From an optimization exercise on the open Yosys and OpenROAD flow, aimed at small area, a short achievable clock period and few clock cycles; shortcuts taken in it are not production practice.
The RTL was checked by simulation tests, not by an equivalence proof against the original design.
Some runs may be left out. An edit can pass the tests and still lose a function that they never use.

### flow/design.v
module add2(out, a, b);
	input  [31:0] a, b;
	output [31:0] out;
	assign out = a + b;
endmodule
module ror(out, in);
	parameter N = 1;
	input  [31:0] in;
	output [31:0] out;
	assign out = {in[N-1:0], in[31:N]};
endmodule
module lsigma(out, in);
	parameter SHIFT_BITS  	= 1;
	parameter ROTATE_BITS_0 = 1;
	parameter ROTATE_BITS_1 = 1;
	input  [31:0] in;
	output [31:0] out;
	wire [31:0] net [2:0];	 
	assign net[0] = in >> SHIFT_BITS;
	ror #(ROTATE_BITS_0) u1(net[1], in);
	ror #(ROTATE_BITS_1) u2(net[2], in);
	assign out = net[0] ^ net[1] ^ net[2];
endmodule
module usigma(out, in);
	parameter ROTATE_BITS_0 = 1;
	parameter ROTATE_BITS_1 = 1;
	parameter ROTATE_BITS_2 = 1;
	input  [31:0] in;
	output [31:0] out;
	wire [31:0] net [2:0];	 
	ror #(ROTATE_BITS_0) u0(net[0], in);
	ror #(ROTATE_BITS_1) u1(net[1], in);
	ror #(ROTATE_BITS_2) u2(net[2], in);
	assign out = net[0] ^ net[1] ^ net[2];
endmodule
module choice(out, a, b, c);
	input  [31:0] a, b, c;
	output [31:0] out;
	assign out = (a & b) | (~a & c);
endmodule
module majority(out, a, b, c);
	input  [31:0] a, b, c;
	output [31:0] out;
	assign out = (a & b) | (a & c) | (b & c);
endmodule
module constants(out, addr);
	input  [5:0]  addr;
	output [31:0] out;
	reg [31:0] cnst;
	always @* begin
		case(addr)
			00 : cnst = 32'h 428a2f98;
			01 : cnst = 32'h 71374491;
			02 : cnst = 32'h b5c0fbcf;
			03 : cnst = 32'h e9b5dba5;
			04 : cnst = 32'h 3956c25b;
			05 : cnst = 32'h 59f111f1;
			06 : cnst = 32'h 923f82a4;
			07 : cnst = 32'h ab1c5ed5;
			08 : cnst = 32'h d807aa98;
			09 : cnst = 32'h 12835b01;
			10 : cnst = 32'h 243185be;
			11 : cnst = 32'h 550c7dc3;
			12 : cnst = 32'h 72be5d74;
			13 : cnst = 32'h 80deb1fe;
			14 : cnst = 32'h 9bdc06a7;
			15 : cnst = 32'h c19bf174;
			16 : cnst = 32'h e49b69c1;
			17 : cnst = 32'h efbe4786;
			18 : cnst = 32'h 0fc19dc6;
			19 : cnst = 32'h 240ca1cc;
			20 : cnst = 32'h 2de92c6f;
			21 : cnst = 32'h 4a7484aa;
			22 : cnst = 32'h 5cb0a9dc;
			23 : cnst = 32'h 76f988da;
			24 : cnst = 32'h 983e5152;
			25 : cnst = 32'h a831c66d;
			26 : cnst = 32'h b00327c8;
			27 : cnst = 32'h bf597fc7;
			28 : cnst = 32'h c6e00bf3;
			29 : cnst = 32'h d5a79147;
			30 : cnst = 32'h 06ca6351;
			31 : cnst = 32'h 14292967;
			32 : cnst = 32'h 27b70a85;
			33 : cnst = 32'h 2e1b2138;
			34 : cnst = 32'h 4d2c6dfc;
			35 : cnst = 32'h 53380d13;
			36 : cnst = 32'h 650a7354;
			37 : cnst = 32'h 766a0abb;
			38 : cnst = 32'h 81c2c92e;
			39 : cnst = 32'h 92722c85;
			40 : cnst = 32'h a2bfe8a1;
			41 : cnst = 32'h a81a664b;
			42 : cnst = 32'h c24b8b70;
			43 : cnst = 32'h c76c51a3;
			44 : cnst = 32'h d192e819;
			45 : cnst = 32'h d6990624;
			46 : cnst = 32'h f40e3585;
			47 : cnst = 32'h 106aa070;
			48 : cnst = 32'h 19a4c116;
			49 : cnst = 32'h 1e376c08;
			50 : cnst = 32'h 2748774c;
			51 : cnst = 32'h 34b0bcb5;
			52 : cnst = 32'h 391c0cb3;
			53 : cnst = 32'h 4ed8aa4a;
			54 : cnst = 32'h 5b9cca4f;
			55 : cnst = 32'h 682e6ff3;
			56 : cnst = 32'h 748f82ee;
			57 : cnst = 32'h 78a5636f;
			58 : cnst = 32'h 84c87814;
			59 : cnst = 32'h 8cc70208;
			60 : cnst = 32'h 90befffa;
			61 : cnst = 32'h a4506ceb;
			62 : cnst = 32'h bef9a3f7;
			63 : cnst = 32'h c67178f2;
		endcase
	end
	assign out = cnst;
endmodule
module counter(addr, eoc, clk, soc_n, rd);
	input  clk, soc_n, rd;
	output eoc;
	output [5:0] addr;
	reg  Q0, Q1, Q2, Q3, Q4, Q5, Q6;
	wire dQ0, dQ1, dQ2, dQ3, dQ4, dQ5, dQ6;
	wire wQ0, wQ1, wQ2, wQ3, wQ4, wQ5, wQ6, eoc_n;
	always @(posedge clk) begin
		Q0 <= dQ0;
		Q1 <= dQ1;
		Q2 <= dQ2;
		Q3 <= dQ3;
		Q4 <= dQ4;
		Q5 <= dQ5;
		Q6 <= dQ6;
	end
	assign eoc_n = ~Q6;
	assign wQ0 = eoc_n | rd; 
	assign dQ0 = (wQ0 ^ Q0) & soc_n;
	assign wQ1 = wQ0 & Q0;
	assign dQ1 = (wQ1 ^ Q1) & soc_n;
	assign wQ2 = wQ1 & Q1;
	assign dQ2 = (wQ2 ^ Q2) & soc_n;
	assign wQ3 = wQ2 & Q2 & eoc_n;
	assign dQ3 = (wQ3 ^ Q3) & soc_n;
	assign wQ4 = wQ3 & Q3;
	assign dQ4 = (wQ4 ^ Q4) & soc_n;
	assign wQ5 = wQ4 & Q4;
	assign dQ5 = (wQ5 ^ Q5) & soc_n;
	assign wQ6 = wQ5 & Q5;
	assign dQ6 = (wQ6 ^ Q6) & soc_n;
	assign eoc  = Q6;
	assign addr = {Q5, Q4, Q3, Q2, Q1, Q0};
endmodule
module wvar(H_out, X_out, in, H0, clk, rst_n, soc, eoc);
	input  clk, rst_n, soc, eoc;
	input  [31:0] in, H0;
	output [31:0] H_out, X_out;
	reg  [31:0] A, A0;
	wire [31:0] dA, dA0, add_out;
	always @(posedge clk) begin
		A  <= dA;
		A0 <= dA0;
	end
	add2 u0(add_out, A, A0);
	assign dA0 = (~rst_n) ? H0 : (soc) ? add_out : A0;
	assign dA  = (~rst_n) ? 32'd 0 : (soc) ? add_out : (eoc) ? A : in;
	assign X_out = A;
	assign H_out = add_out;
endmodule
module expansion(out, in, clk, sel);
	input  clk, sel;
	input  [31:0] in;
	output [31:0] out;
	reg  [31:0] mem [0:15];
	wire [31:0] a00, a01, a09, a14;
	wire [31:0] mux_out, add_out, lsigma0_out, lsigma1_out;
	always @(posedge clk) begin
		mem[0]  <=  mem[1]; 
		mem[1]  <=  mem[2]; 
		mem[2]  <=  mem[3];
		mem[3]  <=  mem[4];
		mem[4]  <=  mem[5];
		mem[5]  <=  mem[6];
		mem[6]  <=  mem[7];
		mem[7]  <=  mem[8];
		mem[8]  <=  mem[9];
		mem[9]  <=  mem[10];
		mem[10] <=  mem[11];
		mem[11] <=  mem[12];
		mem[12] <=  mem[13];
		mem[13] <=  mem[14];
		mem[14] <=  mem[15];
		mem[15] <=  mux_out;
	end
	assign a00 = mem[0];
	assign a01 = mem[1];
	assign a09 = mem[9];
	assign a14 = mem[14];
	lsigma #(3,  7,  18) u0(lsigma0_out, a01);
	lsigma #(10, 17, 19) u1(lsigma1_out, a14);
	assign add_out = a00 + lsigma0_out + a09 + lsigma1_out;
	assign mux_out = (sel) ? add_out : in;
	assign out = mux_out;
endmodule
module compression(hash, msg, k, clk, rst_n, soc, eoc);
	localparam Ha_0 = 32'h6a09e667;
	localparam Hb_0 = 32'hbb67ae85;
	localparam Hc_0 = 32'h3c6ef372;
	localparam Hd_0 = 32'ha54ff53a;
	localparam He_0 = 32'h510e527f;
	localparam Hf_0 = 32'h9b05688c;
	localparam Hg_0 = 32'h1f83d9ab;
	localparam Hh_0 = 32'h5be0cd19;
	input  clk, rst_n, soc, eoc;
	input  [31:0]  msg, k;
	output [255:0] hash;
	wire [31:0] A, B, C, D, E, F, G, H;
	wire [31:0] Ha, Hb, Hc, Hd, He, Hf, Hg, Hh;
	wire [31:0] addMsg, addE, addA;
	wire [31:0] us0, us1, maj, ch;
	wvar 	 uA(Ha, A, addA, Ha_0, clk, rst_n, soc, eoc);
	wvar 	 uB(Hb, B,    A, Hb_0, clk, rst_n, soc, eoc);
	wvar 	 uC(Hc, C,    B, Hc_0, clk, rst_n, soc, eoc);
	wvar 	 uD(Hd, D,    C, Hd_0, clk, rst_n, soc, eoc);
	wvar 	 uE(He, E, addE, He_0, clk, rst_n, soc, eoc);
	wvar 	 uF(Hf, F,    E, Hf_0, clk, rst_n, soc, eoc);
	wvar 	 uG(Hg, G,    F, Hg_0, clk, rst_n, soc, eoc);
	wvar 	 uH(Hh, H,    G, Hh_0, clk, rst_n, soc, eoc);
	usigma #(6, 11, 25)  u0(us1, E);
	choice	 u1(ch, E, F, G);
	assign addMsg = msg + k + us1 + ch + H;
	assign addE = addMsg + D;
	usigma #(2, 13, 22)	 u4(us0, A);
	majority u5(maj, A, B, C);
	assign addA = us0 + maj + addMsg;	
	assign hash = {Ha, Hb, Hc, Hd, He, Hf, Hg, Hh};
endmodule
module SHA256(idata, odata, eoc, clk, rst, soc, rd, hash);
	input  clk, rst, soc, rd;
	input  [31:0] idata;
	output  [31:0] odata;
	output eoc;
	wire rst_n, soc_n;
	wire ieoc, ird;
	assign rst_n = ~rst;
	assign soc_n = ~soc;
	assign ird = rd & ieoc;
	wire sel;
	wire [5:0] addr;
	counter u0(addr, ieoc, clk, soc_n, ird);
	assign sel = ieoc | addr[5] | addr[4];
	assign eoc = ieoc;
	wire [31:0] k;
	constants u1(k, addr);
	wire [31:0] msg;
	expansion u2(msg, idata, clk, sel);
	output wire [255:0] hash;
	compression u3(hash, msg, k, clk, rst_n, soc, ieoc);
	wire [2:0]  abc;
	reg  [31:0] mux_out;
	assign abc = {addr[2], addr[1], addr[0]};
	always @(abc, hash) begin
		case(abc)
			0 : mux_out = hash[255:224];
			1 : mux_out = hash[223:192];
			2 : mux_out = hash[191:160];
			3 : mux_out = hash[159:128];
			4 : mux_out = hash[127:96];
			5 : mux_out = hash[95:64];
			6 : mux_out = hash[63:32];
			7 : mux_out = hash[31:0];
		endcase
	end
	assign odata = (ird) ? mux_out : 32'd0;
endmodule
### flow/run.sh
#!/bin/bash
# synth_recipe.tcl (not shown) runs the flow's synth.tcl, then flattens the netlist and writes it again
# the make line also repeats each setting of config.mk as NAME=value (left out here)
make -C /OpenROAD-flow-scripts/flow DESIGN_CONFIG=/design/flow/config.mk WORK_HOME=/design/flow/orfs CLKGATE_MAP_FILE= SYNTH_SCRIPT=/design/flow/synth_recipe.tcl finish
### flow/config.mk
export PLATFORM = sky130hd
export DESIGN_NAME = SHA256
export DESIGN_NICKNAME = SHA256
export VERILOG_FILES = /design/flow/design.v
export SDC_FILE = /design/flow/constraint.sdc
export NUM_CORES = 4
export LEC_CHECK = 0
export CAP_MARGIN = 20
export CORE_MARGIN = 2
export CORE_UTILIZATION = 40
export SLEW_MARGIN = 20
### flow/constraint.sdc
create_clock -name core_clock -period 11.0 [get_ports {clk}]
set_input_delay 2.2000 -clock core_clock [delete_from_list [all_inputs] [get_ports {clk}]]
set_output_delay 2.2000 -clock core_clock [all_outputs]
set_load 0.01 [all_outputs]
Run 1, register map, names as in the netlist:
(1.5 px per um) Other sequential cells in the stronger gray, the rest of the logic in the fainter gray.
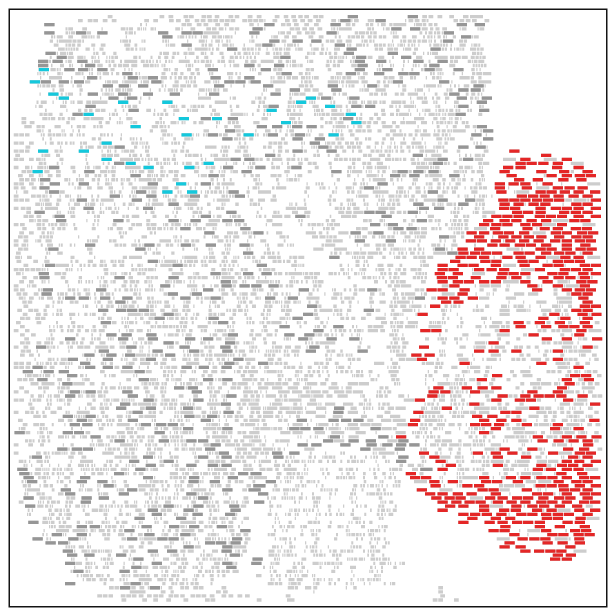
- u3.uC.A0: cyan (sequential cells 32)
- u2.mem: red (sequential cells 512)
- not colored: 519
Reg area: 21300 um^2

Run 1, CTS result over the die:
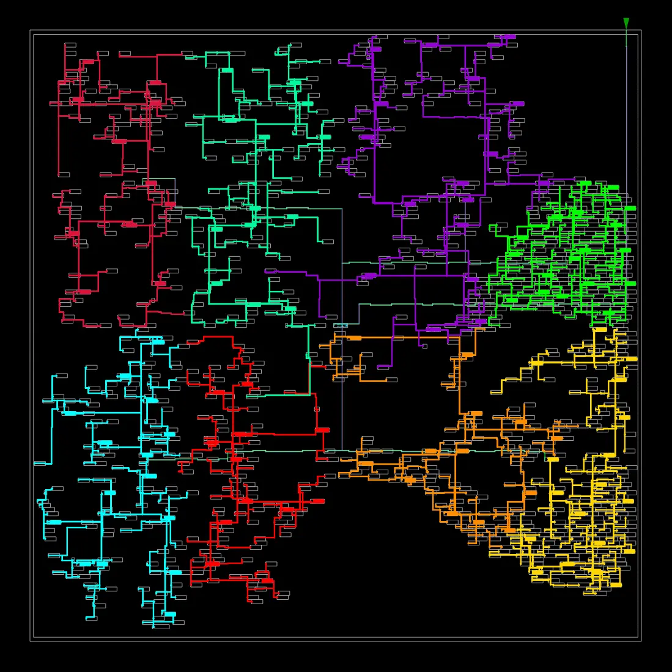
Clock Tree Root: clkbuf_16
CTS H-tree lvls: 3

Run 1, placement by cell class:
(1.5 px per um)
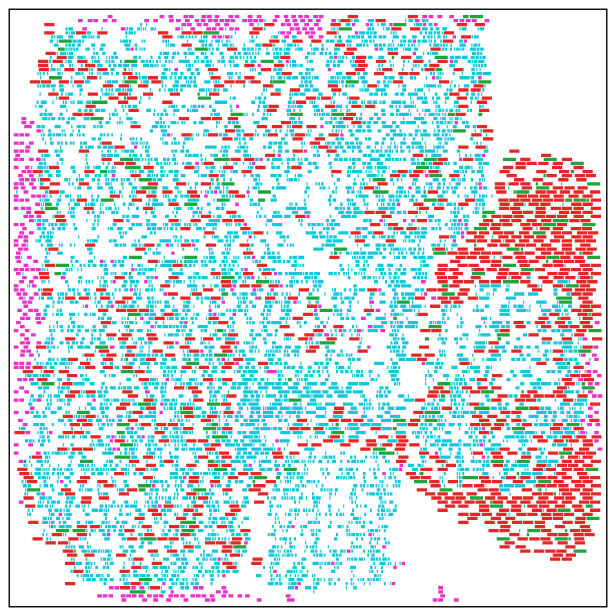
- clock drivers and dummy loads: green (cells 219)
- combinational and other logic: cyan (cells 5610)
- sequential cells: red (cells 1063)
- remaining buffers and delay cells: magenta (cells 471)
post-route cell area: 71600 um^2
core area: 154000 um^2

==> out/qor.txt, run 1 <==
CTS tree: built
Max Freq: 98.7 MHz
outcome: finished clean
hold_ws: 0.276 ns
worst min path class: reg2reg
count leader, synth: dfxtp_1
Synth async-reset ratio: 0
fill cell count: 15000
PortBufs: 324
Synth cell types: 101
Synth top cells by count: dfxtp_1, nor2_1, a21oi_1
antenna violations before repair: 12
clock latency at the later pin of the worst-skew pair: 0.80 ns
CP top delay family: compound AO/OA/AOI/OAI gates
Vias: 55700
post-synth top area share: 0.344
final core utilization: 0.466
post-DR wirelength/cell: 29.3 um
Worst Setup Start Kind: flip-flop
clock tree buffer depth: 3
Final Wtd Congestion: 1.02
DP Wirelength: 215000 um
Initial Utilization: 0.402
CTS sink cnt: 1063
area grow syn2layout: 15.7%
Reg with most FFs: u2.mem
final non-filler cell total: 9414
post_cts resized: 0
Setup Skew: 0.0692 ns
number of max-cap violations: 0
# IOs: 325
final setup fails: 0
Critical Path Max Stage Delay: 0.66 ns
Ys Warns: 10
Post-Syn Instances: 7037
Crit Path Class: reg2reg
Critical Path Sink Type: flip-flop
FP Rows: 144
Die Y: 397 um
post-route ant nets: 0
setup TNS: 0 ns
cell total after placement: 9188
Final Critical Period: 10.13 ns
RSZ-0062 raised after global routing: false
Final nets: 7889
vias in the first global route: 51800
Critical-path top delay cell: o21ai_0
first-pass GRT wire length: 386000 um
Residual DRC: 0
area occupied by multi-input gates: 37700 um^2
Die W: 397 um
Via density: 5.92
layout cells sized above 1: 0.0723
global route overflow: 0
setup ws final: 0.867 ns
Rel. slew slack: 0.159
Largest register FFs: 512
first-pass detailed-route iteration total: 8
Worst EP required: 11.65 ns
final wirelength: 276000 um
Clock Pin Slew Worst Setup and Hold Paths: 0.06 ns
gr usage total: 0.339
CP bufs+invs: 1
total CTS buffers: 118
DR iter-0 viols: 6976
Area after DPL: 67500 um^2
CP max FO: 5
setup bufs post-CTS: 0
Hold Vio Cnt, Final: 0
DIE AREA: 158000 um^2
worst slew pin tran: 1.26 ns
Mapped Nets: 7662
largest net degree at the start of global routing: 164
WP data arrival: 10.79 ns
EDFF count, synth: 0
main area contributors after synthesis: dfxtp_1, ha_1, fa_1, xnor2_1, a21oi_1
synthesized area per cell: 8.80 um^2
cts hold-fix bufs: 0
Seq/Total Area, Yosys: 0.344
dpl ws: 0.987 ns
synthesized area: 61900 um^2
area leader, netlist: dfxtp_1
final worst path period share: 0.921
Top FF cell, synth: dfxtp_1
Yosys reg bits: 1063
max-slew violations: 0
Testbench counts for the RTL of run 1, summed over its fixed seeds: cycles 19,338.
==> run 1: placed cells by master, fill, tap and decap left out, drive strengths merged, types with 20 or more instances in the layout <==
master,count
a221oi,26
or2,21
and2,33
buf,149
nor3,99
clkinv,40
o22ai,35
nand4,33
dfxtp,1063
xnor2,394
mux2i,226
o21bai,43
o31ai,22
or3,20
nand2,594
fa,195
o21a,61
a31oi,57
a21o,175
xor2,183
and3,55
nand3,88
o21ai,440
a21boi,22
clkdlybuf4s50,322
ha,394
a211oi,163
mux2,90
nand2b,71
clkbuf,156
a21oi,597
nor2,636
inv,428
nor2b,39
o211ai,73
==> run 1: worst paths after layout <==
| kind | from | endpoint | slack, ns | cells after the start |
|---|---|---|---|---|
| setup reg to reg | u2.mem[14][21]$_DFF_P_ | u3.uA.A[31]$_SDFFE_PP0P_ | 0.87 | 37 |
| hold reg to reg | u2.mem[5][17]$_DFF_P_ | u2.mem[4][17]$_DFF_P_ | 0.28 | 0 |
| setup / recovery | u2.mem[14][21]$_DFF_P_ | u3.uA.A[31]$_SDFFE_PP0P_ | 0.87 | 37 |
| hold / removal | u2.mem[5][17]$_DFF_P_ | u2.mem[4][17]$_DFF_P_ | 0.28 | 0 |
==> run 1: cells by family (layout without fill, tap and decap cells) <==
logic type                 count (synthesis)  in the layout  share of synthesized area
DFF                                     1063           1063                      0.344
xor gates and xnor gates                 578            578                     0.0821
muxes                                    328            328                     0.0573
buffers and inverters                    790           1116                     0.0479
other                                      0              7                          0
adders and majority gates                607            607                      0.146
and+or+nand+nor                         1743           1743                      0.124
AOI/OAI and AO/OA                       1928           1928                      0.199
==> run 1: per-layer routing <==
| metal | vias to the layer above | global-route usage | wire, um |
|---|---|---|---|
| li1 | 25000 | - | - |
| met1 | 27100 | 0.463 | 116000 |
| met2 | 2983 | 0.504 | 116000 |
| met3 | 609 | 0.0760 | 28100 |
| met4 | 16 | 0.159 | 15500 |
| met5 | - | 0 | 109 |
==> run 1: cell type report <==
class	instances	area share
diodes	7	0.000244
clock buffers	156	0.0457
clock inverters	63	0.0117
inverters	426	0.0225
multi-input cells	5184	0.526
flip-flops and latches	1063	0.297
well taps	2044	0.0357
repair buffers	471	0.0610
==> run 1 -> run 2 <==
--- a/flow/design.v
+++ b/flow/design.v
@@ -240,36 +240,134 @@
 	input  [31:0] idata;
-	output  [31:0] odata;
+	output [31:0] odata;
 	output eoc;
-	wire rst_n, soc_n;
-	wire ieoc, ird;
-	assign rst_n = ~rst;
-	assign soc_n = ~soc;
-	assign ird = rd & ieoc;
-	wire sel;
-	wire [5:0] addr;
-	counter u0(addr, ieoc, clk, soc_n, ird);
-	assign sel = ieoc | addr[5] | addr[4];
-	assign eoc = ieoc;
-	wire [31:0] k;
-	constants u1(k, addr);
-	wire [31:0] msg;
-	expansion u2(msg, idata, clk, sel);
-	output wire [255:0] hash;
-	compression u3(hash, msg, k, clk, rst_n, soc, ieoc);
-	wire [2:0]  abc;
-	reg  [31:0] mux_out;
-	assign abc = {addr[2], addr[1], addr[0]};
-	always @(abc, hash) begin
-		case(abc)
-			0 : mux_out = hash[255:224];
-			1 : mux_out = hash[223:192];
-			2 : mux_out = hash[191:160];
-			3 : mux_out = hash[159:128];
-			4 : mux_out = hash[127:96];
-			5 : mux_out = hash[95:64];
-			6 : mux_out = hash[63:32];
-			7 : mux_out = hash[31:0];
+	output [255:0] hash;
+	localparam [255:0] IV = {32'h6a09e667, 32'hbb67ae85, 32'h3c6ef372, 32'ha54ff53a,
+	                         32'h510e527f, 32'h9b05688c, 32'h1f83d9ab, 32'h5be0cd19};
+	reg        soc_r, rst_r;
+	reg  [6:0] cnt;
+	reg  [2:0] ptr;
+	wire sat    = cnt[6] & cnt[0];                
+	wire active = (|cnt) & ~sat;                   
+	wire last   = cnt[6] & ~cnt[0];                
+	wire ff     = (cnt == 7'd62) | (cnt == 7'd63);  
+	wire load   = (cnt[6:3] == 4'd0) & (cnt[2:0] != 3'd0) & (cnt[2:0] <= 3'd4);  
+	wire wsel   = |cnt[6:4];                       
+	assign eoc = sat;
+	always @(posedge clk) begin
+		soc_r <= soc;
+		rst_r <= rst;
+		if (soc)
+			cnt <= 7'd0;
+		else if (!sat)
+			cnt <= cnt + 7'd1;
+		if (soc)
+			ptr <= 3'd0;
+		else if (rd & sat)
+			ptr <= ptr + 3'd1;
+	end
+	reg  [31:0] w [0:15];
+	wire [31:0] w1 = w[1], w14 = w[14];
+	wire [31:0] ls0 = {w1[6:0], w1[31:7]} ^ {w1[17:0], w1[31:18]} ^ (w1 >> 3);
+	wire [31:0] ls1 = {w14[16:0], w14[31:17]} ^ {w14[18:0], w14[31:19]} ^ (w14 >> 10);
+	wire [31:0] wexp = w[0] + ls0 + w[9] + ls1;
+	integer i;
+	always @(posedge clk) begin
+		for (i = 0; i < 15; i = i + 1)
+			w[i] <= w[i+1];
+		w[15] <= wsel ? wexp : idata;
+	end
+	reg [31:0] k;
+	always @* begin
+		case (cnt[5:0])
+			6'd0 : k = 32'h428a2f98;  6'd1 : k = 32'h71374491;  6'd2 : k = 32'hb5c0fbcf;  6'd3 : k = 32'he9b5dba5;
+			6'd4 : k = 32'h3956c25b;  6'd5 : k = 32'h59f111f1;  6'd6 : k = 32'h923f82a4;  6'd7 : k = 32'hab1c5ed5;
+			6'd8 : k = 32'hd807aa98;  6'd9 : k = 32'h12835b01;  6'd10: k = 32'h243185be;  6'd11: k = 32'h550c7dc3;
+			6'd12: k = 32'h72be5d74;  6'd13: k = 32'h80deb1fe;  6'd14: k = 32'h9bdc06a7;  6'd15: k = 32'hc19bf174;
+			6'd16: k = 32'he49b69c1;  6'd17: k = 32'hefbe4786;  6'd18: k = 32'h0fc19dc6;  6'd19: k = 32'h240ca1cc;
+			6'd20: k = 32'h2de92c6f;  6'd21: k = 32'h4a7484aa;  6'd22: k = 32'h5cb0a9dc;  6'd23: k = 32'h76f988da;
+			6'd24: k = 32'h983e5152;  6'd25: k = 32'ha831c66d;  6'd26: k = 32'hb00327c8;  6'd27: k = 32'hbf597fc7;
+			6'd28: k = 32'hc6e00bf3;  6'd29: k = 32'hd5a79147;  6'd30: k = 32'h06ca6351;  6'd31: k = 32'h14292967;
+			6'd32: k = 32'h27b70a85;  6'd33: k = 32'h2e1b2138;  6'd34: k = 32'h4d2c6dfc;  6'd35: k = 32'h53380d13;
+			6'd36: k = 32'h650a7354;  6'd37: k = 32'h766a0abb;  6'd38: k = 32'h81c2c92e;  6'd39: k = 32'h92722c85;
+			6'd40: k = 32'ha2bfe8a1;  6'd41: k = 32'ha81a664b;  6'd42: k = 32'hc24b8b70;  6'd43: k = 32'hc76c51a3;
+			6'd44: k = 32'hd192e819;  6'd45: k = 32'hd6990624;  6'd46: k = 32'hf40e3585;  6'd47: k = 32'h106aa070;
+			6'd48: k = 32'h19a4c116;  6'd49: k = 32'h1e376c08;  6'd50: k = 32'h2748774c;  6'd51: k = 32'h34b0bcb5;
+			6'd52: k = 32'h391c0cb3;  6'd53: k = 32'h4ed8aa4a;  6'd54: k = 32'h5b9cca4f;  6'd55: k = 32'h682e6ff3;
+			6'd56: k = 32'h748f82ee;  6'd57: k = 32'h78a5636f;  6'd58: k = 32'h84c87814;  6'd59: k = 32'h8cc70208;
+			6'd60: k = 32'h90befffa;  6'd61: k = 32'ha4506ceb;  6'd62: k = 32'hbef9a3f7;  default: k = 32'hc67178f2;
+		endcase
+	end
+	reg  [31:0] A, B, C, D, E, F, G, H;
+	reg  [31:0] hk;
+	always @(posedge clk)
+		hk <= (soc_r ? H : G) + k;
+	reg  [31:0] X0, X1, X2, X3, Y0, Y1, Y2, Y3;
+	wire [31:0] xs = X3 + A;
+	wire [31:0] ys = Y3 + E;
+	always @(posedge clk) begin
+		X0 <= X1;
+		X1 <= X2;
+		X2 <= ff ? xs : X3;
+		X3 <= load ? D : X0;
+		Y0 <= Y1;
+		Y1 <= Y2;
+		Y2 <= ff ? ys : Y3;
+		Y3 <= load ? H : Y0;
+	end
+	wire [31:0] wt  = w[15];
+	wire [31:0] S1  = {E[5:0], E[31:6]} ^ {E[10:0], E[31:11]} ^ {E[24:0], E[31:25]};
+	wire [31:0] S0  = {A[1:0], A[31:2]} ^ {A[12:0], A[31:13]} ^ {A[21:0], A[31:22]};
+	wire [31:0] ch  = (E & F) | (~E & G);
+	wire [31:0] mj  = (A & B) | (A & C) | (B & C);
+	wire [31:0] ga  = last ? X0 : 32'd0;
+	wire [31:0] ge  = last ? Y0 : 32'd0;
+	wire [31:0] a1s = hk ^ wt ^ ga;
+	wire [31:0] a1c = {(hk[30:0] & wt[30:0]) | (hk[30:0] & ga[30:0]) | (wt[30:0] & ga[30:0]), 1'b0};
+	wire [31:0] a2s = ch ^ mj ^ a1s;
+	wire [31:0] a2c = {(ch[30:0] & mj[30:0]) | (ch[30:0] & a1s[30:0]) | (mj[30:0] & a1s[30:0]), 1'b0};
+	wire [31:0] a3s = a1c ^ S1 ^ S0;
+	wire [31:0] a3c = {(a1c[30:0] & S1[30:0]) | (a1c[30:0] & S0[30:0]) | (S1[30:0] & S0[30:0]), 1'b0};
+	wire [31:0] a4s = a2s ^ a2c ^ a3s;
+	wire [31:0] a4c = {(a2s[30:0] & a2c[30:0]) | (a2s[30:0] & a3s[30:0]) | (a2c[30:0] & a3s[30:0]), 1'b0};
+	wire [31:0] a5s = a4s ^ a4c ^ a3c;
+	wire [31:0] a5c = {(a4s[30:0] & a4c[30:0]) | (a4s[30:0] & a3c[30:0]) | (a4c[30:0] & a3c[30:0]), 1'b0};
+	wire [31:0] an  = a5s + a5c;
+	wire [31:0] e1s = hk ^ wt ^ D;
+	wire [31:0] e1c = {(hk[30:0] & wt[30:0]) | (hk[30:0] & D[30:0]) | (wt[30:0] & D[30:0]), 1'b0};
+	wire [31:0] e2s = ge ^ ch ^ S1;
+	wire [31:0] e2c = {(ge[30:0] & ch[30:0]) | (ge[30:0] & S1[30:0]) | (ch[30:0] & S1[30:0]), 1'b0};
+	wire [31:0] e3s = e1s ^ e1c ^ e2s;
+	wire [31:0] e3c = {(e1s[30:0] & e1c[30:0]) | (e1s[30:0] & e2s[30:0]) | (e1c[30:0] & e2s[30:0]), 1'b0};
+	wire [31:0] e4s = e3s ^ e3c ^ e2c;
+	wire [31:0] e4c = {(e3s[30:0] & e3c[30:0]) | (e3s[30:0] & e2c[30:0]) | (e3c[30:0] & e2c[30:0]), 1'b0};
+	wire [31:0] en  = e4s + e4c;
+	always @(posedge clk) begin
+		if (rst_r) begin
+			{A, B, C, D, E, F, G, H} <= IV;
+		end else if (active) begin
+			A <= an;
+			B <= last ? xs : A;
+			C <= last ? X2 : B;
+			D <= last ? X1 : C;
+			E <= en;
+			F <= last ? ys : E;
+			G <= last ? Y2 : F;
+			H <= last ? Y1 : G;
+		end
+	end
+	assign hash = {A, B, C, D, E, F, G, H};
+	reg [31:0] mux_out;
+	always @* begin
+		case (ptr)
+			3'd0: mux_out = A;
+			3'd1: mux_out = B;
+			3'd2: mux_out = C;
+			3'd3: mux_out = D;
+			3'd4: mux_out = E;
+			3'd5: mux_out = F;
+			3'd6: mux_out = G;
+			default: mux_out = H;
 		endcase
 	end
-	assign odata = (ird) ? mux_out : 32'd0;
+	assign odata = mux_out;
 endmodule
Run 2, register map, names as in the netlist:
(1.5 px per um) Other sequential cells in the stronger gray, the rest of the logic in the fainter gray.
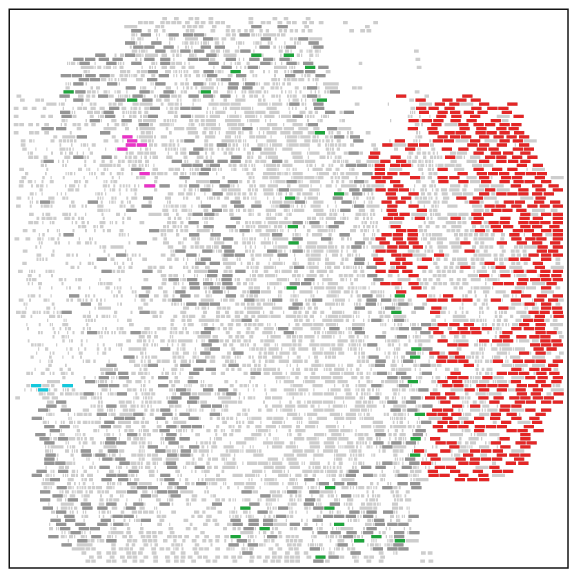
- X1: green (sequential cells 32)
- cnt: magenta (sequential cells 7; where north-west)
- w: red (sequential cells 512)
- ptr: cyan (sequential cells 3)
- not colored: 546

Run 2, CTS result over the die:
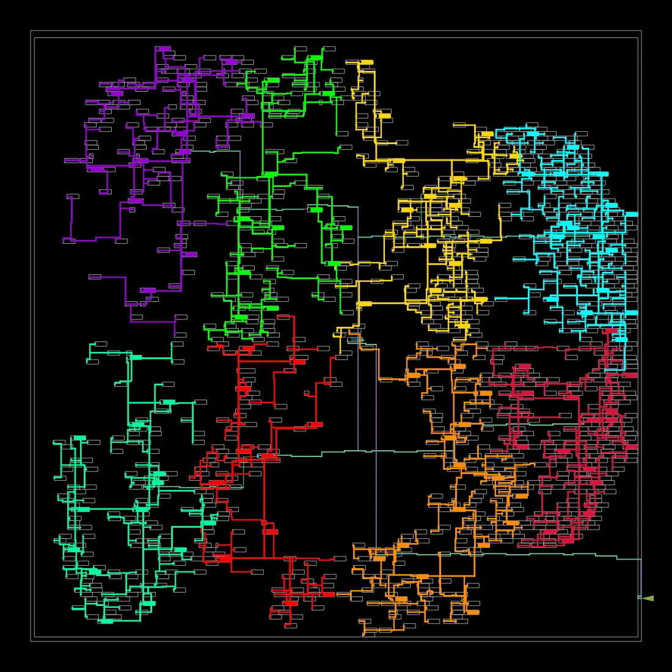
CTS sink cnt: 1100
seq_cells: 1100
total CTS buffers: 115

Run 2, placement by cell class:
(1.5 px per um)
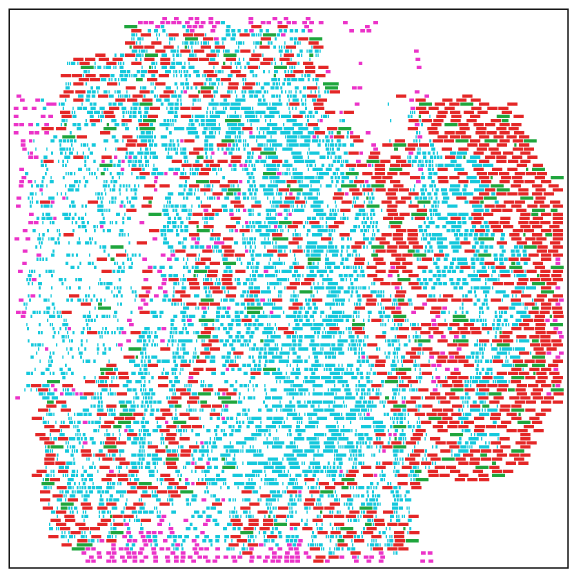
- clock drivers and dummy loads: green (cells 212)
- sequential cells: red (cells 1100)
- combinational and other logic: cyan (cells 4220)
- remaining buffers and delay cells: magenta (cells 405)

==> run 2 against run 1 <==
Still clean on timing, DRC and antenna. Wire length shrank 23%. Sequential cell count grew 37. Synthesized cell count shrank 20%. Worst hold slack gained 0.046 ns.
==> out/qor.txt, run 2 <==
Clock Tree Root: clkbuf_16
# IOs: 325 (unchanged)
reg2reg path depth: 22 (-41%)
clock latency at the later pin of the worst-skew pair: 0.75 ns (-0.05 ns)
RR Endpoint: A[28]$_SDFFE_PP0P_
area occupied by multi-input gates: 29100 um^2 (-23%)
post_cts resized: 0 (unchanged)
fill cell count: 12600 (-16%)
post-DR wirelength/cell: 27.6 um (-5.8%)
Clock Pin Slew Worst Setup and Hold Paths: 0.06 ns (about the same)
hold depth: 0 (unchanged)
Max Freq: 143 MHz (+45%)
DP Wirelength: 160000 um (-25%)
post-route cell area: 63000 um^2 (-12%)
Area after DPL: 58900 um^2 (-13%)
Worst EP required: 8.80 ns (-2.85 ns)
Final nets: 6428 (-19%)
Final Wtd Congestion: 1.02 (-0.57%)
Reg area: 22000 um^2 (+3.5%)
first-pass GRT wire length: 303000 um (-21%)
synthesized area: 54000 um^2 (-13%)
EDFF count, synth: 0 (unchanged)
Synth top cells by count: dfxtp_1, nand2_1, inv_1
area grow syn2layout: 16.5%
Mapped Nets: 6243 (-19%)
global routing's busiest layer: met2
Reg-to-Reg Start: cnt[0]$_SDFFE_PP0N_
RSZ-0062 raised after global routing: false
Ys Warns: 2 (-8)
FF-to-FF setup slack: 4.22 ns (+3.35 ns)
main area contributors after synthesis: dfxtp_1, fa_1, ha_1, nand2_1, xnor2_1
Die Y: 372 um (-6.5%)
area leader, netlist: dfxtp_1
gr usage total: 0.304 (-0.0350)
antenna violations before repair: 11 (-1)
DR iter-0 viols: 4548 (-35%)
worst-path cell chain: inv_1, ha_2, buf_4, nor2b_2, buf_4, a22oi_1, o2111ai_1, o21a_1, clkdlybuf4s50_1
commonest non-fill, non-tap cells in the layout: dfxtp_1, nand2_1, inv_1, nor2_1, fa_1
final setup fails: 0 (unchanged)
count leader, synth: dfxtp_1
hold_ws: 0.322 ns (+0.0461 ns)
setup bufs post-CTS: 0 (unchanged)
first-pass detailed-route iteration total: 12 (+4)
Setup Skew: 0.0267 ns (-0.0425 ns)
Critical Path Sink Type: primary output
FP Rows: 134 (-6.9%)
Rel. slew slack: 0.217 (+0.0577)
Initial Utilization: 0.404 (+0.00147)
Post-Syn Instances: 5657 (-20%)
final wirelength: 213000 um (-23%)
Hold Vio Cnt, Final: 0 (unchanged)
largest net degree at the start of global routing: 203 (+24%)
max-slew violations: 0 (unchanged)
most frequent cell on the critical path: buf_4
most common cell after layout, fill and taps aside: dfxtp_1
Top FF cell, synth: dfxtp_1
outcome: finished clean
met1 usage: 0.403 (-0.0598)
Reg with most FFs: w
setup TNS: 0 ns (unchanged)
Via density: 5.66 (-4.4%)
Critical-path top delay cell: nor2b_2
core area: 134000 um^2 (-13%)
post-route ant nets: 0 (unchanged)
setup ws final: 4.01 ns (+3.14 ns)
Seq/Total Area, Yosys: 0.408 (+0.0638)
CP max FO: 37 (+32)
clock tree buffer depth: 3 (unchanged)
dpl ws: 4.35 ns (+3.36 ns)
Yosys reg bits: 1100 (+3.5%)
PortBufs: 324 (unchanged)
hold path start: w[3][29]$_DFF_P_
layout cells sized above 1: 0.0694 (-0.00286)
number of max-cap violations: 0 (unchanged)
Final Critical Period: 6.99 ns (-3.14 ns)
Largest register FFs: 512 (unchanged)
worst slew pin tran: 1.17 ns (-0.0866 ns)
Critical Path Max Stage Delay: 0.93 ns (+0.27 ns)
Die W: 372 um (-6.5%)
Crit Path Class: reg2out
CTS tree: built
Worst Setup Start Kind: flip-flop
CTS H-tree lvls: 3 (unchanged)
vias in the first global route: 42100 (-19%)
Synth cell types: 85 (-16%)
DIE AREA: 138000 um^2 (-13%)
final worst path period share: 0.635 (-0.286)
Synth async-reset ratio: 0 (unchanged)
Vias: 43600 (-22%)
post-synth top area share: 0.408 (+0.0638)
M2 GR Usage: 0.472 (-0.0324)
met3 Resource Use GR: 0.0744 (-0.00164)
global route overflow: 0 (unchanged)
cts hold-fix bufs: 0 (unchanged)
WP data arrival: 4.79 ns (-6.00 ns)
Hold Crit Endpoint: w[2][29]$_DFF_P_
synthesized area per cell: 9.55 um^2 (+8.6%)
Residual DRC: 0 (unchanged)
worst min path class: reg2reg
Testbench counts for the RTL of run 2, summed over its fixed seeds: cycles 19,620.
[run 2: cell count changes after synthesis, sizes merged, moves of 82 or more]
cell | before | now
a21o | 175 | 93
o21ai | 440 | 282
mux2i | 226 | 43
fa | 195 | 341
a211oi | 163 | 35
nand2 | 594 | 688
xnor2 | 394 | 288
nor2 | 636 | 396
ha | 394 | 209
a21oi | 597 | 309
[run 2: worst max-delay path: cells and delay by family, from the launching register on]
| family | cells | cell delay, ns |
|---|---|---|
| adders and majority gates | 1 | 0.18 |
| and+or+nand+nor | 1 | 0.93 |
| buffers and inverters | 4 | 1.68 |
| DFF | 1 | 0.33 |
| AOI/OAI and AO/OA | 3 | 0.84 |
[run 2: area by class of cell]
type,count,share of cell area
flip-flops and latches,1100,0.350
clock inverters,55,0.0106
repair buffers,405,0.0616
diodes,5,0.000199
well taps,1768,0.0351
clock buffers,157,0.0530
multi-input cells,3770,0.463
inverters,450,0.0269
[run 2: how the worst max path moves through the flow]
stage                   startpoint                 end  slack [ns]  cells after the start
2_1_floorplan  cnt[6]$_SDFFE_PP0N_  A[28]$_SDFFE_PP0P_        4.71                     25
3_3_place_gp   ptr[2]$_SDFFE_PP0P_           odata[16]        4.43                      7
3_5_place_dp   cnt[0]$_SDFFE_PP0N_  A[28]$_SDFFE_PP0P_        4.35                     22
4_1_cts        ptr[2]$_SDFFE_PP0P_           odata[16]        4.05                      7
5_1_grt        cnt[0]$_SDFFE_PP0N_  A[28]$_SDFFE_PP0P_        4.00                     22
6_report       ptr[0]$_SDFFE_PP0P_           odata[13]        4.01                      9
[run 2: logic make-up after synthesis]
| logic type | synth area share |
|---|---|
| flops | 0.408 |
| mux | 0.0236 |
| compound gates | 0.164 |
| buf+inv | 0.0550 |
| simple gates | 0.106 |
| fa+ha+maj | 0.175 |
| xor+xnor | 0.0689 |
[run 2: per-stage QoR]
step	std cells	utilization
3_3_place_gp	7493	0.440
6_report	7710	0.471
2_1_floorplan	5657	-
5_1_grt	7708	0.470
4_1_cts	7705	0.470
3_5_place_dp	7493	0.440
[run 2: per-layer routing]
layer  routed length (um)  part of all wire
met3                21400              0.10
met2                94700              0.44
met5                   16          0.000075
met4                 9700             0.046
met1                87200              0.41
==> run 2 -> run 3 <==
--- a/flow/design.v
+++ b/flow/design.v
@@ -1,5 +1,121 @@
-module add2(out, a, b);
-	input  [31:0] a, b;
-	output [31:0] out;
-	assign out = a + b;
+module add32_bk(a, b, s);
+	input [31:0] a, b;
+	output [31:0] s;
+	wire [31:0] p0 = a ^ b;
+	wire [31:0] g0 = a & b;
+	wire g_b0_1 = g0[1] | (p0[1] & g0[0]);
+	wire p_b0_1 = p0[1] & p0[0];
+	wire g_b0_3 = g0[3] | (p0[3] & g0[2]);
+	wire p_b0_3 = p0[3] & p0[2];
+	wire g_b0_5 = g0[5] | (p0[5] & g0[4]);
+	wire p_b0_5 = p0[5] & p0[4];
+	wire g_b0_7 = g0[7] | (p0[7] & g0[6]);
+	wire p_b0_7 = p0[7] & p0[6];
+	wire g_b0_9 = g0[9] | (p0[9] & g0[8]);
+	wire p_b0_9 = p0[9] & p0[8];
+	wire g_b0_11 = g0[11] | (p0[11] & g0[10]);
+	wire p_b0_11 = p0[11] & p0[10];
+	wire g_b0_13 = g0[13] | (p0[13] & g0[12]);
+	wire p_b0_13 = p0[13] & p0[12];
+	wire g_b0_15 = g0[15] | (p0[15] & g0[14]);
+	wire p_b0_15 = p0[15] & p0[14];
+	wire g_b0_17 = g0[17] | (p0[17] & g0[16]);
+	wire p_b0_17 = p0[17] & p0[16];
+	wire g_b0_19 = g0[19] | (p0[19] & g0[18]);
+	wire p_b0_19 = p0[19] & p0[18];
+	wire g_b0_21 = g0[21] | (p0[21] & g0[20]);
+	wire p_b0_21 = p0[21] & p0[20];
+	wire g_b0_23 = g0[23] | (p0[23] & g0[22]);
+	wire p_b0_23 = p0[23] & p0[22];
+	wire g_b0_25 = g0[25] | (p0[25] & g0[24]);
+	wire p_b0_25 = p0[25] & p0[24];
+	wire g_b0_27 = g0[27] | (p0[27] & g0[26]);
+	wire p_b0_27 = p0[27] & p0[26];
+	wire g_b0_29 = g0[29] | (p0[29] & g0[28]);
+	wire p_b0_29 = p0[29] & p0[28];
+	wire g_b0_31 = g0[31] | (p0[31] & g0[30]);
+	wire p_b0_31 = p0[31] & p0[30];
+	wire g_b1_3 = g_b0_3 | (p_b0_3 & g_b0_1);
+	wire p_b1_3 = p_b0_3 & p_b0_1;
+	wire g_b1_7 = g_b0_7 | (p_b0_7 & g_b0_5);
+	wire p_b1_7 = p_b0_7 & p_b0_5;
+	wire g_b1_11 = g_b0_11 | (p_b0_11 & g_b0_9);
+	wire p_b1_11 = p_b0_11 & p_b0_9;
+	wire g_b1_15 = g_b0_15 | (p_b0_15 & g_b0_13);
+	wire p_b1_15 = p_b0_15 & p_b0_13;
+	wire g_b1_19 = g_b0_19 | (p_b0_19 & g_b0_17);
+	wire p_b1_19 = p_b0_19 & p_b0_17;
+	wire g_b1_23 = g_b0_23 | (p_b0_23 & g_b0_21);
+	wire p_b1_23 = p_b0_23 & p_b0_21;
+	wire g_b1_27 = g_b0_27 | (p_b0_27 & g_b0_25);
+	wire p_b1_27 = p_b0_27 & p_b0_25;
+	wire g_b1_31 = g_b0_31 | (p_b0_31 & g_b0_29);
+	wire p_b1_31 = p_b0_31 & p_b0_29;
+	wire g_b2_7 = g_b1_7 | (p_b1_7 & g_b1_3);
+	wire p_b2_7 = p_b1_7 & p_b1_3;
+	wire g_b2_15 = g_b1_15 | (p_b1_15 & g_b1_11);
+	wire p_b2_15 = p_b1_15 & p_b1_11;
+	wire g_b2_23 = g_b1_23 | (p_b1_23 & g_b1_19);
+	wire p_b2_23 = p_b1_23 & p_b1_19;
+	wire g_b2_31 = g_b1_31 | (p_b1_31 & g_b1_27);
+	wire p_b2_31 = p_b1_31 & p_b1_27;
+	wire g_b3_15 = g_b2_15 | (p_b2_15 & g_b2_7);
+	wire p_b3_15 = p_b2_15 & p_b2_7;
+	wire g_b3_31 = g_b2_31 | (p_b2_31 & g_b2_23);
+	wire p_b3_31 = p_b2_31 & p_b2_23;
+	wire g_b4_31 = g_b3_31 | (p_b3_31 & g_b3_15);
+	wire p_b4_31 = p_b3_31 & p_b3_15;
+	wire g_r6_23 = g_b2_23 | (p_b2_23 & g_b3_15);
+	wire p_r6_23 = p_b2_23 & p_b3_15;
+	wire g_r7_11 = g_b1_11 | (p_b1_11 & g_b2_7);
+	wire p_r7_11 = p_b1_11 & p_b2_7;
+	wire g_r7_19 = g_b1_19 | (p_b1_19 & g_b3_15);
+	wire p_r7_19 = p_b1_19 & p_b3_15;
+	wire g_r7_27 = g_b1_27 | (p_b1_27 & g_r6_23);
+	wire p_r7_27 = p_b1_27 & p_r6_23;
+	wire g_r8_5 = g_b0_5 | (p_b0_5 & g_b1_3);
+	wire p_r8_5 = p_b0_5 & p_b1_3;
+	wire g_r8_9 = g_b0_9 | (p_b0_9 & g_b2_7);
+	wire p_r8_9 = p_b0_9 & p_b2_7;
+	wire g_r8_13 = g_b0_13 | (p_b0_13 & g_r7_11);
+	wire p_r8_13 = p_b0_13 & p_r7_11;
+	wire g_r8_17 = g_b0_17 | (p_b0_17 & g_b3_15);
+	wire p_r8_17 = p_b0_17 & p_b3_15;
+	wire g_r8_21 = g_b0_21 | (p_b0_21 & g_r7_19);
+	wire p_r8_21 = p_b0_21 & p_r7_19;
+	wire g_r8_25 = g_b0_25 | (p_b0_25 & g_r6_23);
+	wire p_r8_25 = p_b0_25 & p_r6_23;
+	wire g_r8_29 = g_b0_29 | (p_b0_29 & g_r7_27);
+	wire p_r8_29 = p_b0_29 & p_r7_27;
+	wire g_r9_2 = g0[2] | (p0[2] & g_b0_1);
+	wire p_r9_2 = p0[2] & p_b0_1;
+	wire g_r9_4 = g0[4] | (p0[4] & g_b1_3);
+	wire p_r9_4 = p0[4] & p_b1_3;
+	wire g_r9_6 = g0[6] | (p0[6] & g_r8_5);
+	wire p_r9_6 = p0[6] & p_r8_5;
+	wire g_r9_8 = g0[8] | (p0[8] & g_b2_7);
+	wire p_r9_8 = p0[8] & p_b2_7;
+	wire g_r9_10 = g0[10] | (p0[10] & g_r8_9);
+	wire p_r9_10 = p0[10] & p_r8_9;
+	wire g_r9_12 = g0[12] | (p0[12] & g_r7_11);
+	wire p_r9_12 = p0[12] & p_r7_11;
+	wire g_r9_14 = g0[14] | (p0[14] & g_r8_13);
+	wire p_r9_14 = p0[14] & p_r8_13;
+	wire g_r9_16 = g0[16] | (p0[16] & g_b3_15);
+	wire p_r9_16 = p0[16] & p_b3_15;
+	wire g_r9_18 = g0[18] | (p0[18] & g_r8_17);
+	wire p_r9_18 = p0[18] & p_r8_17;
+	wire g_r9_20 = g0[20] | (p0[20] & g_r7_19);
+	wire p_r9_20 = p0[20] & p_r7_19;
+	wire g_r9_22 = g0[22] | (p0[22] & g_r8_21);
+	wire p_r9_22 = p0[22] & p_r8_21;
+	wire g_r9_24 = g0[24] | (p0[24] & g_r6_23);
+	wire p_r9_24 = p0[24] & p_r6_23;
+	wire g_r9_26 = g0[26] | (p0[26] & g_r8_25);
+	wire p_r9_26 = p0[26] & p_r8_25;
+	wire g_r9_28 = g0[28] | (p0[28] & g_r7_27);
+	wire p_r9_28 = p0[28] & p_r7_27;
+	wire g_r9_30 = g0[30] | (p0[30] & g_r8_29);
+	wire p_r9_30 = p0[30] & p_r8_29;
+	assign s = p0 ^ {g_r9_30, g_r8_29, g_r9_28, g_r7_27, g_r9_26, g_r8_25, g_r9_24, g_r6_23, g_r9_22, g_r8_21, g_r9_20, g_r7_19, g_r9_18, g_r8_17, g_r9_16, g_b3_15, g_r9_14, g_r8_13, g_r9_12, g_r7_11, g_r9_10, g_r8_9, g_r9_8, g_b2_7, g_r9_6, g_r8_5, g_r9_4, g_b1_3, g_r9_2, g_b0_1, g0[0], 1'b0};
 endmodule
@@ -247,6 +363,8 @@
 	reg  [6:0] cnt;
-	reg  [2:0] ptr;
-	wire sat    = cnt[6] & cnt[0];                
-	wire active = (|cnt) & ~sat;                   
-	wire last   = cnt[6] & ~cnt[0];                
+	reg  [2:0] ptr;                               
+	reg        eoc_r;
+	wire sat    = cnt[6] & cnt[1];                
+	wire rnd    = (|cnt) & (~cnt[6] | (cnt[5:0] == 6'd0));  
+	wire last   = cnt[6] & (cnt[5:0] == 6'd0);    
+	wire fin    = cnt[6] & (cnt[5:0] == 6'd1);    
 	wire ff     = (cnt == 7'd62) | (cnt == 7'd63);  
@@ -254,3 +372,3 @@
 	wire wsel   = |cnt[6:4];                       
-	assign eoc = sat;
+	assign eoc = eoc_r;
 	always @(posedge clk) begin
@@ -262,5 +380,6 @@
 			cnt <= cnt + 7'd1;
+		eoc_r <= ~soc & (sat | fin);
 		if (soc)
-			ptr <= 3'd0;
-		else if (rd & sat)
+			ptr <= 3'd1;
+		else if (rd & eoc_r)
 			ptr <= ptr + 3'd1;
@@ -271,3 +390,8 @@
 	wire [31:0] ls1 = {w14[16:0], w14[31:17]} ^ {w14[18:0], w14[31:19]} ^ (w14 >> 10);
-	wire [31:0] wexp = w[0] + ls0 + w[9] + ls1;
+	wire [31:0] x1s = w[0] ^ ls0 ^ w[9];
+	wire [31:0] x1c = {(w[0][30:0] & ls0[30:0]) | (w[0][30:0] & w[9][30:0]) | (ls0[30:0] & w[9][30:0]), 1'b0};
+	wire [31:0] x2s = x1s ^ x1c ^ ls1;
+	wire [31:0] x2c = {(x1s[30:0] & x1c[30:0]) | (x1s[30:0] & ls1[30:0]) | (x1c[30:0] & ls1[30:0]), 1'b0};
+	wire [31:0] wexp;
+	add32_bk uwx(x2s, x2c, wexp);
 	integer i;
@@ -301,7 +425,11 @@
 	reg  [31:0] hk;
+	wire [31:0] hkn;
+	add32_bk uhk(soc_r ? H : G, k, hkn);
 	always @(posedge clk)
-		hk <= (soc_r ? H : G) + k;
+		hk <= hkn;
 	reg  [31:0] X0, X1, X2, X3, Y0, Y1, Y2, Y3;
-	wire [31:0] xs = X3 + A;
-	wire [31:0] ys = Y3 + E;
+	wire [31:0] xs;
+	add32_bk uxs(X3, A, xs);
+	wire [31:0] ys;
+	add32_bk uys(Y3, E, ys);
 	always @(posedge clk) begin
@@ -321,24 +449,18 @@
 	wire [31:0] mj  = (A & B) | (A & C) | (B & C);
-	wire [31:0] ga  = last ? X0 : 32'd0;
-	wire [31:0] ge  = last ? Y0 : 32'd0;
-	wire [31:0] a1s = hk ^ wt ^ ga;
-	wire [31:0] a1c = {(hk[30:0] & wt[30:0]) | (hk[30:0] & ga[30:0]) | (wt[30:0] & ga[30:0]), 1'b0};
-	wire [31:0] a2s = ch ^ mj ^ a1s;
-	wire [31:0] a2c = {(ch[30:0] & mj[30:0]) | (ch[30:0] & a1s[30:0]) | (mj[30:0] & a1s[30:0]), 1'b0};
-	wire [31:0] a3s = a1c ^ S1 ^ S0;
-	wire [31:0] a3c = {(a1c[30:0] & S1[30:0]) | (a1c[30:0] & S0[30:0]) | (S1[30:0] & S0[30:0]), 1'b0};
-	wire [31:0] a4s = a2s ^ a2c ^ a3s;
-	wire [31:0] a4c = {(a2s[30:0] & a2c[30:0]) | (a2s[30:0] & a3s[30:0]) | (a2c[30:0] & a3s[30:0]), 1'b0};
-	wire [31:0] a5s = a4s ^ a4c ^ a3c;
-	wire [31:0] a5c = {(a4s[30:0] & a4c[30:0]) | (a4s[30:0] & a3c[30:0]) | (a4c[30:0] & a3c[30:0]), 1'b0};
-	wire [31:0] an  = a5s + a5c;
+	wire [31:0] a1s = hk ^ wt ^ ch;
+	wire [31:0] a1c = {(hk[30:0] & wt[30:0]) | (hk[30:0] & ch[30:0]) | (wt[30:0] & ch[30:0]), 1'b0};
+	wire [31:0] a2s = mj ^ S1 ^ S0;
+	wire [31:0] a2c = {(mj[30:0] & S1[30:0]) | (mj[30:0] & S0[30:0]) | (S1[30:0] & S0[30:0]), 1'b0};
+	wire [31:0] a3s = a1s ^ a1c ^ a2s;
+	wire [31:0] a3c = {(a1s[30:0] & a1c[30:0]) | (a1s[30:0] & a2s[30:0]) | (a1c[30:0] & a2s[30:0]), 1'b0};
+	wire [31:0] a4s = a3s ^ a3c ^ a2c;
+	wire [31:0] a4c = {(a3s[30:0] & a3c[30:0]) | (a3s[30:0] & a2c[30:0]) | (a3c[30:0] & a2c[30:0]), 1'b0};
+	wire [31:0] an  = a4s + a4c;
 	wire [31:0] e1s = hk ^ wt ^ D;
 	wire [31:0] e1c = {(hk[30:0] & wt[30:0]) | (hk[30:0] & D[30:0]) | (wt[30:0] & D[30:0]), 1'b0};
-	wire [31:0] e2s = ge ^ ch ^ S1;
-	wire [31:0] e2c = {(ge[30:0] & ch[30:0]) | (ge[30:0] & S1[30:0]) | (ch[30:0] & S1[30:0]), 1'b0};
-	wire [31:0] e3s = e1s ^ e1c ^ e2s;
-	wire [31:0] e3c = {(e1s[30:0] & e1c[30:0]) | (e1s[30:0] & e2s[30:0]) | (e1c[30:0] & e2s[30:0]), 1'b0};
-	wire [31:0] e4s = e3s ^ e3c ^ e2c;
-	wire [31:0] e4c = {(e3s[30:0] & e3c[30:0]) | (e3s[30:0] & e2c[30:0]) | (e3c[30:0] & e2c[30:0]), 1'b0};
-	wire [31:0] en  = e4s + e4c;
+	wire [31:0] e2s = e1s ^ e1c ^ ch;
+	wire [31:0] e2c = {(e1s[30:0] & e1c[30:0]) | (e1s[30:0] & ch[30:0]) | (e1c[30:0] & ch[30:0]), 1'b0};
+	wire [31:0] e3s = e2s ^ e2c ^ S1;
+	wire [31:0] e3c = {(e2s[30:0] & e2c[30:0]) | (e2s[30:0] & S1[30:0]) | (e2c[30:0] & S1[30:0]), 1'b0};
+	wire [31:0] en  = e3s + e3c;
 	always @(posedge clk) begin
@@ -346,3 +468,3 @@
 			{A, B, C, D, E, F, G, H} <= IV;
-		end else if (active) begin
+		end else if (rnd) begin
 			A <= an;
@@ -355,2 +477,5 @@
 			H <= last ? Y1 : G;
+		end else if (fin) begin
+			A <= xs;
+			E <= ys;
 		end
@@ -358,3 +483,3 @@
 	assign hash = {A, B, C, D, E, F, G, H};
-	reg [31:0] mux_out;
+	reg [31:0] mux_out, odata_r;
 	always @* begin
@@ -371,3 +496,9 @@
 	end
-	assign odata = mux_out;
+	always @(posedge clk) begin
+		if (fin)
+			odata_r <= xs;
+		else if (rd & eoc_r)
+			odata_r <= mux_out;
+	end
+	assign odata = odata_r;
 endmodule
Run 3, CTS result over the die:
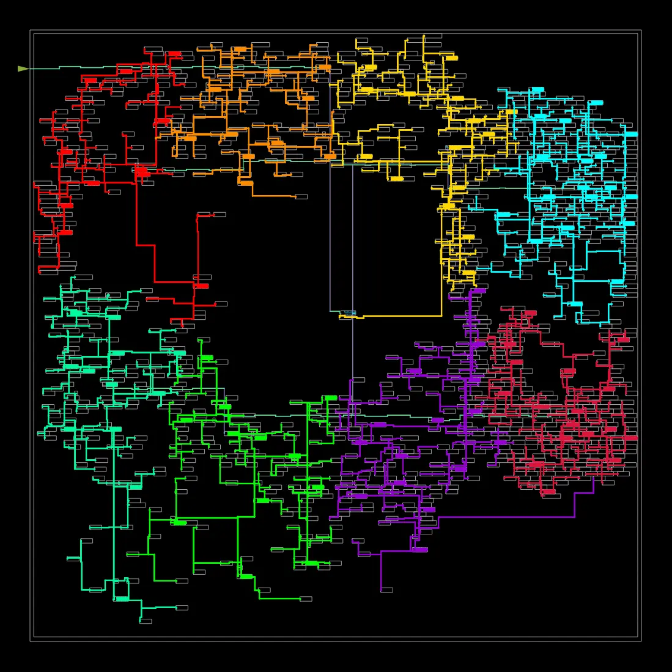
total CTS buffers: 113
seq_cells: 1133

Run 3, placement by cell class:
(1.5 px per um)
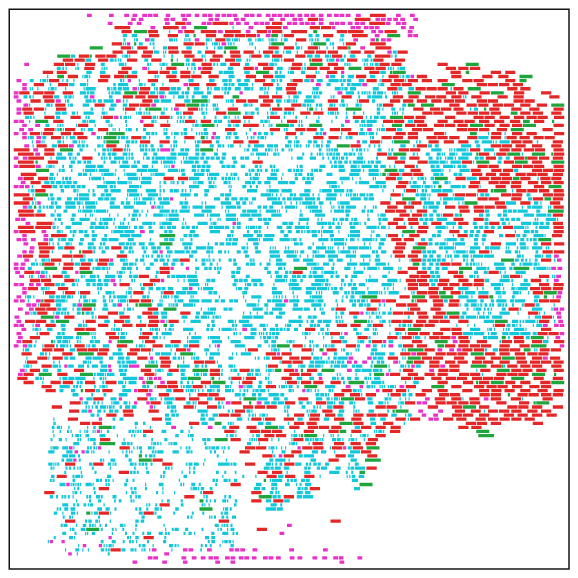
- sequential cells: red (cells 1133)
- remaining buffers and delay cells: magenta (cells 407)
- clock drivers and dummy loads: green (cells 212)
- combinational and other logic: cyan (cells 3946)
final core utilization: 0.467
FP Rows: 135
sequential cell area share: 0.365
core area: 135000 um^2

==> run 3 against run 2 <==
Still clean. Via count down 5.1%. Count of clock-buffer cells in the layout unchanged. Maximum frequency up 11%. Core utilization down 0.33 points. Critical path depth up 12. Sequential share of layout area up 1.5 points. Synthesized cell count down 4.2%. Cell count down 3.0%. Critical path type is now reg2reg. Highest routed layer unchanged.
==> out/qor.txt, run 3 <==
final wirelength: 205000 um (-3.8%)
Mapped Nets: 6001 (-3.9%)
Synth Area in XOR/XNOR: 0.0612 (-0.00765)
Ys Warns: 2 (unchanged)
final worst path period share: 0.572 (-0.0636)
Hold Vio Cnt, Final: 0 (unchanged)
final non-filler cell total: 7480 (-3.0%)
cts hold-fix bufs: 0 (unchanged)
area grow syn2layout: 16.3%
synthesized area per cell: 10.0 um^2 (+4.7%)
cell total after placement: 7267 (-3.0%)
Setup Skew: 0.0749 ns (+0.0482 ns)
gr usage total: 0.291 (-0.0124)
post-synthesis mux area share: 0.0463 (+0.0227)
hold path start: w[3][3]$_DFF_P_
reg2reg path depth: 21 (-4.5%)
Yosys reg bits: 1133 (+3.0%)
Critical Path Sink Type: flip-flop
CTS H-tree lvls: 3 (unchanged)
Die W: 372 um (+0.16%)
post-route ant nets: 0 (unchanged)
DP Wirelength: 154000 um (-3.9%)
Clock Tree Root: clkbuf_16
DIE AREA: 138000 um^2 (+0.31%)
Critical-path top delay cell: dfxtp_1
Final Critical Period: 6.29 ns (-0.699 ns)
Synth cell types: 84 (-1.2%)
count leader, synth: dfxtp_1
Worst Setup Start Kind: flip-flop
area leader, netlist: dfxtp_1
most frequent cell on the critical path: inv_1
Post-Syn Instances: 5422 (-4.2%)
hold depth: 0 (unchanged)
Max Freq: 159 MHz (+11%)
CTS tree: built
Final Wtd Congestion: 1.02 (+0.30%)
main combinational cell family by area after synthesis: adder cells
Largest register FFs: 512 (unchanged)
max-slew violations: 0 (unchanged)
Final nets: 6180 (-3.9%)
WP data arrival: 6.91 ns (+2.12 ns)
Via density: 5.54 (-2.2%)
worst min path class: reg2reg
Residual DRC: 0 (unchanged)
CP max FO: 10 (-73%)
worst-path cell chain: xnor2_1, xnor2_1, inv_1, fa_1, inv_1, fa_1, inv_1, fa_1, inv_1, ha_1, inv_1, fa_1, nand2b_1, a21oi_1, nor2_1, o31ai_2, a211oi_1, nor3_1, o21ai_1, and2_1, o311a_1
Post-Synth Adder-Cell Area: 0.172 (-0.00282)
Worst EP required: 11.62 ns (+2.82 ns)
RR Endpoint: A[30]$_SDFFE_PP1P_
Reg with most FFs: w
Rel. slew slack: 0.249 (+0.0320)
Reg-to-Reg Start: E[26]$_SDFFE_PP0P_
Seq/Total Area, Yosys: 0.424 (+0.0168)
CP top delay family: adder cells
Die Y: 372 um (+0.16%)
layout cells sized above 1: 0.0879 (+0.0185)
main area contributors after synthesis: dfxtp_1, fa_1, ha_1, nand2_1, xnor2_1
post_cts resized: 0 (unchanged)
Simple-Gate Fraction of Synth Area: 0.0874 (-0.0184)
post-DR wirelength/cell: 27.4 um (-0.80%)
Crit Path Class: reg2reg
# IOs: 325 (unchanged)
worst slew pin tran: 1.12 ns (-0.0521 ns)
clock tree buffer depth: 3 (unchanged)
first-pass GRT wire length: 290000 um (-4.2%)
antenna violations before repair: 4 (-7)
global route overflow: 0 (unchanged)
Synth async-reset ratio: 0 (unchanged)
first-pass detailed-route iteration total: 8 (-4)
Synth top cells by count: dfxtp_1, nand2_1, inv_1
post-synth top area share: 0.407 (-0.000920)
Compound-Gate Fraction of Synth Area: 0.151 (-0.0124)
Vias: 41400 (-5.1%)
outcome: finished clean
most common cell after layout, fill and taps aside: dfxtp_1
setup TNS: 0 ns (unchanged)
Top FF cell, synth: dfxtp_1
RSZ-0062 raised after global routing: false
PortBufs: 324 (unchanged)
Initial Utilization: 0.402 (-0.00222)
commonest non-fill, non-tap cells in the layout: dfxtp_1, nand2_1, inv_1, fa_1, clkdlybuf4s50_1
vias in the first global route: 40700 (-3.4%)
Clock Pin Slew Worst Setup and Hold Paths: 0.09 ns (+0.03 ns)
CP bufs+invs: 5 (+1)
setup bufs post-CTS: 0 (unchanged)
final setup fails: 0 (unchanged)
Hold Crit Endpoint: w[2][3]$_DFF_P_
synthesized area: 54200 um^2 (+0.32%)
EDFF count, synth: 32 (+32)
Critical Path Max Stage Delay: 0.73 ns (-0.20 ns)
largest net degree at the start of global routing: 128 (-37%)
clock latency at the later pin of the worst-skew pair: 0.79 ns (+0.04 ns)
CTS sink cnt: 1133 (+3.0%)
number of max-cap violations: 0 (unchanged)
FF-to-FF setup slack: 4.71 ns (+0.49 ns)
DR iter-0 viols: 4258 (-6.4%)
Testbench counts for the RTL of run 3, summed over its fixed seeds: cycles 19,902.
Run 3, register map, names as in the netlist:
(1.5 px per um) Other sequential cells in the stronger gray, the rest of the logic in the fainter gray.
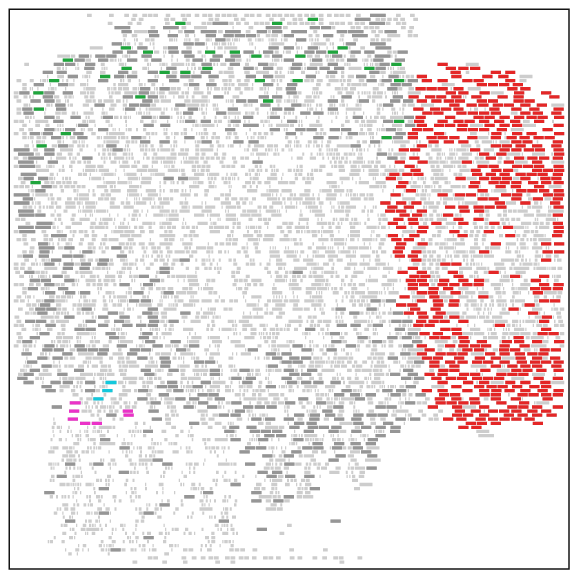
- ptr: cyan (sequential cells 3)
- w: red (sequential cells 512)
- X1: green (sequential cells 32; where a horizontal strip, top)
- cnt: magenta (sequential cells 7; where south-west)
- not colored: 579

==> run 3: cell families (layout without fill, tap and decap cells) <==
group | after synthesis | after routing
xor+xnor | 379 | 379
flops | 1133 | 1133
simple gates | 1126 | 1126
other cells | 0 | 1
buf+inv | 806 | 1082
fa+ha+maj | 544 | 544
mux | 226 | 226
compound gates | 1208 | 1208
==> run 3: cell type report <==
| type | count | area [um^2] |
|---|---|---|
| inverters | 463 | 1740 |
| flip-flops and latches | 1133 | 23000 |
| multi-input cells | 3483 | 28200 |
| clock inverters | 55 | 787 |
| well taps | 1781 | 2230 |
| clock buffers | 157 | 3180 |
| repair buffers | 407 | 3890 |
| diodes | 1 | 2.50 |
| fillers | 12600 | 71900 |
==> run 3: through the flow <==
step / hold WS (ns) / instance area, um^2 / worst slack (ns)
detailed placement: 0.312 / 59100 / 4.87
finish: 0.287 / 63100 / 4.71
floorplan: 0.310 / 54200 / 5.82
CTS: 0.287 / 63000 / 4.91
global route: 0.318 / 63000 / 4.40
global placement: 0.310 / 59100 / 4.51
==> run 3: metal layers <==
layer | up-vias | routed length [um] | GRT usage
met4 | 4 | 12700 | 0.158
li1 | 18700 | - | -
met3 | 437 | 13900 | 0.0471
met2 | 1793 | 95600 | 0.474
met1 | 20500 | 82800 | 0.369
met5 | - | 28 | 0
==> run 3: how the worst max path moves through the flow <==
| stage | cells after the start | start | to |
|---|---|---|---|
| final | 21 | E[26]$_SDFFE_PP0P_ | A[30]$_SDFFE_PP1P_ |
| after global routing | 22 | E[26]$_SDFFE_PP0P_ | A[30]$_SDFFE_PP1P_ |
| after CTS | 21 | E[26]$_SDFFE_PP0P_ | A[30]$_SDFFE_PP1P_ |
| after detailed placement | 8 | soc | uhk.b[18]$_DFF_P_ |
| after global placement | 10 | soc | uhk.b[18]$_DFF_P_ |
| after floorplan | 22 | E[12]$_SDFFE_PP1P_ | A[30]$_SDFFE_PP1P_ |
==> run 3 -> run 4 <==
--- a/flow/design.v
+++ b/flow/design.v
@@ -361,3 +361,3 @@
 	                         32'h510e527f, 32'h9b05688c, 32'h1f83d9ab, 32'h5be0cd19};
-	reg        soc_r, rst_r;
+	reg        rst_r;
 	reg  [6:0] cnt;
@@ -374,3 +374,2 @@
 	always @(posedge clk) begin
-		soc_r <= soc;
 		rst_r <= rst;
@@ -402,21 +401,21 @@
 	end
-	reg [31:0] k;
-	always @* begin
+	reg [31:0] k;                 
+	always @(posedge clk) begin
 		case (cnt[5:0])
-			6'd0 : k = 32'h428a2f98;  6'd1 : k = 32'h71374491;  6'd2 : k = 32'hb5c0fbcf;  6'd3 : k = 32'he9b5dba5;
-			6'd4 : k = 32'h3956c25b;  6'd5 : k = 32'h59f111f1;  6'd6 : k = 32'h923f82a4;  6'd7 : k = 32'hab1c5ed5;
-			6'd8 : k = 32'hd807aa98;  6'd9 : k = 32'h12835b01;  6'd10: k = 32'h243185be;  6'd11: k = 32'h550c7dc3;
-			6'd12: k = 32'h72be5d74;  6'd13: k = 32'h80deb1fe;  6'd14: k = 32'h9bdc06a7;  6'd15: k = 32'hc19bf174;
-			6'd16: k = 32'he49b69c1;  6'd17: k = 32'hefbe4786;  6'd18: k = 32'h0fc19dc6;  6'd19: k = 32'h240ca1cc;
-			6'd20: k = 32'h2de92c6f;  6'd21: k = 32'h4a7484aa;  6'd22: k = 32'h5cb0a9dc;  6'd23: k = 32'h76f988da;
-			6'd24: k = 32'h983e5152;  6'd25: k = 32'ha831c66d;  6'd26: k = 32'hb00327c8;  6'd27: k = 32'hbf597fc7;
-			6'd28: k = 32'hc6e00bf3;  6'd29: k = 32'hd5a79147;  6'd30: k = 32'h06ca6351;  6'd31: k = 32'h14292967;
-			6'd32: k = 32'h27b70a85;  6'd33: k = 32'h2e1b2138;  6'd34: k = 32'h4d2c6dfc;  6'd35: k = 32'h53380d13;
-			6'd36: k = 32'h650a7354;  6'd37: k = 32'h766a0abb;  6'd38: k = 32'h81c2c92e;  6'd39: k = 32'h92722c85;
-			6'd40: k = 32'ha2bfe8a1;  6'd41: k = 32'ha81a664b;  6'd42: k = 32'hc24b8b70;  6'd43: k = 32'hc76c51a3;
-			6'd44: k = 32'hd192e819;  6'd45: k = 32'hd6990624;  6'd46: k = 32'hf40e3585;  6'd47: k = 32'h106aa070;
-			6'd48: k = 32'h19a4c116;  6'd49: k = 32'h1e376c08;  6'd50: k = 32'h2748774c;  6'd51: k = 32'h34b0bcb5;
-			6'd52: k = 32'h391c0cb3;  6'd53: k = 32'h4ed8aa4a;  6'd54: k = 32'h5b9cca4f;  6'd55: k = 32'h682e6ff3;
-			6'd56: k = 32'h748f82ee;  6'd57: k = 32'h78a5636f;  6'd58: k = 32'h84c87814;  6'd59: k = 32'h8cc70208;
-			6'd60: k = 32'h90befffa;  6'd61: k = 32'ha4506ceb;  6'd62: k = 32'hbef9a3f7;  default: k = 32'hc67178f2;
+			   6'd0: k <= 32'h428a2f98;     6'd1: k <= 32'h71374491;     6'd2: k <= 32'hb5c0fbcf;     6'd3: k <= 32'he9b5dba5;
+			   6'd4: k <= 32'h3956c25b;     6'd5: k <= 32'h59f111f1;     6'd6: k <= 32'h923f82a4;     6'd7: k <= 32'hab1c5ed5;
+			   6'd8: k <= 32'hd807aa98;     6'd9: k <= 32'h12835b01;    6'd10: k <= 32'h243185be;    6'd11: k <= 32'h550c7dc3;
+			  6'd12: k <= 32'h72be5d74;    6'd13: k <= 32'h80deb1fe;    6'd14: k <= 32'h9bdc06a7;    6'd15: k <= 32'hc19bf174;
+			  6'd16: k <= 32'he49b69c1;    6'd17: k <= 32'hefbe4786;    6'd18: k <= 32'h0fc19dc6;    6'd19: k <= 32'h240ca1cc;
+			  6'd20: k <= 32'h2de92c6f;    6'd21: k <= 32'h4a7484aa;    6'd22: k <= 32'h5cb0a9dc;    6'd23: k <= 32'h76f988da;
+			  6'd24: k <= 32'h983e5152;    6'd25: k <= 32'ha831c66d;    6'd26: k <= 32'hb00327c8;    6'd27: k <= 32'hbf597fc7;
+			  6'd28: k <= 32'hc6e00bf3;    6'd29: k <= 32'hd5a79147;    6'd30: k <= 32'h06ca6351;    6'd31: k <= 32'h14292967;
+			  6'd32: k <= 32'h27b70a85;    6'd33: k <= 32'h2e1b2138;    6'd34: k <= 32'h4d2c6dfc;    6'd35: k <= 32'h53380d13;
+			  6'd36: k <= 32'h650a7354;    6'd37: k <= 32'h766a0abb;    6'd38: k <= 32'h81c2c92e;    6'd39: k <= 32'h92722c85;
+			  6'd40: k <= 32'ha2bfe8a1;    6'd41: k <= 32'ha81a664b;    6'd42: k <= 32'hc24b8b70;    6'd43: k <= 32'hc76c51a3;
+			  6'd44: k <= 32'hd192e819;    6'd45: k <= 32'hd6990624;    6'd46: k <= 32'hf40e3585;    6'd47: k <= 32'h106aa070;
+			  6'd48: k <= 32'h19a4c116;    6'd49: k <= 32'h1e376c08;    6'd50: k <= 32'h2748774c;    6'd51: k <= 32'h34b0bcb5;
+			  6'd52: k <= 32'h391c0cb3;    6'd53: k <= 32'h4ed8aa4a;    6'd54: k <= 32'h5b9cca4f;    6'd55: k <= 32'h682e6ff3;
+			  6'd56: k <= 32'h748f82ee;    6'd57: k <= 32'h78a5636f;    6'd58: k <= 32'h84c87814;    6'd59: k <= 32'h8cc70208;
+			  6'd60: k <= 32'h90befffa;    6'd61: k <= 32'ha4506ceb;    6'd62: k <= 32'hbef9a3f7;  default: k <= 32'hc67178f2;
 		endcase
@@ -424,7 +423,2 @@
 	reg  [31:0] A, B, C, D, E, F, G, H;
-	reg  [31:0] hk;
-	wire [31:0] hkn;
-	add32_bk uhk(soc_r ? H : G, k, hkn);
-	always @(posedge clk)
-		hk <= hkn;
 	reg  [31:0] X0, X1, X2, X3, Y0, Y1, Y2, Y3;
@@ -449,4 +443,6 @@
 	wire [31:0] mj  = (A & B) | (A & C) | (B & C);
-	wire [31:0] a1s = hk ^ wt ^ ch;
-	wire [31:0] a1c = {(hk[30:0] & wt[30:0]) | (hk[30:0] & ch[30:0]) | (wt[30:0] & ch[30:0]), 1'b0};
+	wire [31:0] t0s = H ^ k ^ wt;
+	wire [31:0] t0c = {(H[30:0] & k[30:0]) | (H[30:0] & wt[30:0]) | (k[30:0] & wt[30:0]), 1'b0};
+	wire [31:0] a1s = t0s ^ t0c ^ ch;
+	wire [31:0] a1c = {(t0s[30:0] & t0c[30:0]) | (t0s[30:0] & ch[30:0]) | (t0c[30:0] & ch[30:0]), 1'b0};
 	wire [31:0] a2s = mj ^ S1 ^ S0;
@@ -457,10 +453,10 @@
 	wire [31:0] a4c = {(a3s[30:0] & a3c[30:0]) | (a3s[30:0] & a2c[30:0]) | (a3c[30:0] & a2c[30:0]), 1'b0};
-	wire [31:0] an  = a4s + a4c;
-	wire [31:0] e1s = hk ^ wt ^ D;
-	wire [31:0] e1c = {(hk[30:0] & wt[30:0]) | (hk[30:0] & D[30:0]) | (wt[30:0] & D[30:0]), 1'b0};
-	wire [31:0] e2s = e1s ^ e1c ^ ch;
-	wire [31:0] e2c = {(e1s[30:0] & e1c[30:0]) | (e1s[30:0] & ch[30:0]) | (e1c[30:0] & ch[30:0]), 1'b0};
-	wire [31:0] e3s = e2s ^ e2c ^ S1;
-	wire [31:0] e3c = {(e2s[30:0] & e2c[30:0]) | (e2s[30:0] & S1[30:0]) | (e2c[30:0] & S1[30:0]), 1'b0};
-	wire [31:0] en  = e3s + e3c;
+	wire [31:0] an; add32_bk uan(a4s, a4c, an);
+	wire [31:0] e1s = D ^ ch ^ S1;
+	wire [31:0] e1c = {(D[30:0] & ch[30:0]) | (D[30:0] & S1[30:0]) | (ch[30:0] & S1[30:0]), 1'b0};
+	wire [31:0] e2s = t0s ^ t0c ^ e1s;
+	wire [31:0] e2c = {(t0s[30:0] & t0c[30:0]) | (t0s[30:0] & e1s[30:0]) | (t0c[30:0] & e1s[30:0]), 1'b0};
+	wire [31:0] e3s = e2s ^ e2c ^ e1c;
+	wire [31:0] e3c = {(e2s[30:0] & e2c[30:0]) | (e2s[30:0] & e1c[30:0]) | (e2c[30:0] & e1c[30:0]), 1'b0};
+	wire [31:0] en; add32_bk uen(e3s, e3c, en);
 	always @(posedge clk) begin
==> flow/flow/run.sh (new file) <==
#!/bin/bash
set -euo pipefail
bash standard.sh "DONT_USE_CELLS=sky130_fd_sc_hd__probe_p_8 sky130_fd_sc_hd__probec_p_8 sky130_fd_sc_hd__lpflow_bleeder_1 sky130_fd_sc_hd__lpflow_clkbufkapwr_1 sky130_fd_sc_hd__lpflow_clkbufkapwr_16 sky130_fd_sc_hd__lpflow_clkbufkapwr_2 sky130_fd_sc_hd__lpflow_clkbufkapwr_4 sky130_fd_sc_hd__lpflow_clkbufkapwr_8 sky130_fd_sc_hd__lpflow_clkinvkapwr_1 sky130_fd_sc_hd__lpflow_clkinvkapwr_16 sky130_fd_sc_hd__lpflow_clkinvkapwr_2 sky130_fd_sc_hd__lpflow_clkinvkapwr_4 sky130_fd_sc_hd__lpflow_clkinvkapwr_8 sky130_fd_sc_hd__lpflow_decapkapwr_12 sky130_fd_sc_hd__lpflow_decapkapwr_3 sky130_fd_sc_hd__lpflow_decapkapwr_4 sky130_fd_sc_hd__lpflow_decapkapwr_6 sky130_fd_sc_hd__lpflow_decapkapwr_8 sky130_fd_sc_hd__lpflow_inputiso0n_1 sky130_fd_sc_hd__lpflow_inputiso0p_1 sky130_fd_sc_hd__lpflow_inputiso1n_1 sky130_fd_sc_hd__lpflow_inputiso1p_1 sky130_fd_sc_hd__lpflow_inputisolatch_1 sky130_fd_sc_hd__lpflow_isobufsrc_1 sky130_fd_sc_hd__lpflow_isobufsrc_16 sky130_fd_sc_hd__lpflow_isobufsrc_2 sky130_fd_sc_hd__lpflow_isobufsrc_4 sky130_fd_sc_hd__lpflow_isobufsrc_8 sky130_fd_sc_hd__lpflow_isobufsrckapwr_16 sky130_fd_sc_hd__lpflow_lsbuf_lh_hl_isowell_tap_1 sky130_fd_sc_hd__lpflow_lsbuf_lh_hl_isowell_tap_2 sky130_fd_sc_hd__lpflow_lsbuf_lh_hl_isowell_tap_4 sky130_fd_sc_hd__lpflow_lsbuf_lh_isowell_4 sky130_fd_sc_hd__lpflow_lsbuf_lh_isowell_tap_1 sky130_fd_sc_hd__lpflow_lsbuf_lh_isowell_tap_2 sky130_fd_sc_hd__lpflow_lsbuf_lh_isowell_tap_4  sky130_fd_sc_hd__fa_1 sky130_fd_sc_hd__fa_2 sky130_fd_sc_hd__fa_4 sky130_fd_sc_hd__ha_1 sky130_fd_sc_hd__ha_2 sky130_fd_sc_hd__ha_4" SETUP_SLACK_MARGIN=7.0 > standard.log 2>&1
==> flow/standard.sh (new file) <==
#!/bin/bash
# synth_recipe.tcl (not shown) runs the flow's synth.tcl, then flattens the netlist and writes it again
# the make line also repeats each setting of config.mk as NAME=value (left out here)
make -C /OpenROAD-flow-scripts/flow DESIGN_CONFIG=/design/flow/config.mk WORK_HOME=/design/flow/orfs CLKGATE_MAP_FILE= SYNTH_SCRIPT=/design/flow/synth_recipe.tcl "${@:-finish}"
--- a/flow/config.mk
+++ b/flow/config.mk
@@ -7,2 +7,3 @@
 export LEC_CHECK = 0
+export ABC_AREA = 1
 export CAP_MARGIN = 20
removed: flow/run.sh
Run 4, register map, names as in the netlist:
(1.5 px per um) Other sequential cells in the stronger gray, the rest of the logic in the fainter gray.
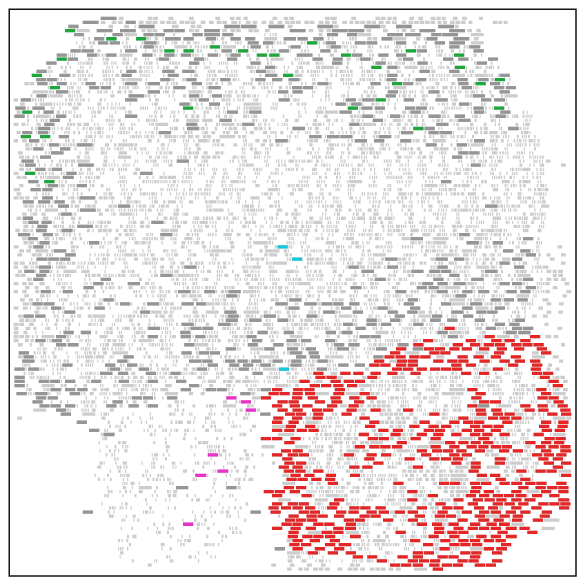
- cnt: magenta (sequential cells 7)
- ptr: cyan (sequential cells 3)
- w: red (sequential cells 512)
- X1: green (sequential cells 32; where a horizontal strip, top)

Run 4, placement by cell class:
(1.5 px per um)
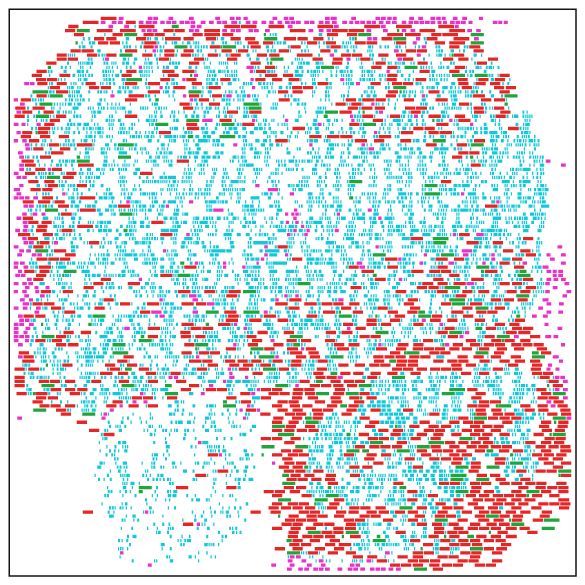
- remaining buffers and delay cells: magenta (cells 439)
- clock drivers and dummy loads: green (cells 220)
- combinational and other logic: cyan (cells 6500)
- sequential cells: red (cells 1100)

Run 4, CTS result over the die:
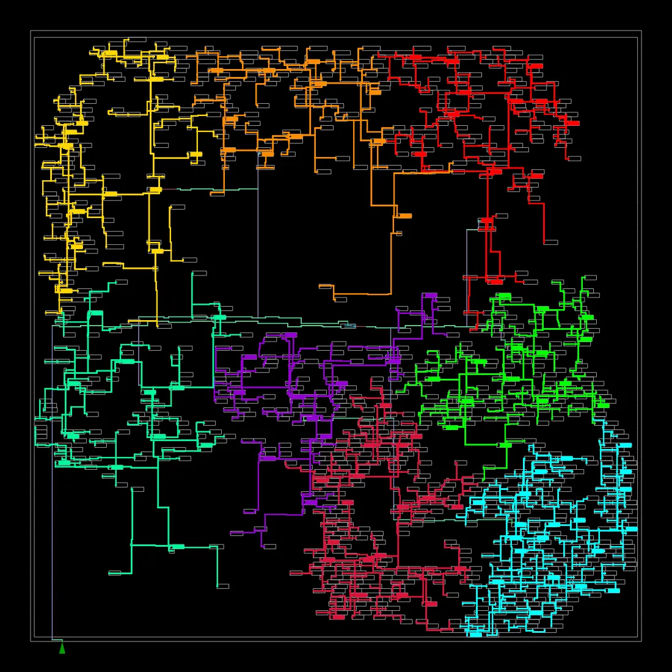
total CTS buffers: 116
seq_cells: 1100

==> run 4 against run 3 <==
Global-route usage is 3.5 points higher. Area after synthesis is 2.6% higher. Sequential cell count is 33 lower. Worst hold slack hardly changed. Non-clock buffer count is 32 higher. Via count is 31% higher. Cell count is 34% higher. Register-to-register slack better by 2.5 ns. Core utilization is 1.1 points higher. Critical path depth is 20 lower. Highest routed layer unchanged.
==> out/qor.txt, run 4 <==
outcome: finished clean
setup TNS: 0 ns (unchanged)
fill cell count: 13800 (+9.8%)
most common cell after layout, fill and taps aside: nand2_1
worst slew pin tran: 1.17 ns (+0.0492 ns)
Clock Tree Root: clkbuf_16
CTS H-tree lvls: 3 (unchanged)
clock latency at the later pin of the worst-skew pair: 0.79 ns (about the same)
gr usage total: 0.327 (+0.0354)
Synth cell types: 77 (-8.3%)
Worst EP required: 8.80 ns (-2.82 ns)
Yosys reg bits: 1100 (-2.9%)
main area contributors after synthesis: dfxtp_1, nand2_1, inv_1, o21ai_0, xor2_1
Critical-path top delay cell: clkdlybuf4s50_1
RSZ-0062 raised after global routing: true
post-route ant nets: 0 (unchanged)
M2 GR Usage: 0.508 (+0.0337)
cts hold-fix bufs: 0 (unchanged)
CP bufs+invs: 1 (-4)
CTS sink cnt: 1100 (-2.9%)
Residual DRC: 0 (unchanged)
Critical Path Max Stage Delay: 0.66 ns (-0.07 ns)
first-pass detailed-route iteration total: 6 (-2)
Largest register FFs: 512 (unchanged)
Crit Path Class: reg2out
Reg-to-Reg Start: E[25]$_SDFFE_PP0P_
first-pass GRT wire length: 337000 um (+16%)
PortBufs: 324 (unchanged)
commonest non-fill, non-tap cells in the layout: nand2_1, dfxtp_1, inv_1, o21ai_0, nand3_1
Hold Crit Endpoint: w[11][24]$_DFF_P_
Max Freq: 251 MHz (+58%)
Ys Warns: 2 (unchanged)
area leader, netlist: dfxtp_1
clock tree buffer depth: 3 (unchanged)
global route overflow: 0 (unchanged)
final wirelength: 239000 um (+16%)
post-DR wirelength/cell: 23.7 um (-13%)
setup ws final: 7.01 ns (+2.30 ns)
Critical Path Stages: 1 (-95%)
layout cells sized above 1: 0.115 (+0.0272)
EDFF count, synth: 32 (unchanged)
WP data arrival: 1.79 ns (-5.12 ns)
CP top delay family: buffers and inverters
Final nets: 8193 (+33%)
FF-to-FF setup slack: 7.18 ns (+2.47 ns)
Post-Syn Instances: 7878 (+45%)
Final Critical Period: 3.99 ns (-2.30 ns)
Setup Skew: 0.0569 ns (-0.0180 ns)
CTS tree: built
core area: 138000 um^2 (+2.0%)
Worst Setup Start Kind: flip-flop
DP Wirelength: 183000 um (+19%)
synthesized area: 55600 um^2 (+2.6%)
worst min path class: reg2reg
crit path to: hash[194]
Mapped Nets: 7914 (+32%)
hold depth: 0 (unchanged)
DR iter-0 viols: 5695 (+34%)
Die Y: 377 um (+1.3%)
Synth async-reset ratio: 0 (unchanged)
largest net degree at the start of global routing: 131 (+2.3%)
synthesized area per cell: 7.06 um^2 (-29%)
Hold Vio Cnt, Final: 0 (unchanged)
final worst path period share: 0.363 (-0.209)
RR Endpoint: A[13]$_SDFFE_PP1P_
CP max FO: 3 (-7)
dpl ws: 6.26 ns (+1.39 ns)
Testbench counts for the RTL of run 4, summed over its fixed seeds: cycles 19,902.
-- run 4: cell count changes after synthesis, moves of 100 or more --
cell and delta:
nand2_2 +116, nand2_1 +1892, inv_1 +422, fa_1 -339, a211o_1 -109, o21ai_0 +341, ha_1 -204, xor2_1 +176
nand3_1 +378, a21o_1 -100, mux2_2 -184
-- run 4: through the flow --
step,utilization,cell area [um^2],hold WS [ns],std cells
floorplan,-,55600,0.310,7878
global placement,0.438,60200,0.310,9775
detailed placement,0.438,60200,0.312,9775
CTS,0.471,64900,0.278,10000
global route,0.478,65800,0.291,10100
finish,0.478,65800,0.288,10100
-- run 4: final cells by class --
class | count | area (um^2) | area share
multi-input combinational | 5554 | 28800 | 0.439
tap | 1794 | 2240 | 0.0341
clock buffer | 163 | 3280 | 0.0499
sequential | 1100 | 22800 | 0.346
antenna | 4 | 10.0 | 0.000152
clock inverter | 57 | 786 | 0.0119
timing repair buffer | 439 | 4170 | 0.0635
inverter | 946 | 3640 | 0.0553
-- run 4: cells by family after synthesis --
group / after synthesis / share of synthesized area
AND/OR/NAND/NOR: 3613 / 0.270
AO/OA/AOI/OAI: 1395 / 0.147
buffers and inverters: 1224 / 0.0885
flip-flops: 1100 / 0.402
XOR/XNOR: 542 / 0.0912
multiplexers: 4 / 0.000788
-- run 4: routing by layer --
| metal | wire length [um] | part of all wire |
|---|---|---|
| met1 | 98900 | 0.41 |
| met2 | 103000 | 0.43 |
| met5 | 57 | 0.00024 |
| met4 | 16300 | 0.069 |
| met3 | 20400 | 0.086 |
-- run 4: repair_timing --
action                     CTS  global route
pin swaps                    0             8
setup endpoints to repair  357           114
gates resized for setup    322           195
setup buffers               33            25
-- run 4: worst reg2reg max path, stage by stage (launching register included) --
cell       delay (ns)
dfxtp_4          0.38
buf_4            0.28
inv_4            0.16
o21ai_1          0.11
nand2_1          0.20
inv_2            0.18
nand2_1          0.10
nand3b_1         0.09
nand2_1          0.07
nor2_1           0.22
o211ai_1         0.11
nand2_1          0.14
nand3_4          0.12
o21ai_4          0.19
nand3_2          0.11
nand2_4          0.13
inv_1            0.08
o21bai_2         0.19
nand2_1          0.08
nand2_1          0.19
a21oi_1          0.12
o21ai_1          0.23
o2111ai_1        0.16
==> run 4 -> run 5 <==
--- a/flow/config.mk
+++ b/flow/config.mk
@@ -11,2 +11,3 @@
 export CORE_UTILIZATION = 40
+export CTS_BUF_LIST = sky130_fd_sc_hd__clkbuf_8
 export SLEW_MARGIN = 20
Run 5, placement by cell class:
(1.5 px per um)
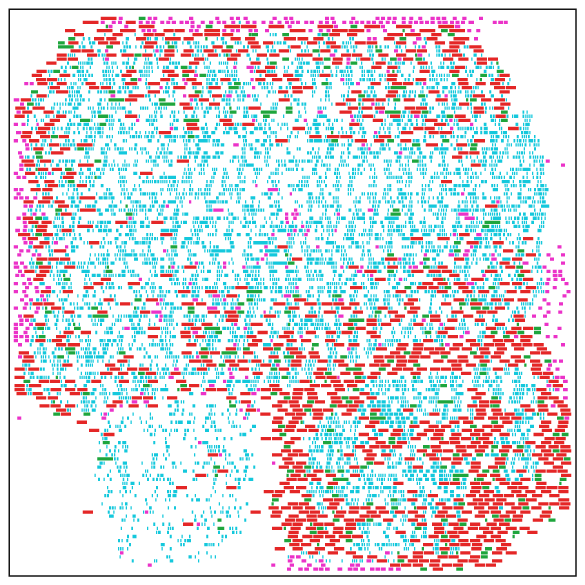
- remaining buffers and delay cells: magenta (cells 458)
- clock drivers and dummy loads: green (cells 339)
- combinational and other logic: cyan (cells 6500)
- sequential cells: red (cells 1100)
FP Rows: 136
sequential cell area share: 0.346

Run 5, CTS result over the die:
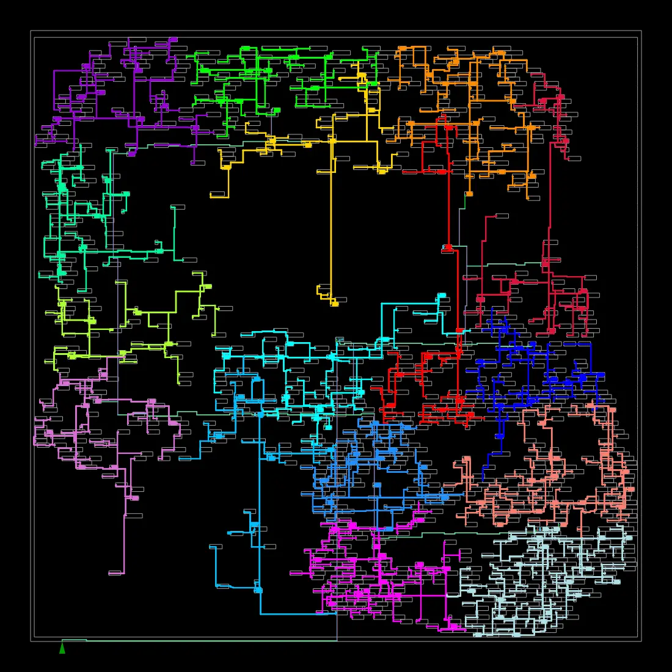
total CTS buffers: 182
CTS H-tree lvls: 4
Clock Tree Root: clkbuf_8

Run 5, register map, names as in the netlist:
(1.5 px per um) Other sequential cells in the stronger gray, the rest of the logic in the fainter gray.
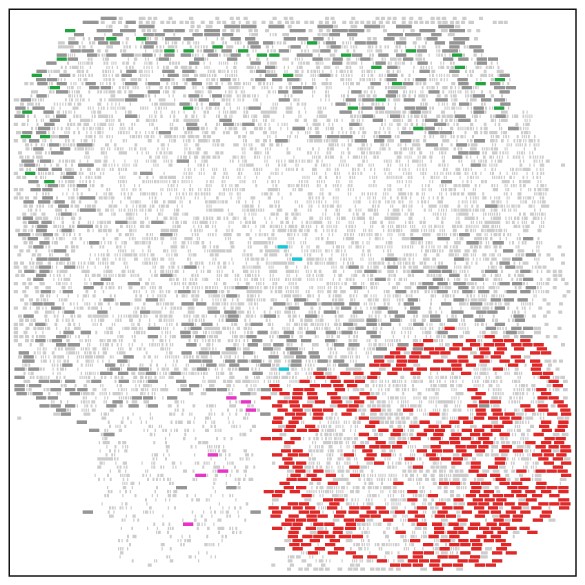
- cnt: magenta (sequential cells 7)
- w: red (sequential cells 512)
- X1: green (sequential cells 32; where a horizontal strip, top)
- ptr: cyan (sequential cells 3)

==> run 5 against run 4 <==
Still clean. Clock skew is 0.0023 ns higher. Synthesized cell count stayed put. Via count grew 1.1%. Critical path depth up 2. First-iteration DRC count up 2.0%. Sequential share of layout area shrank 0.059 points. Count of clock-buffer cells in the layout rose by 70. Worst hold slack lost 0.0014 ns. Sequential cell count stayed put. Worst setup slack gained 0.027 ns.
==> out/qor.txt, run 5 <==
area occupied by multi-input gates: 28900 um^2 (about the same)
Hold Vio Cnt, Final: 0 (unchanged)
Final Critical Period: 3.96 ns (-0.0267 ns)
outcome: finished clean
WP data arrival: 1.76 ns (-0.03 ns)
Largest register FFs: 512 (unchanged)
worst slew pin tran: 1.18 ns (+0.00701 ns)
DIE AREA: 142000 um^2
final setup fails: 0
Mapped Nets: 7914 (unchanged)
gr usage total: 0.329 (+0.00257)
# IOs: 325
Yosys reg bits: 1100 (unchanged)
commonest non-fill, non-tap cells in the layout: nand2_1, inv_1, dfxtp_1, o21ai_0, nand3_1
global route overflow: 0 (unchanged)
Die Y: 377 um (unchanged)
antenna violations before repair: 32
hold_ws: 0.286 ns (-0.00142 ns)
cts hold-fix bufs: 0 (unchanged)
vias in the first global route: 50400
Vias: 54700
synthesized area: 55600 um^2 (unchanged)
Die W: 377 um
Synth async-reset ratio: 0 (unchanged)
clock tree buffer depth: 3 (unchanged)
DR iter-0 viols: 5807 (+2.0%)
final worst path period share: 0.360 (-0.00243)
Reg with most FFs: w
final wirelength: 240000 um (+0.72%)
post-synth top area share: 0.385
Max Freq: 252 MHz (+0.67%)
number of max-cap violations: 0
setup TNS: 0 ns (unchanged)
Worst Setup Start Kind: flip-flop
CTS tree: built
worst min path class: reg2reg
Initial Utilization: 0.404
most common cell after layout, fill and taps aside: nand2_1
Residual DRC: 0 (unchanged)
Ys Warns: 2 (unchanged)
Critical Path Sink Type: primary output
Crit Path Class: reg2out
Setup Skew: 0.0592 ns (+0.00234 ns)
clock latency at the later pin of the worst-skew pair: 0.98 ns (+0.19 ns)
largest net degree at the start of global routing: 131 (unchanged)
Final Wtd Congestion: 1.01
RSZ-0062 raised after global routing: true
CP max FO: 2 (-1)
Via density: 5.36
Worst EP required: 8.80 ns (about the same)
PortBufs: 324 (unchanged)
max-slew violations: 0
Post-Syn Instances: 7878 (unchanged)
fill cell count: 13800 (+0.23%)
Rel. slew slack: 0.211
Seq/Total Area, Yosys: 0.402
core area: 138000 um^2 (unchanged)
synthesized area per cell: 7.06 um^2 (unchanged)
count leader, synth: nand2_1
post-route ant nets: 0 (unchanged)
CTS sink cnt: 1100 (unchanged)
Top FF cell, synth: dfxtp_1
first-pass GRT wire length: 340000 um (+0.74%)
DP Wirelength: 183000 um (unchanged)
EDFF count, synth: 32 (unchanged)
area leader, netlist: dfxtp_1
area grow syn2layout: 18.6%
first-pass detailed-route iteration total: 6 (unchanged)
Reg area: 22800 um^2 (+0.13%)
Synth cell types: 77 (unchanged)
final core utilization: 0.479 (+0.00142)
layout cells sized above 1: 0.133 (+0.0180)
Final nets: 8278 (+1.0%)
main area contributors after synthesis: dfxtp_1, nand2_1, inv_1, o21ai_0, xor2_1
post-DR wirelength/cell: 23.5 um (-0.73%)
Synth top cells by count: nand2_1, dfxtp_1, inv_1
Clock Pin Slew Worst Setup and Hold Paths: 0.06 ns
## run 5: cell counts after synthesis
Identical to the previous run, type by type.
## run 5: worst max-delay path, cell delays in order (launching register included)
cell	delay [ns]
dfxtp_2	0.33
buf_6	0.13
buf_12	0.13
clkdlybuf4s15_2	0.24
## run 5: final timing paths
check,to,slack (ns),cells past startpoint,start
worst min-delay path,w[9][6]$_DFF_P_,0.29,0,w[10][6]$_DFF_P_
worst max-delay path,hash[102],7.04,3,E[6]$_SDFFE_PP1P_
worst min register to register,w[9][6]$_DFF_P_,0.29,0,w[10][6]$_DFF_P_
worst max register to register,A[13]$_SDFFE_PP1P_,7.13,25,E[11]$_SDFFE_PP0P_
## run 5: cell families (layout without fill, tap and decap cells)
group	count (synthesis)	after routing	synth area share
buffers and inverters	1224	1743	0.0885
other	0	13	0
AND/OR/NAND/NOR	3613	3613	0.270
XOR/XNOR	542	542	0.0912
multiplexers	4	4	0.000788
AO/OA/AOI/OAI	1395	1395	0.147
flip-flops	1100	1100	0.402
## run 5: repair_timing
| action | in CTS | in global routing |
|---|---|---|
| resized for setup | 655 | 171 |
| pin swaps | 0 | 17 |
| buffers inserted | 49 | 28 |
| hold endpoints to repair | 0 | 0 |
| endpoints found under the setup margin | 457 | 87 |
## run 5: metrics by stage
step / setup WS (ns) / area, um^2 / cells
after floorplan: 7.59 / 55600 / 7878
after CTS: 6.88 / 65100 / 10200
after global placement: 6.26 / 60200 / 9775
final: 7.04 / 66000 / 10200
after global routing: 6.88 / 65900 / 10200
after detailed placement: 6.26 / 60200 / 9775
## run 5: final cells by class
cell class / count / share of cell area
Clock inverter: 106 / 0.0166
Tap cell: 1794 / 0.0340
Timing Repair Buffer: 458 / 0.0618
Inverter: 946 / 0.0550
Sequential cell: 1100 / 0.346
Multi-Input combinational cell: 5554 / 0.438
Antenna cell: 13 / 0.000493
Clock buffer: 233 / 0.0486
## run 5: layer usage
layer  vias up  GRT usage  wire length, um
li1      26000          -                -
met1     25400      0.425            99200
met2      2650      0.505           103000
met3       664     0.0619            20900
met4        10      0.207            17200
met5         -          0               57
==> run 5 -> run 6 <==
==> flow/flow/run.sh (replaced) <==
#!/bin/bash
set -euo pipefail
bash standard.sh "DONT_USE_CELLS=sky130_fd_sc_hd__probe_p_8 sky130_fd_sc_hd__probec_p_8 sky130_fd_sc_hd__lpflow_bleeder_1 sky130_fd_sc_hd__lpflow_clkbufkapwr_1 sky130_fd_sc_hd__lpflow_clkbufkapwr_16 sky130_fd_sc_hd__lpflow_clkbufkapwr_2 sky130_fd_sc_hd__lpflow_clkbufkapwr_4 sky130_fd_sc_hd__lpflow_clkbufkapwr_8 sky130_fd_sc_hd__lpflow_clkinvkapwr_1 sky130_fd_sc_hd__lpflow_clkinvkapwr_16 sky130_fd_sc_hd__lpflow_clkinvkapwr_2 sky130_fd_sc_hd__lpflow_clkinvkapwr_4 sky130_fd_sc_hd__lpflow_clkinvkapwr_8 sky130_fd_sc_hd__lpflow_decapkapwr_12 sky130_fd_sc_hd__lpflow_decapkapwr_3 sky130_fd_sc_hd__lpflow_decapkapwr_4 sky130_fd_sc_hd__lpflow_decapkapwr_6 sky130_fd_sc_hd__lpflow_decapkapwr_8 sky130_fd_sc_hd__lpflow_inputiso0n_1 sky130_fd_sc_hd__lpflow_inputiso0p_1 sky130_fd_sc_hd__lpflow_inputiso1n_1 sky130_fd_sc_hd__lpflow_inputiso1p_1 sky130_fd_sc_hd__lpflow_inputisolatch_1 sky130_fd_sc_hd__lpflow_isobufsrc_1 sky130_fd_sc_hd__lpflow_isobufsrc_16 sky130_fd_sc_hd__lpflow_isobufsrc_2 sky130_fd_sc_hd__lpflow_isobufsrc_4 sky130_fd_sc_hd__lpflow_isobufsrc_8 sky130_fd_sc_hd__lpflow_isobufsrckapwr_16 sky130_fd_sc_hd__lpflow_lsbuf_lh_hl_isowell_tap_1 sky130_fd_sc_hd__lpflow_lsbuf_lh_hl_isowell_tap_2 sky130_fd_sc_hd__lpflow_lsbuf_lh_hl_isowell_tap_4 sky130_fd_sc_hd__lpflow_lsbuf_lh_isowell_4 sky130_fd_sc_hd__lpflow_lsbuf_lh_isowell_tap_1 sky130_fd_sc_hd__lpflow_lsbuf_lh_isowell_tap_2 sky130_fd_sc_hd__lpflow_lsbuf_lh_isowell_tap_4  sky130_fd_sc_hd__fa_1 sky130_fd_sc_hd__fa_2 sky130_fd_sc_hd__fa_4 sky130_fd_sc_hd__ha_1 sky130_fd_sc_hd__ha_2 sky130_fd_sc_hd__ha_4" SETUP_SLACK_MARGIN=7.0 "CTS_ARGS=-sink_clustering_enable -repair_clock_nets -dont_use_dummy_load" > standard.log 2>&1
--- a/flow/config.mk
+++ b/flow/config.mk
@@ -10,4 +10,3 @@
 export CORE_MARGIN = 2
-export CORE_UTILIZATION = 40
-export CTS_BUF_LIST = sky130_fd_sc_hd__clkbuf_8
+export CORE_UTILIZATION = 55
 export SLEW_MARGIN = 20
Run 6, register map, names as in the netlist:
(2 px per um) Other sequential cells in the stronger gray, the rest of the logic in the fainter gray.
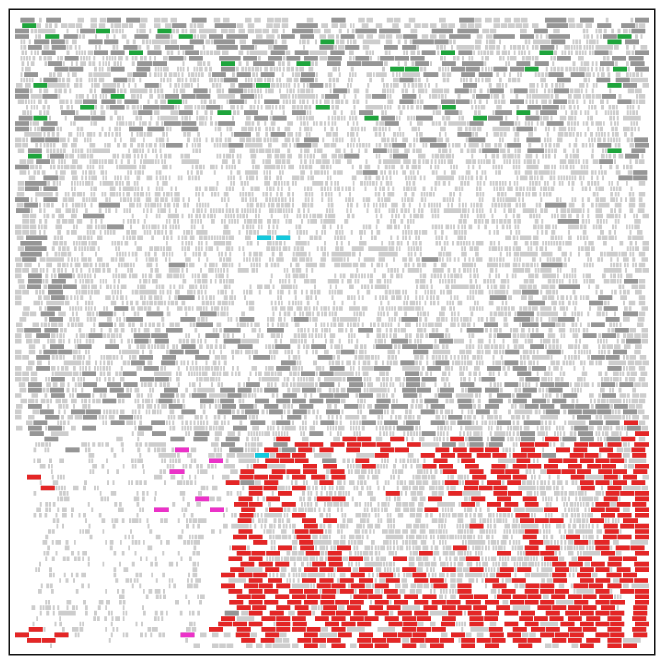
- X1: green (sequential cells 32; where a horizontal strip, top)
- ptr: cyan (sequential cells 3)
- cnt: magenta (sequential cells 7; where south-west)
- w: red (sequential cells 512)
- not colored: 546

Run 6, CTS result over the die:
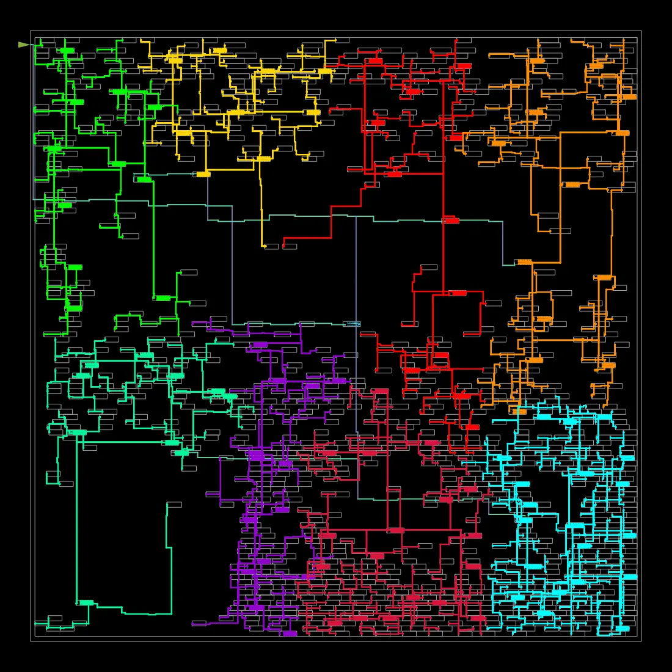
CTS H-tree lvls: 3
Clock Tree Root: clkbuf_16

Run 6, placement by cell class:
(2 px per um)
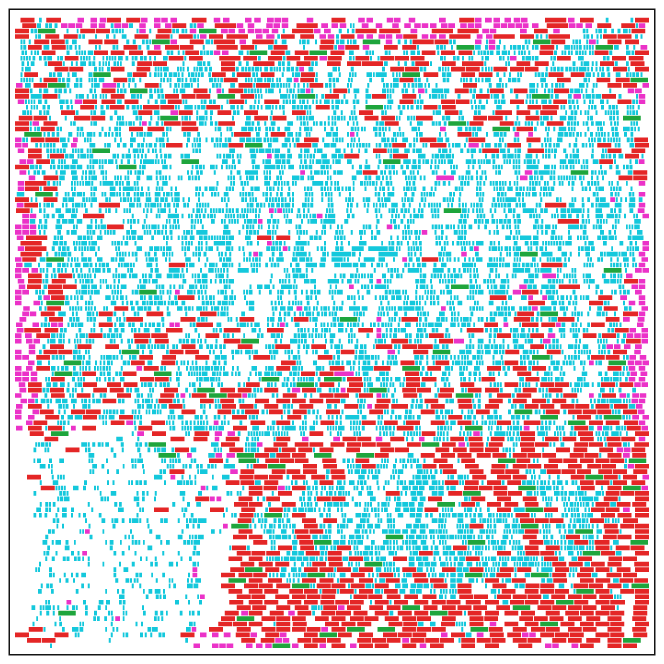
- remaining buffers and delay cells: magenta (cells 403)
- combinational and other logic: cyan (cells 6500)
- sequential cells: red (cells 1100)
- clock drivers: green (cells 108)
FP Rows: 116
final core utilization: 0.632
core area: 100000 um^2
sequential cell area share: 0.357

==> run 6 against run 5 <==
Still clean. Via count grew 0.42%. Design area shrank 4.1%. Global-route usage grew 8.4 points. Wire length shrank 7.6%.
==> out/qor.txt, run 6 <==
Yosys reg bits: 1100 (unchanged)
Top FF cell, synth: dfxtp_1
Clock Pin Slew Worst Setup and Hold Paths: 0.06 ns (about the same)
final worst path period share: 0.365 (+0.00420)
Final Wtd Congestion: 1.03 (+2.5%)
DIE AREA: 104000 um^2 (-27%)
Reg with most FFs: w
area leader, netlist: dfxtp_1
Critical-path top delay cell: clkdlybuf4s50_1
Synth top cells by count: nand2_1, dfxtp_1, inv_1
met1 usage: 0.523 (+0.0980)
Rel. slew slack: 0.182 (-0.0297)
antenna violations before repair: 11 (-66%)
first-pass GRT wire length: 315000 um (-7.2%)
WP data arrival: 1.81 ns (+0.05 ns)
largest net degree at the start of global routing: 173 (+32%)
DP Wirelength: 168000 um (-8.0%)
Crit Path Class: reg2out
CTS sink cnt: 1100 (unchanged)
post-synth top area share: 0.385 (unchanged)
Synth cell types: 77 (unchanged)
gr usage total: 0.413 (+0.0842)
RSZ-0062 raised after global routing: true
CP max FO: 4 (+2)
main area contributors after synthesis: dfxtp_1, nand2_1, inv_1, o21ai_0, xor2_1
setup TNS: 0 ns (unchanged)
Setup Skew: 0.116 ns (+0.0566 ns)
CP bufs+invs: 1 (-2)
hold path start: w[5][23]$_DFF_P_
Residual DRC: 0 (unchanged)
synthesized area: 55600 um^2 (unchanged)
Reg-to-Reg Start: cnt[0]$_SDFFE_PP0N_
Worst EP required: 8.80 ns (about the same)
Area after DPL: 59600 um^2 (-1.0%)
CTS tree: built
Vias: 54900 (+0.42%)
Mapped Nets: 7914 (unchanged)
crit path from: D[13]$_SDFFE_PP1P_
Seq/Total Area, Yosys: 0.402 (unchanged)
Ys Warns: 2 (unchanged)
setup ws final: 6.99 ns (-0.0462 ns)
global route overflow: 0 (unchanged)
global routing's busiest layer: met2
final non-filler cell total: 9416 (-7.7%)
synthesized area per cell: 7.06 um^2 (unchanged)
post-DR wirelength/cell: 23.6 um (+0.17%)
Critical Path Max Stage Delay: 0.61 ns (+0.28 ns)
Synth async-reset ratio: 0 (unchanged)
max-slew violations: 0 (unchanged)
Post-Syn Instances: 7878 (unchanged)
final setup fails: 0 (unchanged)
clock tree buffer depth: 3 (unchanged)
Via density: 5.83 (+8.8%)
Critical Path Sink Type: primary output
CP top delay family: buffers and inverters
final wirelength: 222000 um (-7.6%)
worst slew pin tran: 1.23 ns (+0.0475 ns)
post-route ant nets: 0 (unchanged)
Initial Utilization: 0.555 (+0.151)
cts hold-fix bufs: 0 (unchanged)
vias in the first global route: 50200 (-0.46%)
worst-path cell chain: clkdlybuf4s50_1
Die Y: 322 um (-15%)
cell total after placement: 9274 (-5.1%)
worst min path class: reg2reg
Worst Setup Start Kind: flip-flop
Max Freq: 249 MHz (-1.2%)
outcome: finished clean
DR iter-0 viols: 6172 (+6.3%)
layout cells sized above 1: 0.0935 (-0.0397)
dpl ws: 6.51 ns (+0.249 ns)
number of max-cap violations: 0 (unchanged)
M2 GR Usage: 0.637 (+0.132)
PortBufs: 324 (unchanged)
first-pass detailed-route iteration total: 7 (+1)
Final Critical Period: 4.01 ns (+0.0462 ns)
count leader, synth: nand2_1
most common cell after layout, fill and taps aside: nand2_1
post-route cell area: 63300 um^2 (-4.1%)
Hold Vio Cnt, Final: 0 (unchanged)
clock latency at the later pin of the worst-skew pair: 0.75 ns (-0.23 ns)
met3 Resource Use GR: 0.0871 (+0.0252)
Final nets: 8149 (-1.6%)
# IOs: 325 (unchanged)
area grow syn2layout: 13.8%
commonest non-fill, non-tap cells in the layout: nand2_1, dfxtp_1, inv_1, o21ai_0, nand3_1
Largest register FFs: 512 (unchanged)
EDFF count, synth: 32 (unchanged)
total CTS buffers: 108 (-41%)
Die W: 322 um (-15%)
run 6: final cells by class:
| class | count | area (um^2) |
|---|---|---|
| Antenna cell | 7 | 17.5 |
| Clock buffer | 108 | 2700 |
| Fill cell | 8948 | 36900 |
| Inverter | 946 | 3610 |
| Multi-Input combinational cell | 5554 | 28700 |
| Sequential cell | 1100 | 22600 |
| Tap cell | 1298 | 1620 |
| Timing Repair Buffer | 403 | 3950 |
run 6: cells by family (layout without fill, tap and decap cells):
group           Yosys count  in the layout  share of synthesized area
xor+xnor                542            542                     0.0912
mux                       4              4                   0.000788
compound gates         1395           1395                      0.147
other cells               0              7                          0
flops                  1100           1100                      0.402
simple gates           3613           3613                      0.270
buf+inv                1224           1457                     0.0885
run 6: per-layer routing:
metal  up-vias  routed length [um]
li1      25600                   -
met1     25400               85400
met2      3132               94800
met3       791               24800
met4         8               17100
met5         -                  75
run 6: worst paths after layout:
path | slack (ns) | endpoint | cells past startpoint
worst min register to register | 0.28 | w[4][23]$_DFF_P_ | 0
worst max-delay path | 6.99 | hash[141] | 1
worst min-delay path | 0.28 | w[4][23]$_DFF_P_ | 0
worst max register to register | 7.18 | odata_r[16]$_DFFE_PP_ | 13
run 6: metrics by stage:
step	utilization	hold slack (ns)
detailed placement	0.595	0.312
global route	0.632	0.267
global placement	0.595	0.310
CTS	0.625	0.271
floorplan	-	0.310
finish	0.632	0.280
run 6: timing repair:
| action | in CTS | in global routing |
|---|---|---|
| endpoints found under the setup margin | 236 | 202 |
| resized for setup | 156 | 147 |
| pin swaps | 0 | 4 |
| buffers inserted | 6 | 20 |
| cloned | 0 | 1 |
Run 6, selected gate families:
(1.5 px per um)
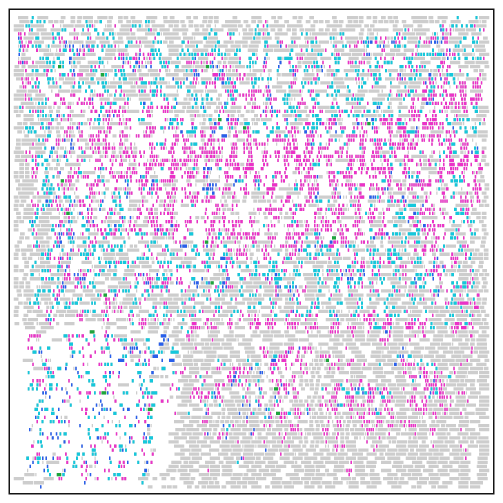

==> run 6 -> run 7 <==
==> flow/flow/run.sh (replaced) <==
#!/bin/bash
set -euo pipefail
bash standard.sh "DONT_USE_CELLS=sky130_fd_sc_hd__probe_p_8 sky130_fd_sc_hd__probec_p_8 sky130_fd_sc_hd__lpflow_bleeder_1 sky130_fd_sc_hd__lpflow_clkbufkapwr_1 sky130_fd_sc_hd__lpflow_clkbufkapwr_16 sky130_fd_sc_hd__lpflow_clkbufkapwr_2 sky130_fd_sc_hd__lpflow_clkbufkapwr_4 sky130_fd_sc_hd__lpflow_clkbufkapwr_8 sky130_fd_sc_hd__lpflow_clkinvkapwr_1 sky130_fd_sc_hd__lpflow_clkinvkapwr_16 sky130_fd_sc_hd__lpflow_clkinvkapwr_2 sky130_fd_sc_hd__lpflow_clkinvkapwr_4 sky130_fd_sc_hd__lpflow_clkinvkapwr_8 sky130_fd_sc_hd__lpflow_decapkapwr_12 sky130_fd_sc_hd__lpflow_decapkapwr_3 sky130_fd_sc_hd__lpflow_decapkapwr_4 sky130_fd_sc_hd__lpflow_decapkapwr_6 sky130_fd_sc_hd__lpflow_decapkapwr_8 sky130_fd_sc_hd__lpflow_inputiso0n_1 sky130_fd_sc_hd__lpflow_inputiso0p_1 sky130_fd_sc_hd__lpflow_inputiso1n_1 sky130_fd_sc_hd__lpflow_inputiso1p_1 sky130_fd_sc_hd__lpflow_inputisolatch_1 sky130_fd_sc_hd__lpflow_isobufsrc_1 sky130_fd_sc_hd__lpflow_isobufsrc_16 sky130_fd_sc_hd__lpflow_isobufsrc_2 sky130_fd_sc_hd__lpflow_isobufsrc_4 sky130_fd_sc_hd__lpflow_isobufsrc_8 sky130_fd_sc_hd__lpflow_isobufsrckapwr_16 sky130_fd_sc_hd__lpflow_lsbuf_lh_hl_isowell_tap_1 sky130_fd_sc_hd__lpflow_lsbuf_lh_hl_isowell_tap_2 sky130_fd_sc_hd__lpflow_lsbuf_lh_hl_isowell_tap_4 sky130_fd_sc_hd__lpflow_lsbuf_lh_isowell_4 sky130_fd_sc_hd__lpflow_lsbuf_lh_isowell_tap_1 sky130_fd_sc_hd__lpflow_lsbuf_lh_isowell_tap_2 sky130_fd_sc_hd__lpflow_lsbuf_lh_isowell_tap_4  sky130_fd_sc_hd__fa_1 sky130_fd_sc_hd__fa_2 sky130_fd_sc_hd__fa_4 sky130_fd_sc_hd__ha_1 sky130_fd_sc_hd__ha_2 sky130_fd_sc_hd__ha_4" SETUP_SLACK_MARGIN=7.0 "CTS_ARGS=-sink_clustering_enable -repair_clock_nets -dont_use_dummy_load" "BUFFER_PORTS_ARGS=-buffer_cell sky130_fd_sc_hd__buf_2" > standard.log 2>&1
Run 7, selected gate families:
(1.5 px per um)
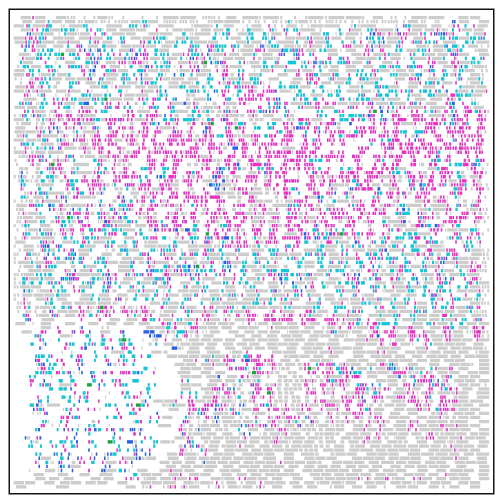
- aoi and oai cells: cyan (cells 1376; where widely spread)
- nor cells: blue (cells 412; where widely spread)
- nand cells: magenta (cells 3113; where widely spread)
- non-inverting ao/oa cells: green (cells 19)

Run 7, placement by cell class:
(2 px per um)
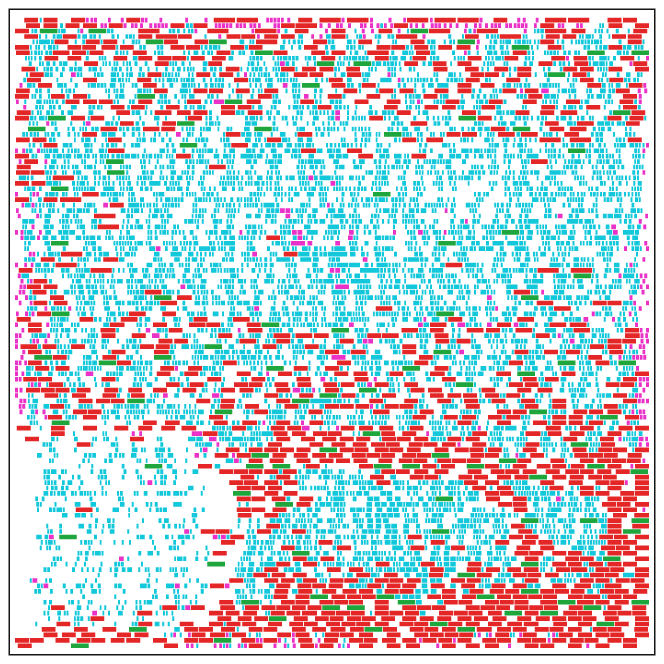
- clock drivers: green (cells 109)
- remaining buffers and delay cells: magenta (cells 400)
- sequential cells: red (cells 1100)
- combinational and other logic: cyan (cells 6500)
final core utilization: 0.615
post-route cell area: 61600 um^2
sequential cell area share: 0.366

Run 7, CTS result over the die:
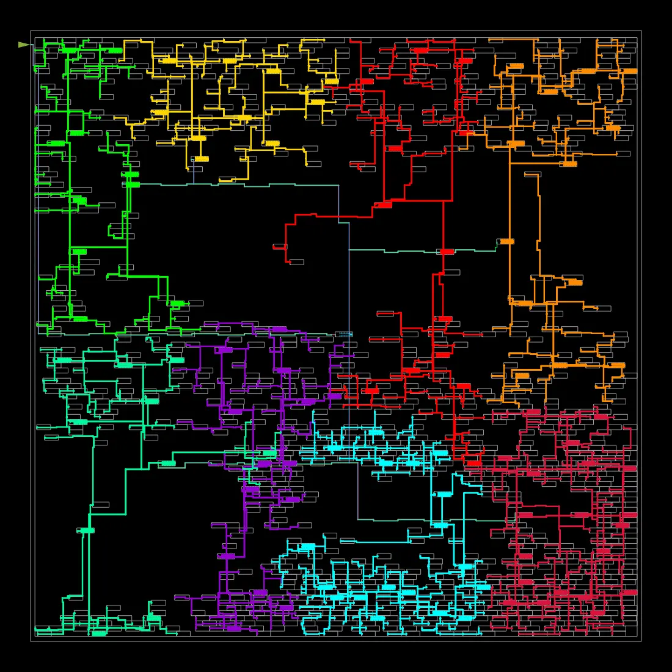
total CTS buffers: 109

==> run 7 against run 6 <==
Still clean on timing, DRC and antenna. Global-route usage fell by 0.29 points. Worst hold slack better by 0.00069 ns. Worst setup slack better by 0.084 ns. Synthesized cell count did not move. Count of clock-buffer cells in the layout increased by 1. Critical endpoint is now A[18]$_SDFFE_PP0P_. Highest routed layer unchanged.
==> out/qor.txt, run 7 <==
final wirelength: 219000 um (-1.4%)
Synth Area in XOR/XNOR: 0.0912 (unchanged)
worst min path class: reg2reg
main combinational cell family by area after synthesis: simple AND/OR/NAND/NOR gates
setup TNS: 0 ns (unchanged)
vias in the first global route: 49400 (-1.7%)
main area contributors after synthesis: dfxtp_1, nand2_1, inv_1, o21ai_0, xor2_1
outcome: finished clean
post-synthesis mux area share: 0.000788 (unchanged)
Mapped Nets: 7914 (unchanged)
first-pass GRT wire length: 313000 um (-0.71%)
core area: 100000 um^2 (unchanged)
PortBufs: 324 (unchanged)
Die W: 322 um (unchanged)
RR Endpoint: A[18]$_SDFFE_PP0P_
Clock Pin Slew Worst Setup and Hold Paths: 0.06 ns (about the same)
synthesized area per cell: 7.06 um^2 (unchanged)
CTS tree: built
Post-Synth Adder-Cell Area: 0 (unchanged)
Hold Crit Endpoint: X0[14]$_DFF_P_
worst-path cell chain: buf_4, nor2_2, buf_4, inv_2, nor2_4, inv_2, o21ai_4, buf_6, buf_6, buf_8, o22ai_1, o21ai_0, inv_1
reg2reg path depth: 13 (unchanged)
post-route ant nets: 0 (unchanged)
antenna violations before repair: 15 (+4)
largest net degree at the start of global routing: 153 (-12%)
Top FF cell, synth: dfxtp_1
final worst path period share: 0.357 (-0.00763)
Simple-Gate Fraction of Synth Area: 0.270 (unchanged)
WP data arrival: 4.46 ns (+2.65 ns)
CP max FO: 78 (+74)
Vias: 54600 (-0.61%)
Reg with most FFs: w
# IOs: 325 (unchanged)
Crit Path Class: reg2reg
Synth top cells by count: nand2_1, dfxtp_1, inv_1
FF-to-FF setup slack: 7.07 ns (-0.11 ns)
Max Freq: 255 MHz (+2.1%)
Setup Skew: 0.0975 ns (-0.0183 ns)
CP top delay family: buffers and inverters
global route overflow: 0 (unchanged)
Synth async-reset ratio: 0 (unchanged)
first-pass detailed-route iteration total: 9 (+2)
post-DR wirelength/cell: 23.3 um (-1.3%)
count leader, synth: nand2_1
number of max-cap violations: 0 (unchanged)
CP bufs+invs: 8 (+7)
Synth cell types: 77 (unchanged)
clock tree buffer depth: 3 (unchanged)
Initial Utilization: 0.555 (unchanged)
Final Wtd Congestion: 1.03 (about the same)
layout cells sized above 1: 0.131 (+0.0376)
area occupied by multi-input gates: 28800 um^2 (about the same)
hold path start: X1[14]$_DFF_P_
fill cell count: 9233 (+3.2%)
DR iter-0 viols: 6541 (+6.0%)
Reg-to-Reg Start: cnt[4]$_SDFFE_PP0N_
Die Y: 322 um (unchanged)
-- run 7: area by class of cell --
class | instances | share of cell area
inverter | 946 | 0.0591
sequential | 1100 | 0.366
multi-input combinational | 5554 | 0.467
tap | 1298 | 0.0264
antenna | 6 | 0.000244
clock buffer | 109 | 0.0443
timing repair buffer | 400 | 0.0369
-- run 7: kinds of logic (layout without fill, tap and decap cells) --
kind of cell,Yosys count,count (layout)
xor gates and xnor gates,542,542
DFF,1100,1100
AOI/OAI and AO/OA,1395,1395
muxes,4,4
and+or+nand+nor,3613,3613
other,0,6
buffers and inverters,1224,1455
-- run 7: per-stage QoR --
stage / std cells / setup WS, ns / hold slack (ns) / cell area (um^2)
after floorplan: 7878 / 7.59 / 0.310 / 55600
after global placement: 9270 / 6.27 / 0.310 / 57900
after detailed placement: 9271 / 6.26 / 0.312 / 58000
after CTS: 9381 / 6.97 / 0.273 / 60800
after global routing: 9407 / 6.90 / 0.290 / 61600
final: 9413 / 7.07 / 0.281 / 61600
-- run 7: how the worst max path moves through the flow --
stage | cells past startpoint | end | slack [ns] | start
6_report | 13 | A[18]$_SDFFE_PP0P_ | 7.07 | cnt[4]$_SDFFE_PP0N_
5_1_grt | 13 | A[18]$_SDFFE_PP0P_ | 6.90 | cnt[4]$_SDFFE_PP0N_
4_1_cts | 12 | A[18]$_SDFFE_PP0P_ | 6.97 | cnt[2]$_SDFFE_PP0N_
3_5_place_dp | 11 | A[4]$_SDFFE_PP0P_ | 6.26 | cnt[2]$_SDFFE_PP0N_
3_3_place_gp | 12 | odata_r[6]$_DFFE_PP_ | 6.27 | cnt[0]$_SDFFE_PP0N_
2_1_floorplan | 2 | odata_r[0]$_DFFE_PP_ | 7.59 | rd
-- run 7: timing repair --
| action | in CTS | in global routing |
|---|---|---|
| setup endpoints to repair | 257 | 249 |
| pin swaps | 0 | 8 |
| buffers inserted | 1 | 26 |
| resized for setup | 47 | 220 |
-- run 7: layer usage --
layer  global-route usage  up-vias
met5                    0        -
met3               0.0976      720
li1                     -    25500
met4                0.264        8
met1                0.526    25300
met2                0.618     3014

## port drivers added, routing unchanged
The flow's constraints put no driver on any port. The routed layouts listed below were extracted and timed again, unchanged, in two steps. Step 1 (the two cells are an assumption about what drives the block):
set clk [get_ports {clk}]
set_driving_cell -lib_cell sky130_fd_sc_hd__clkbuf_16 $clk
set_driving_cell -lib_cell sky130_fd_sc_hd__buf_2 [delete_from_list [all_inputs] $clk]
Step 2 adds t to the input delays and takes it off the output delays; t is the mean of the earliest and latest rising clock arrival at the registers after step 1. Input paths then give back, and output paths get back, about the clock's delay inside the block. a / b / c = ideal ports / drivers / drivers and shift; a / b = the first two.
run | shift t [ns] | setup slack, ns | slew at the worst register clock pin (ns) | cell pins on the clock port's net
run 1 | 0.848 | 0.867 / 0.867 / 0.867 | 0.07 / 0.07 | 1
run 2 | 0.824 | 4.011 / 3.932 / 4.221 | 0.07 / 0.07 | 1
run 3 | 0.840 | 4.711 / 4.711 / 4.701 | 0.09 / 0.09 | 1
run 4 | 0.851 | 7.009 / 6.920 / 6.934 | 0.08 / 0.08 | 1
run 5 | 1.018 | 7.036 / 6.967 / 6.941 | 0.08 / 0.08 | 1
run 6 | 0.774 | 6.990 / 6.912 / 6.841 | 0.07 / 0.07 | 1
run 7 | 0.774 | 7.074 / 7.074 / 7.074 | 0.07 / 0.07 | 1
After both steps every run listed still meets setup and hold. For run 6, which loses most, drivers alone change the setup slack by -0.078 ns; drivers and shift together by -0.149 ns.
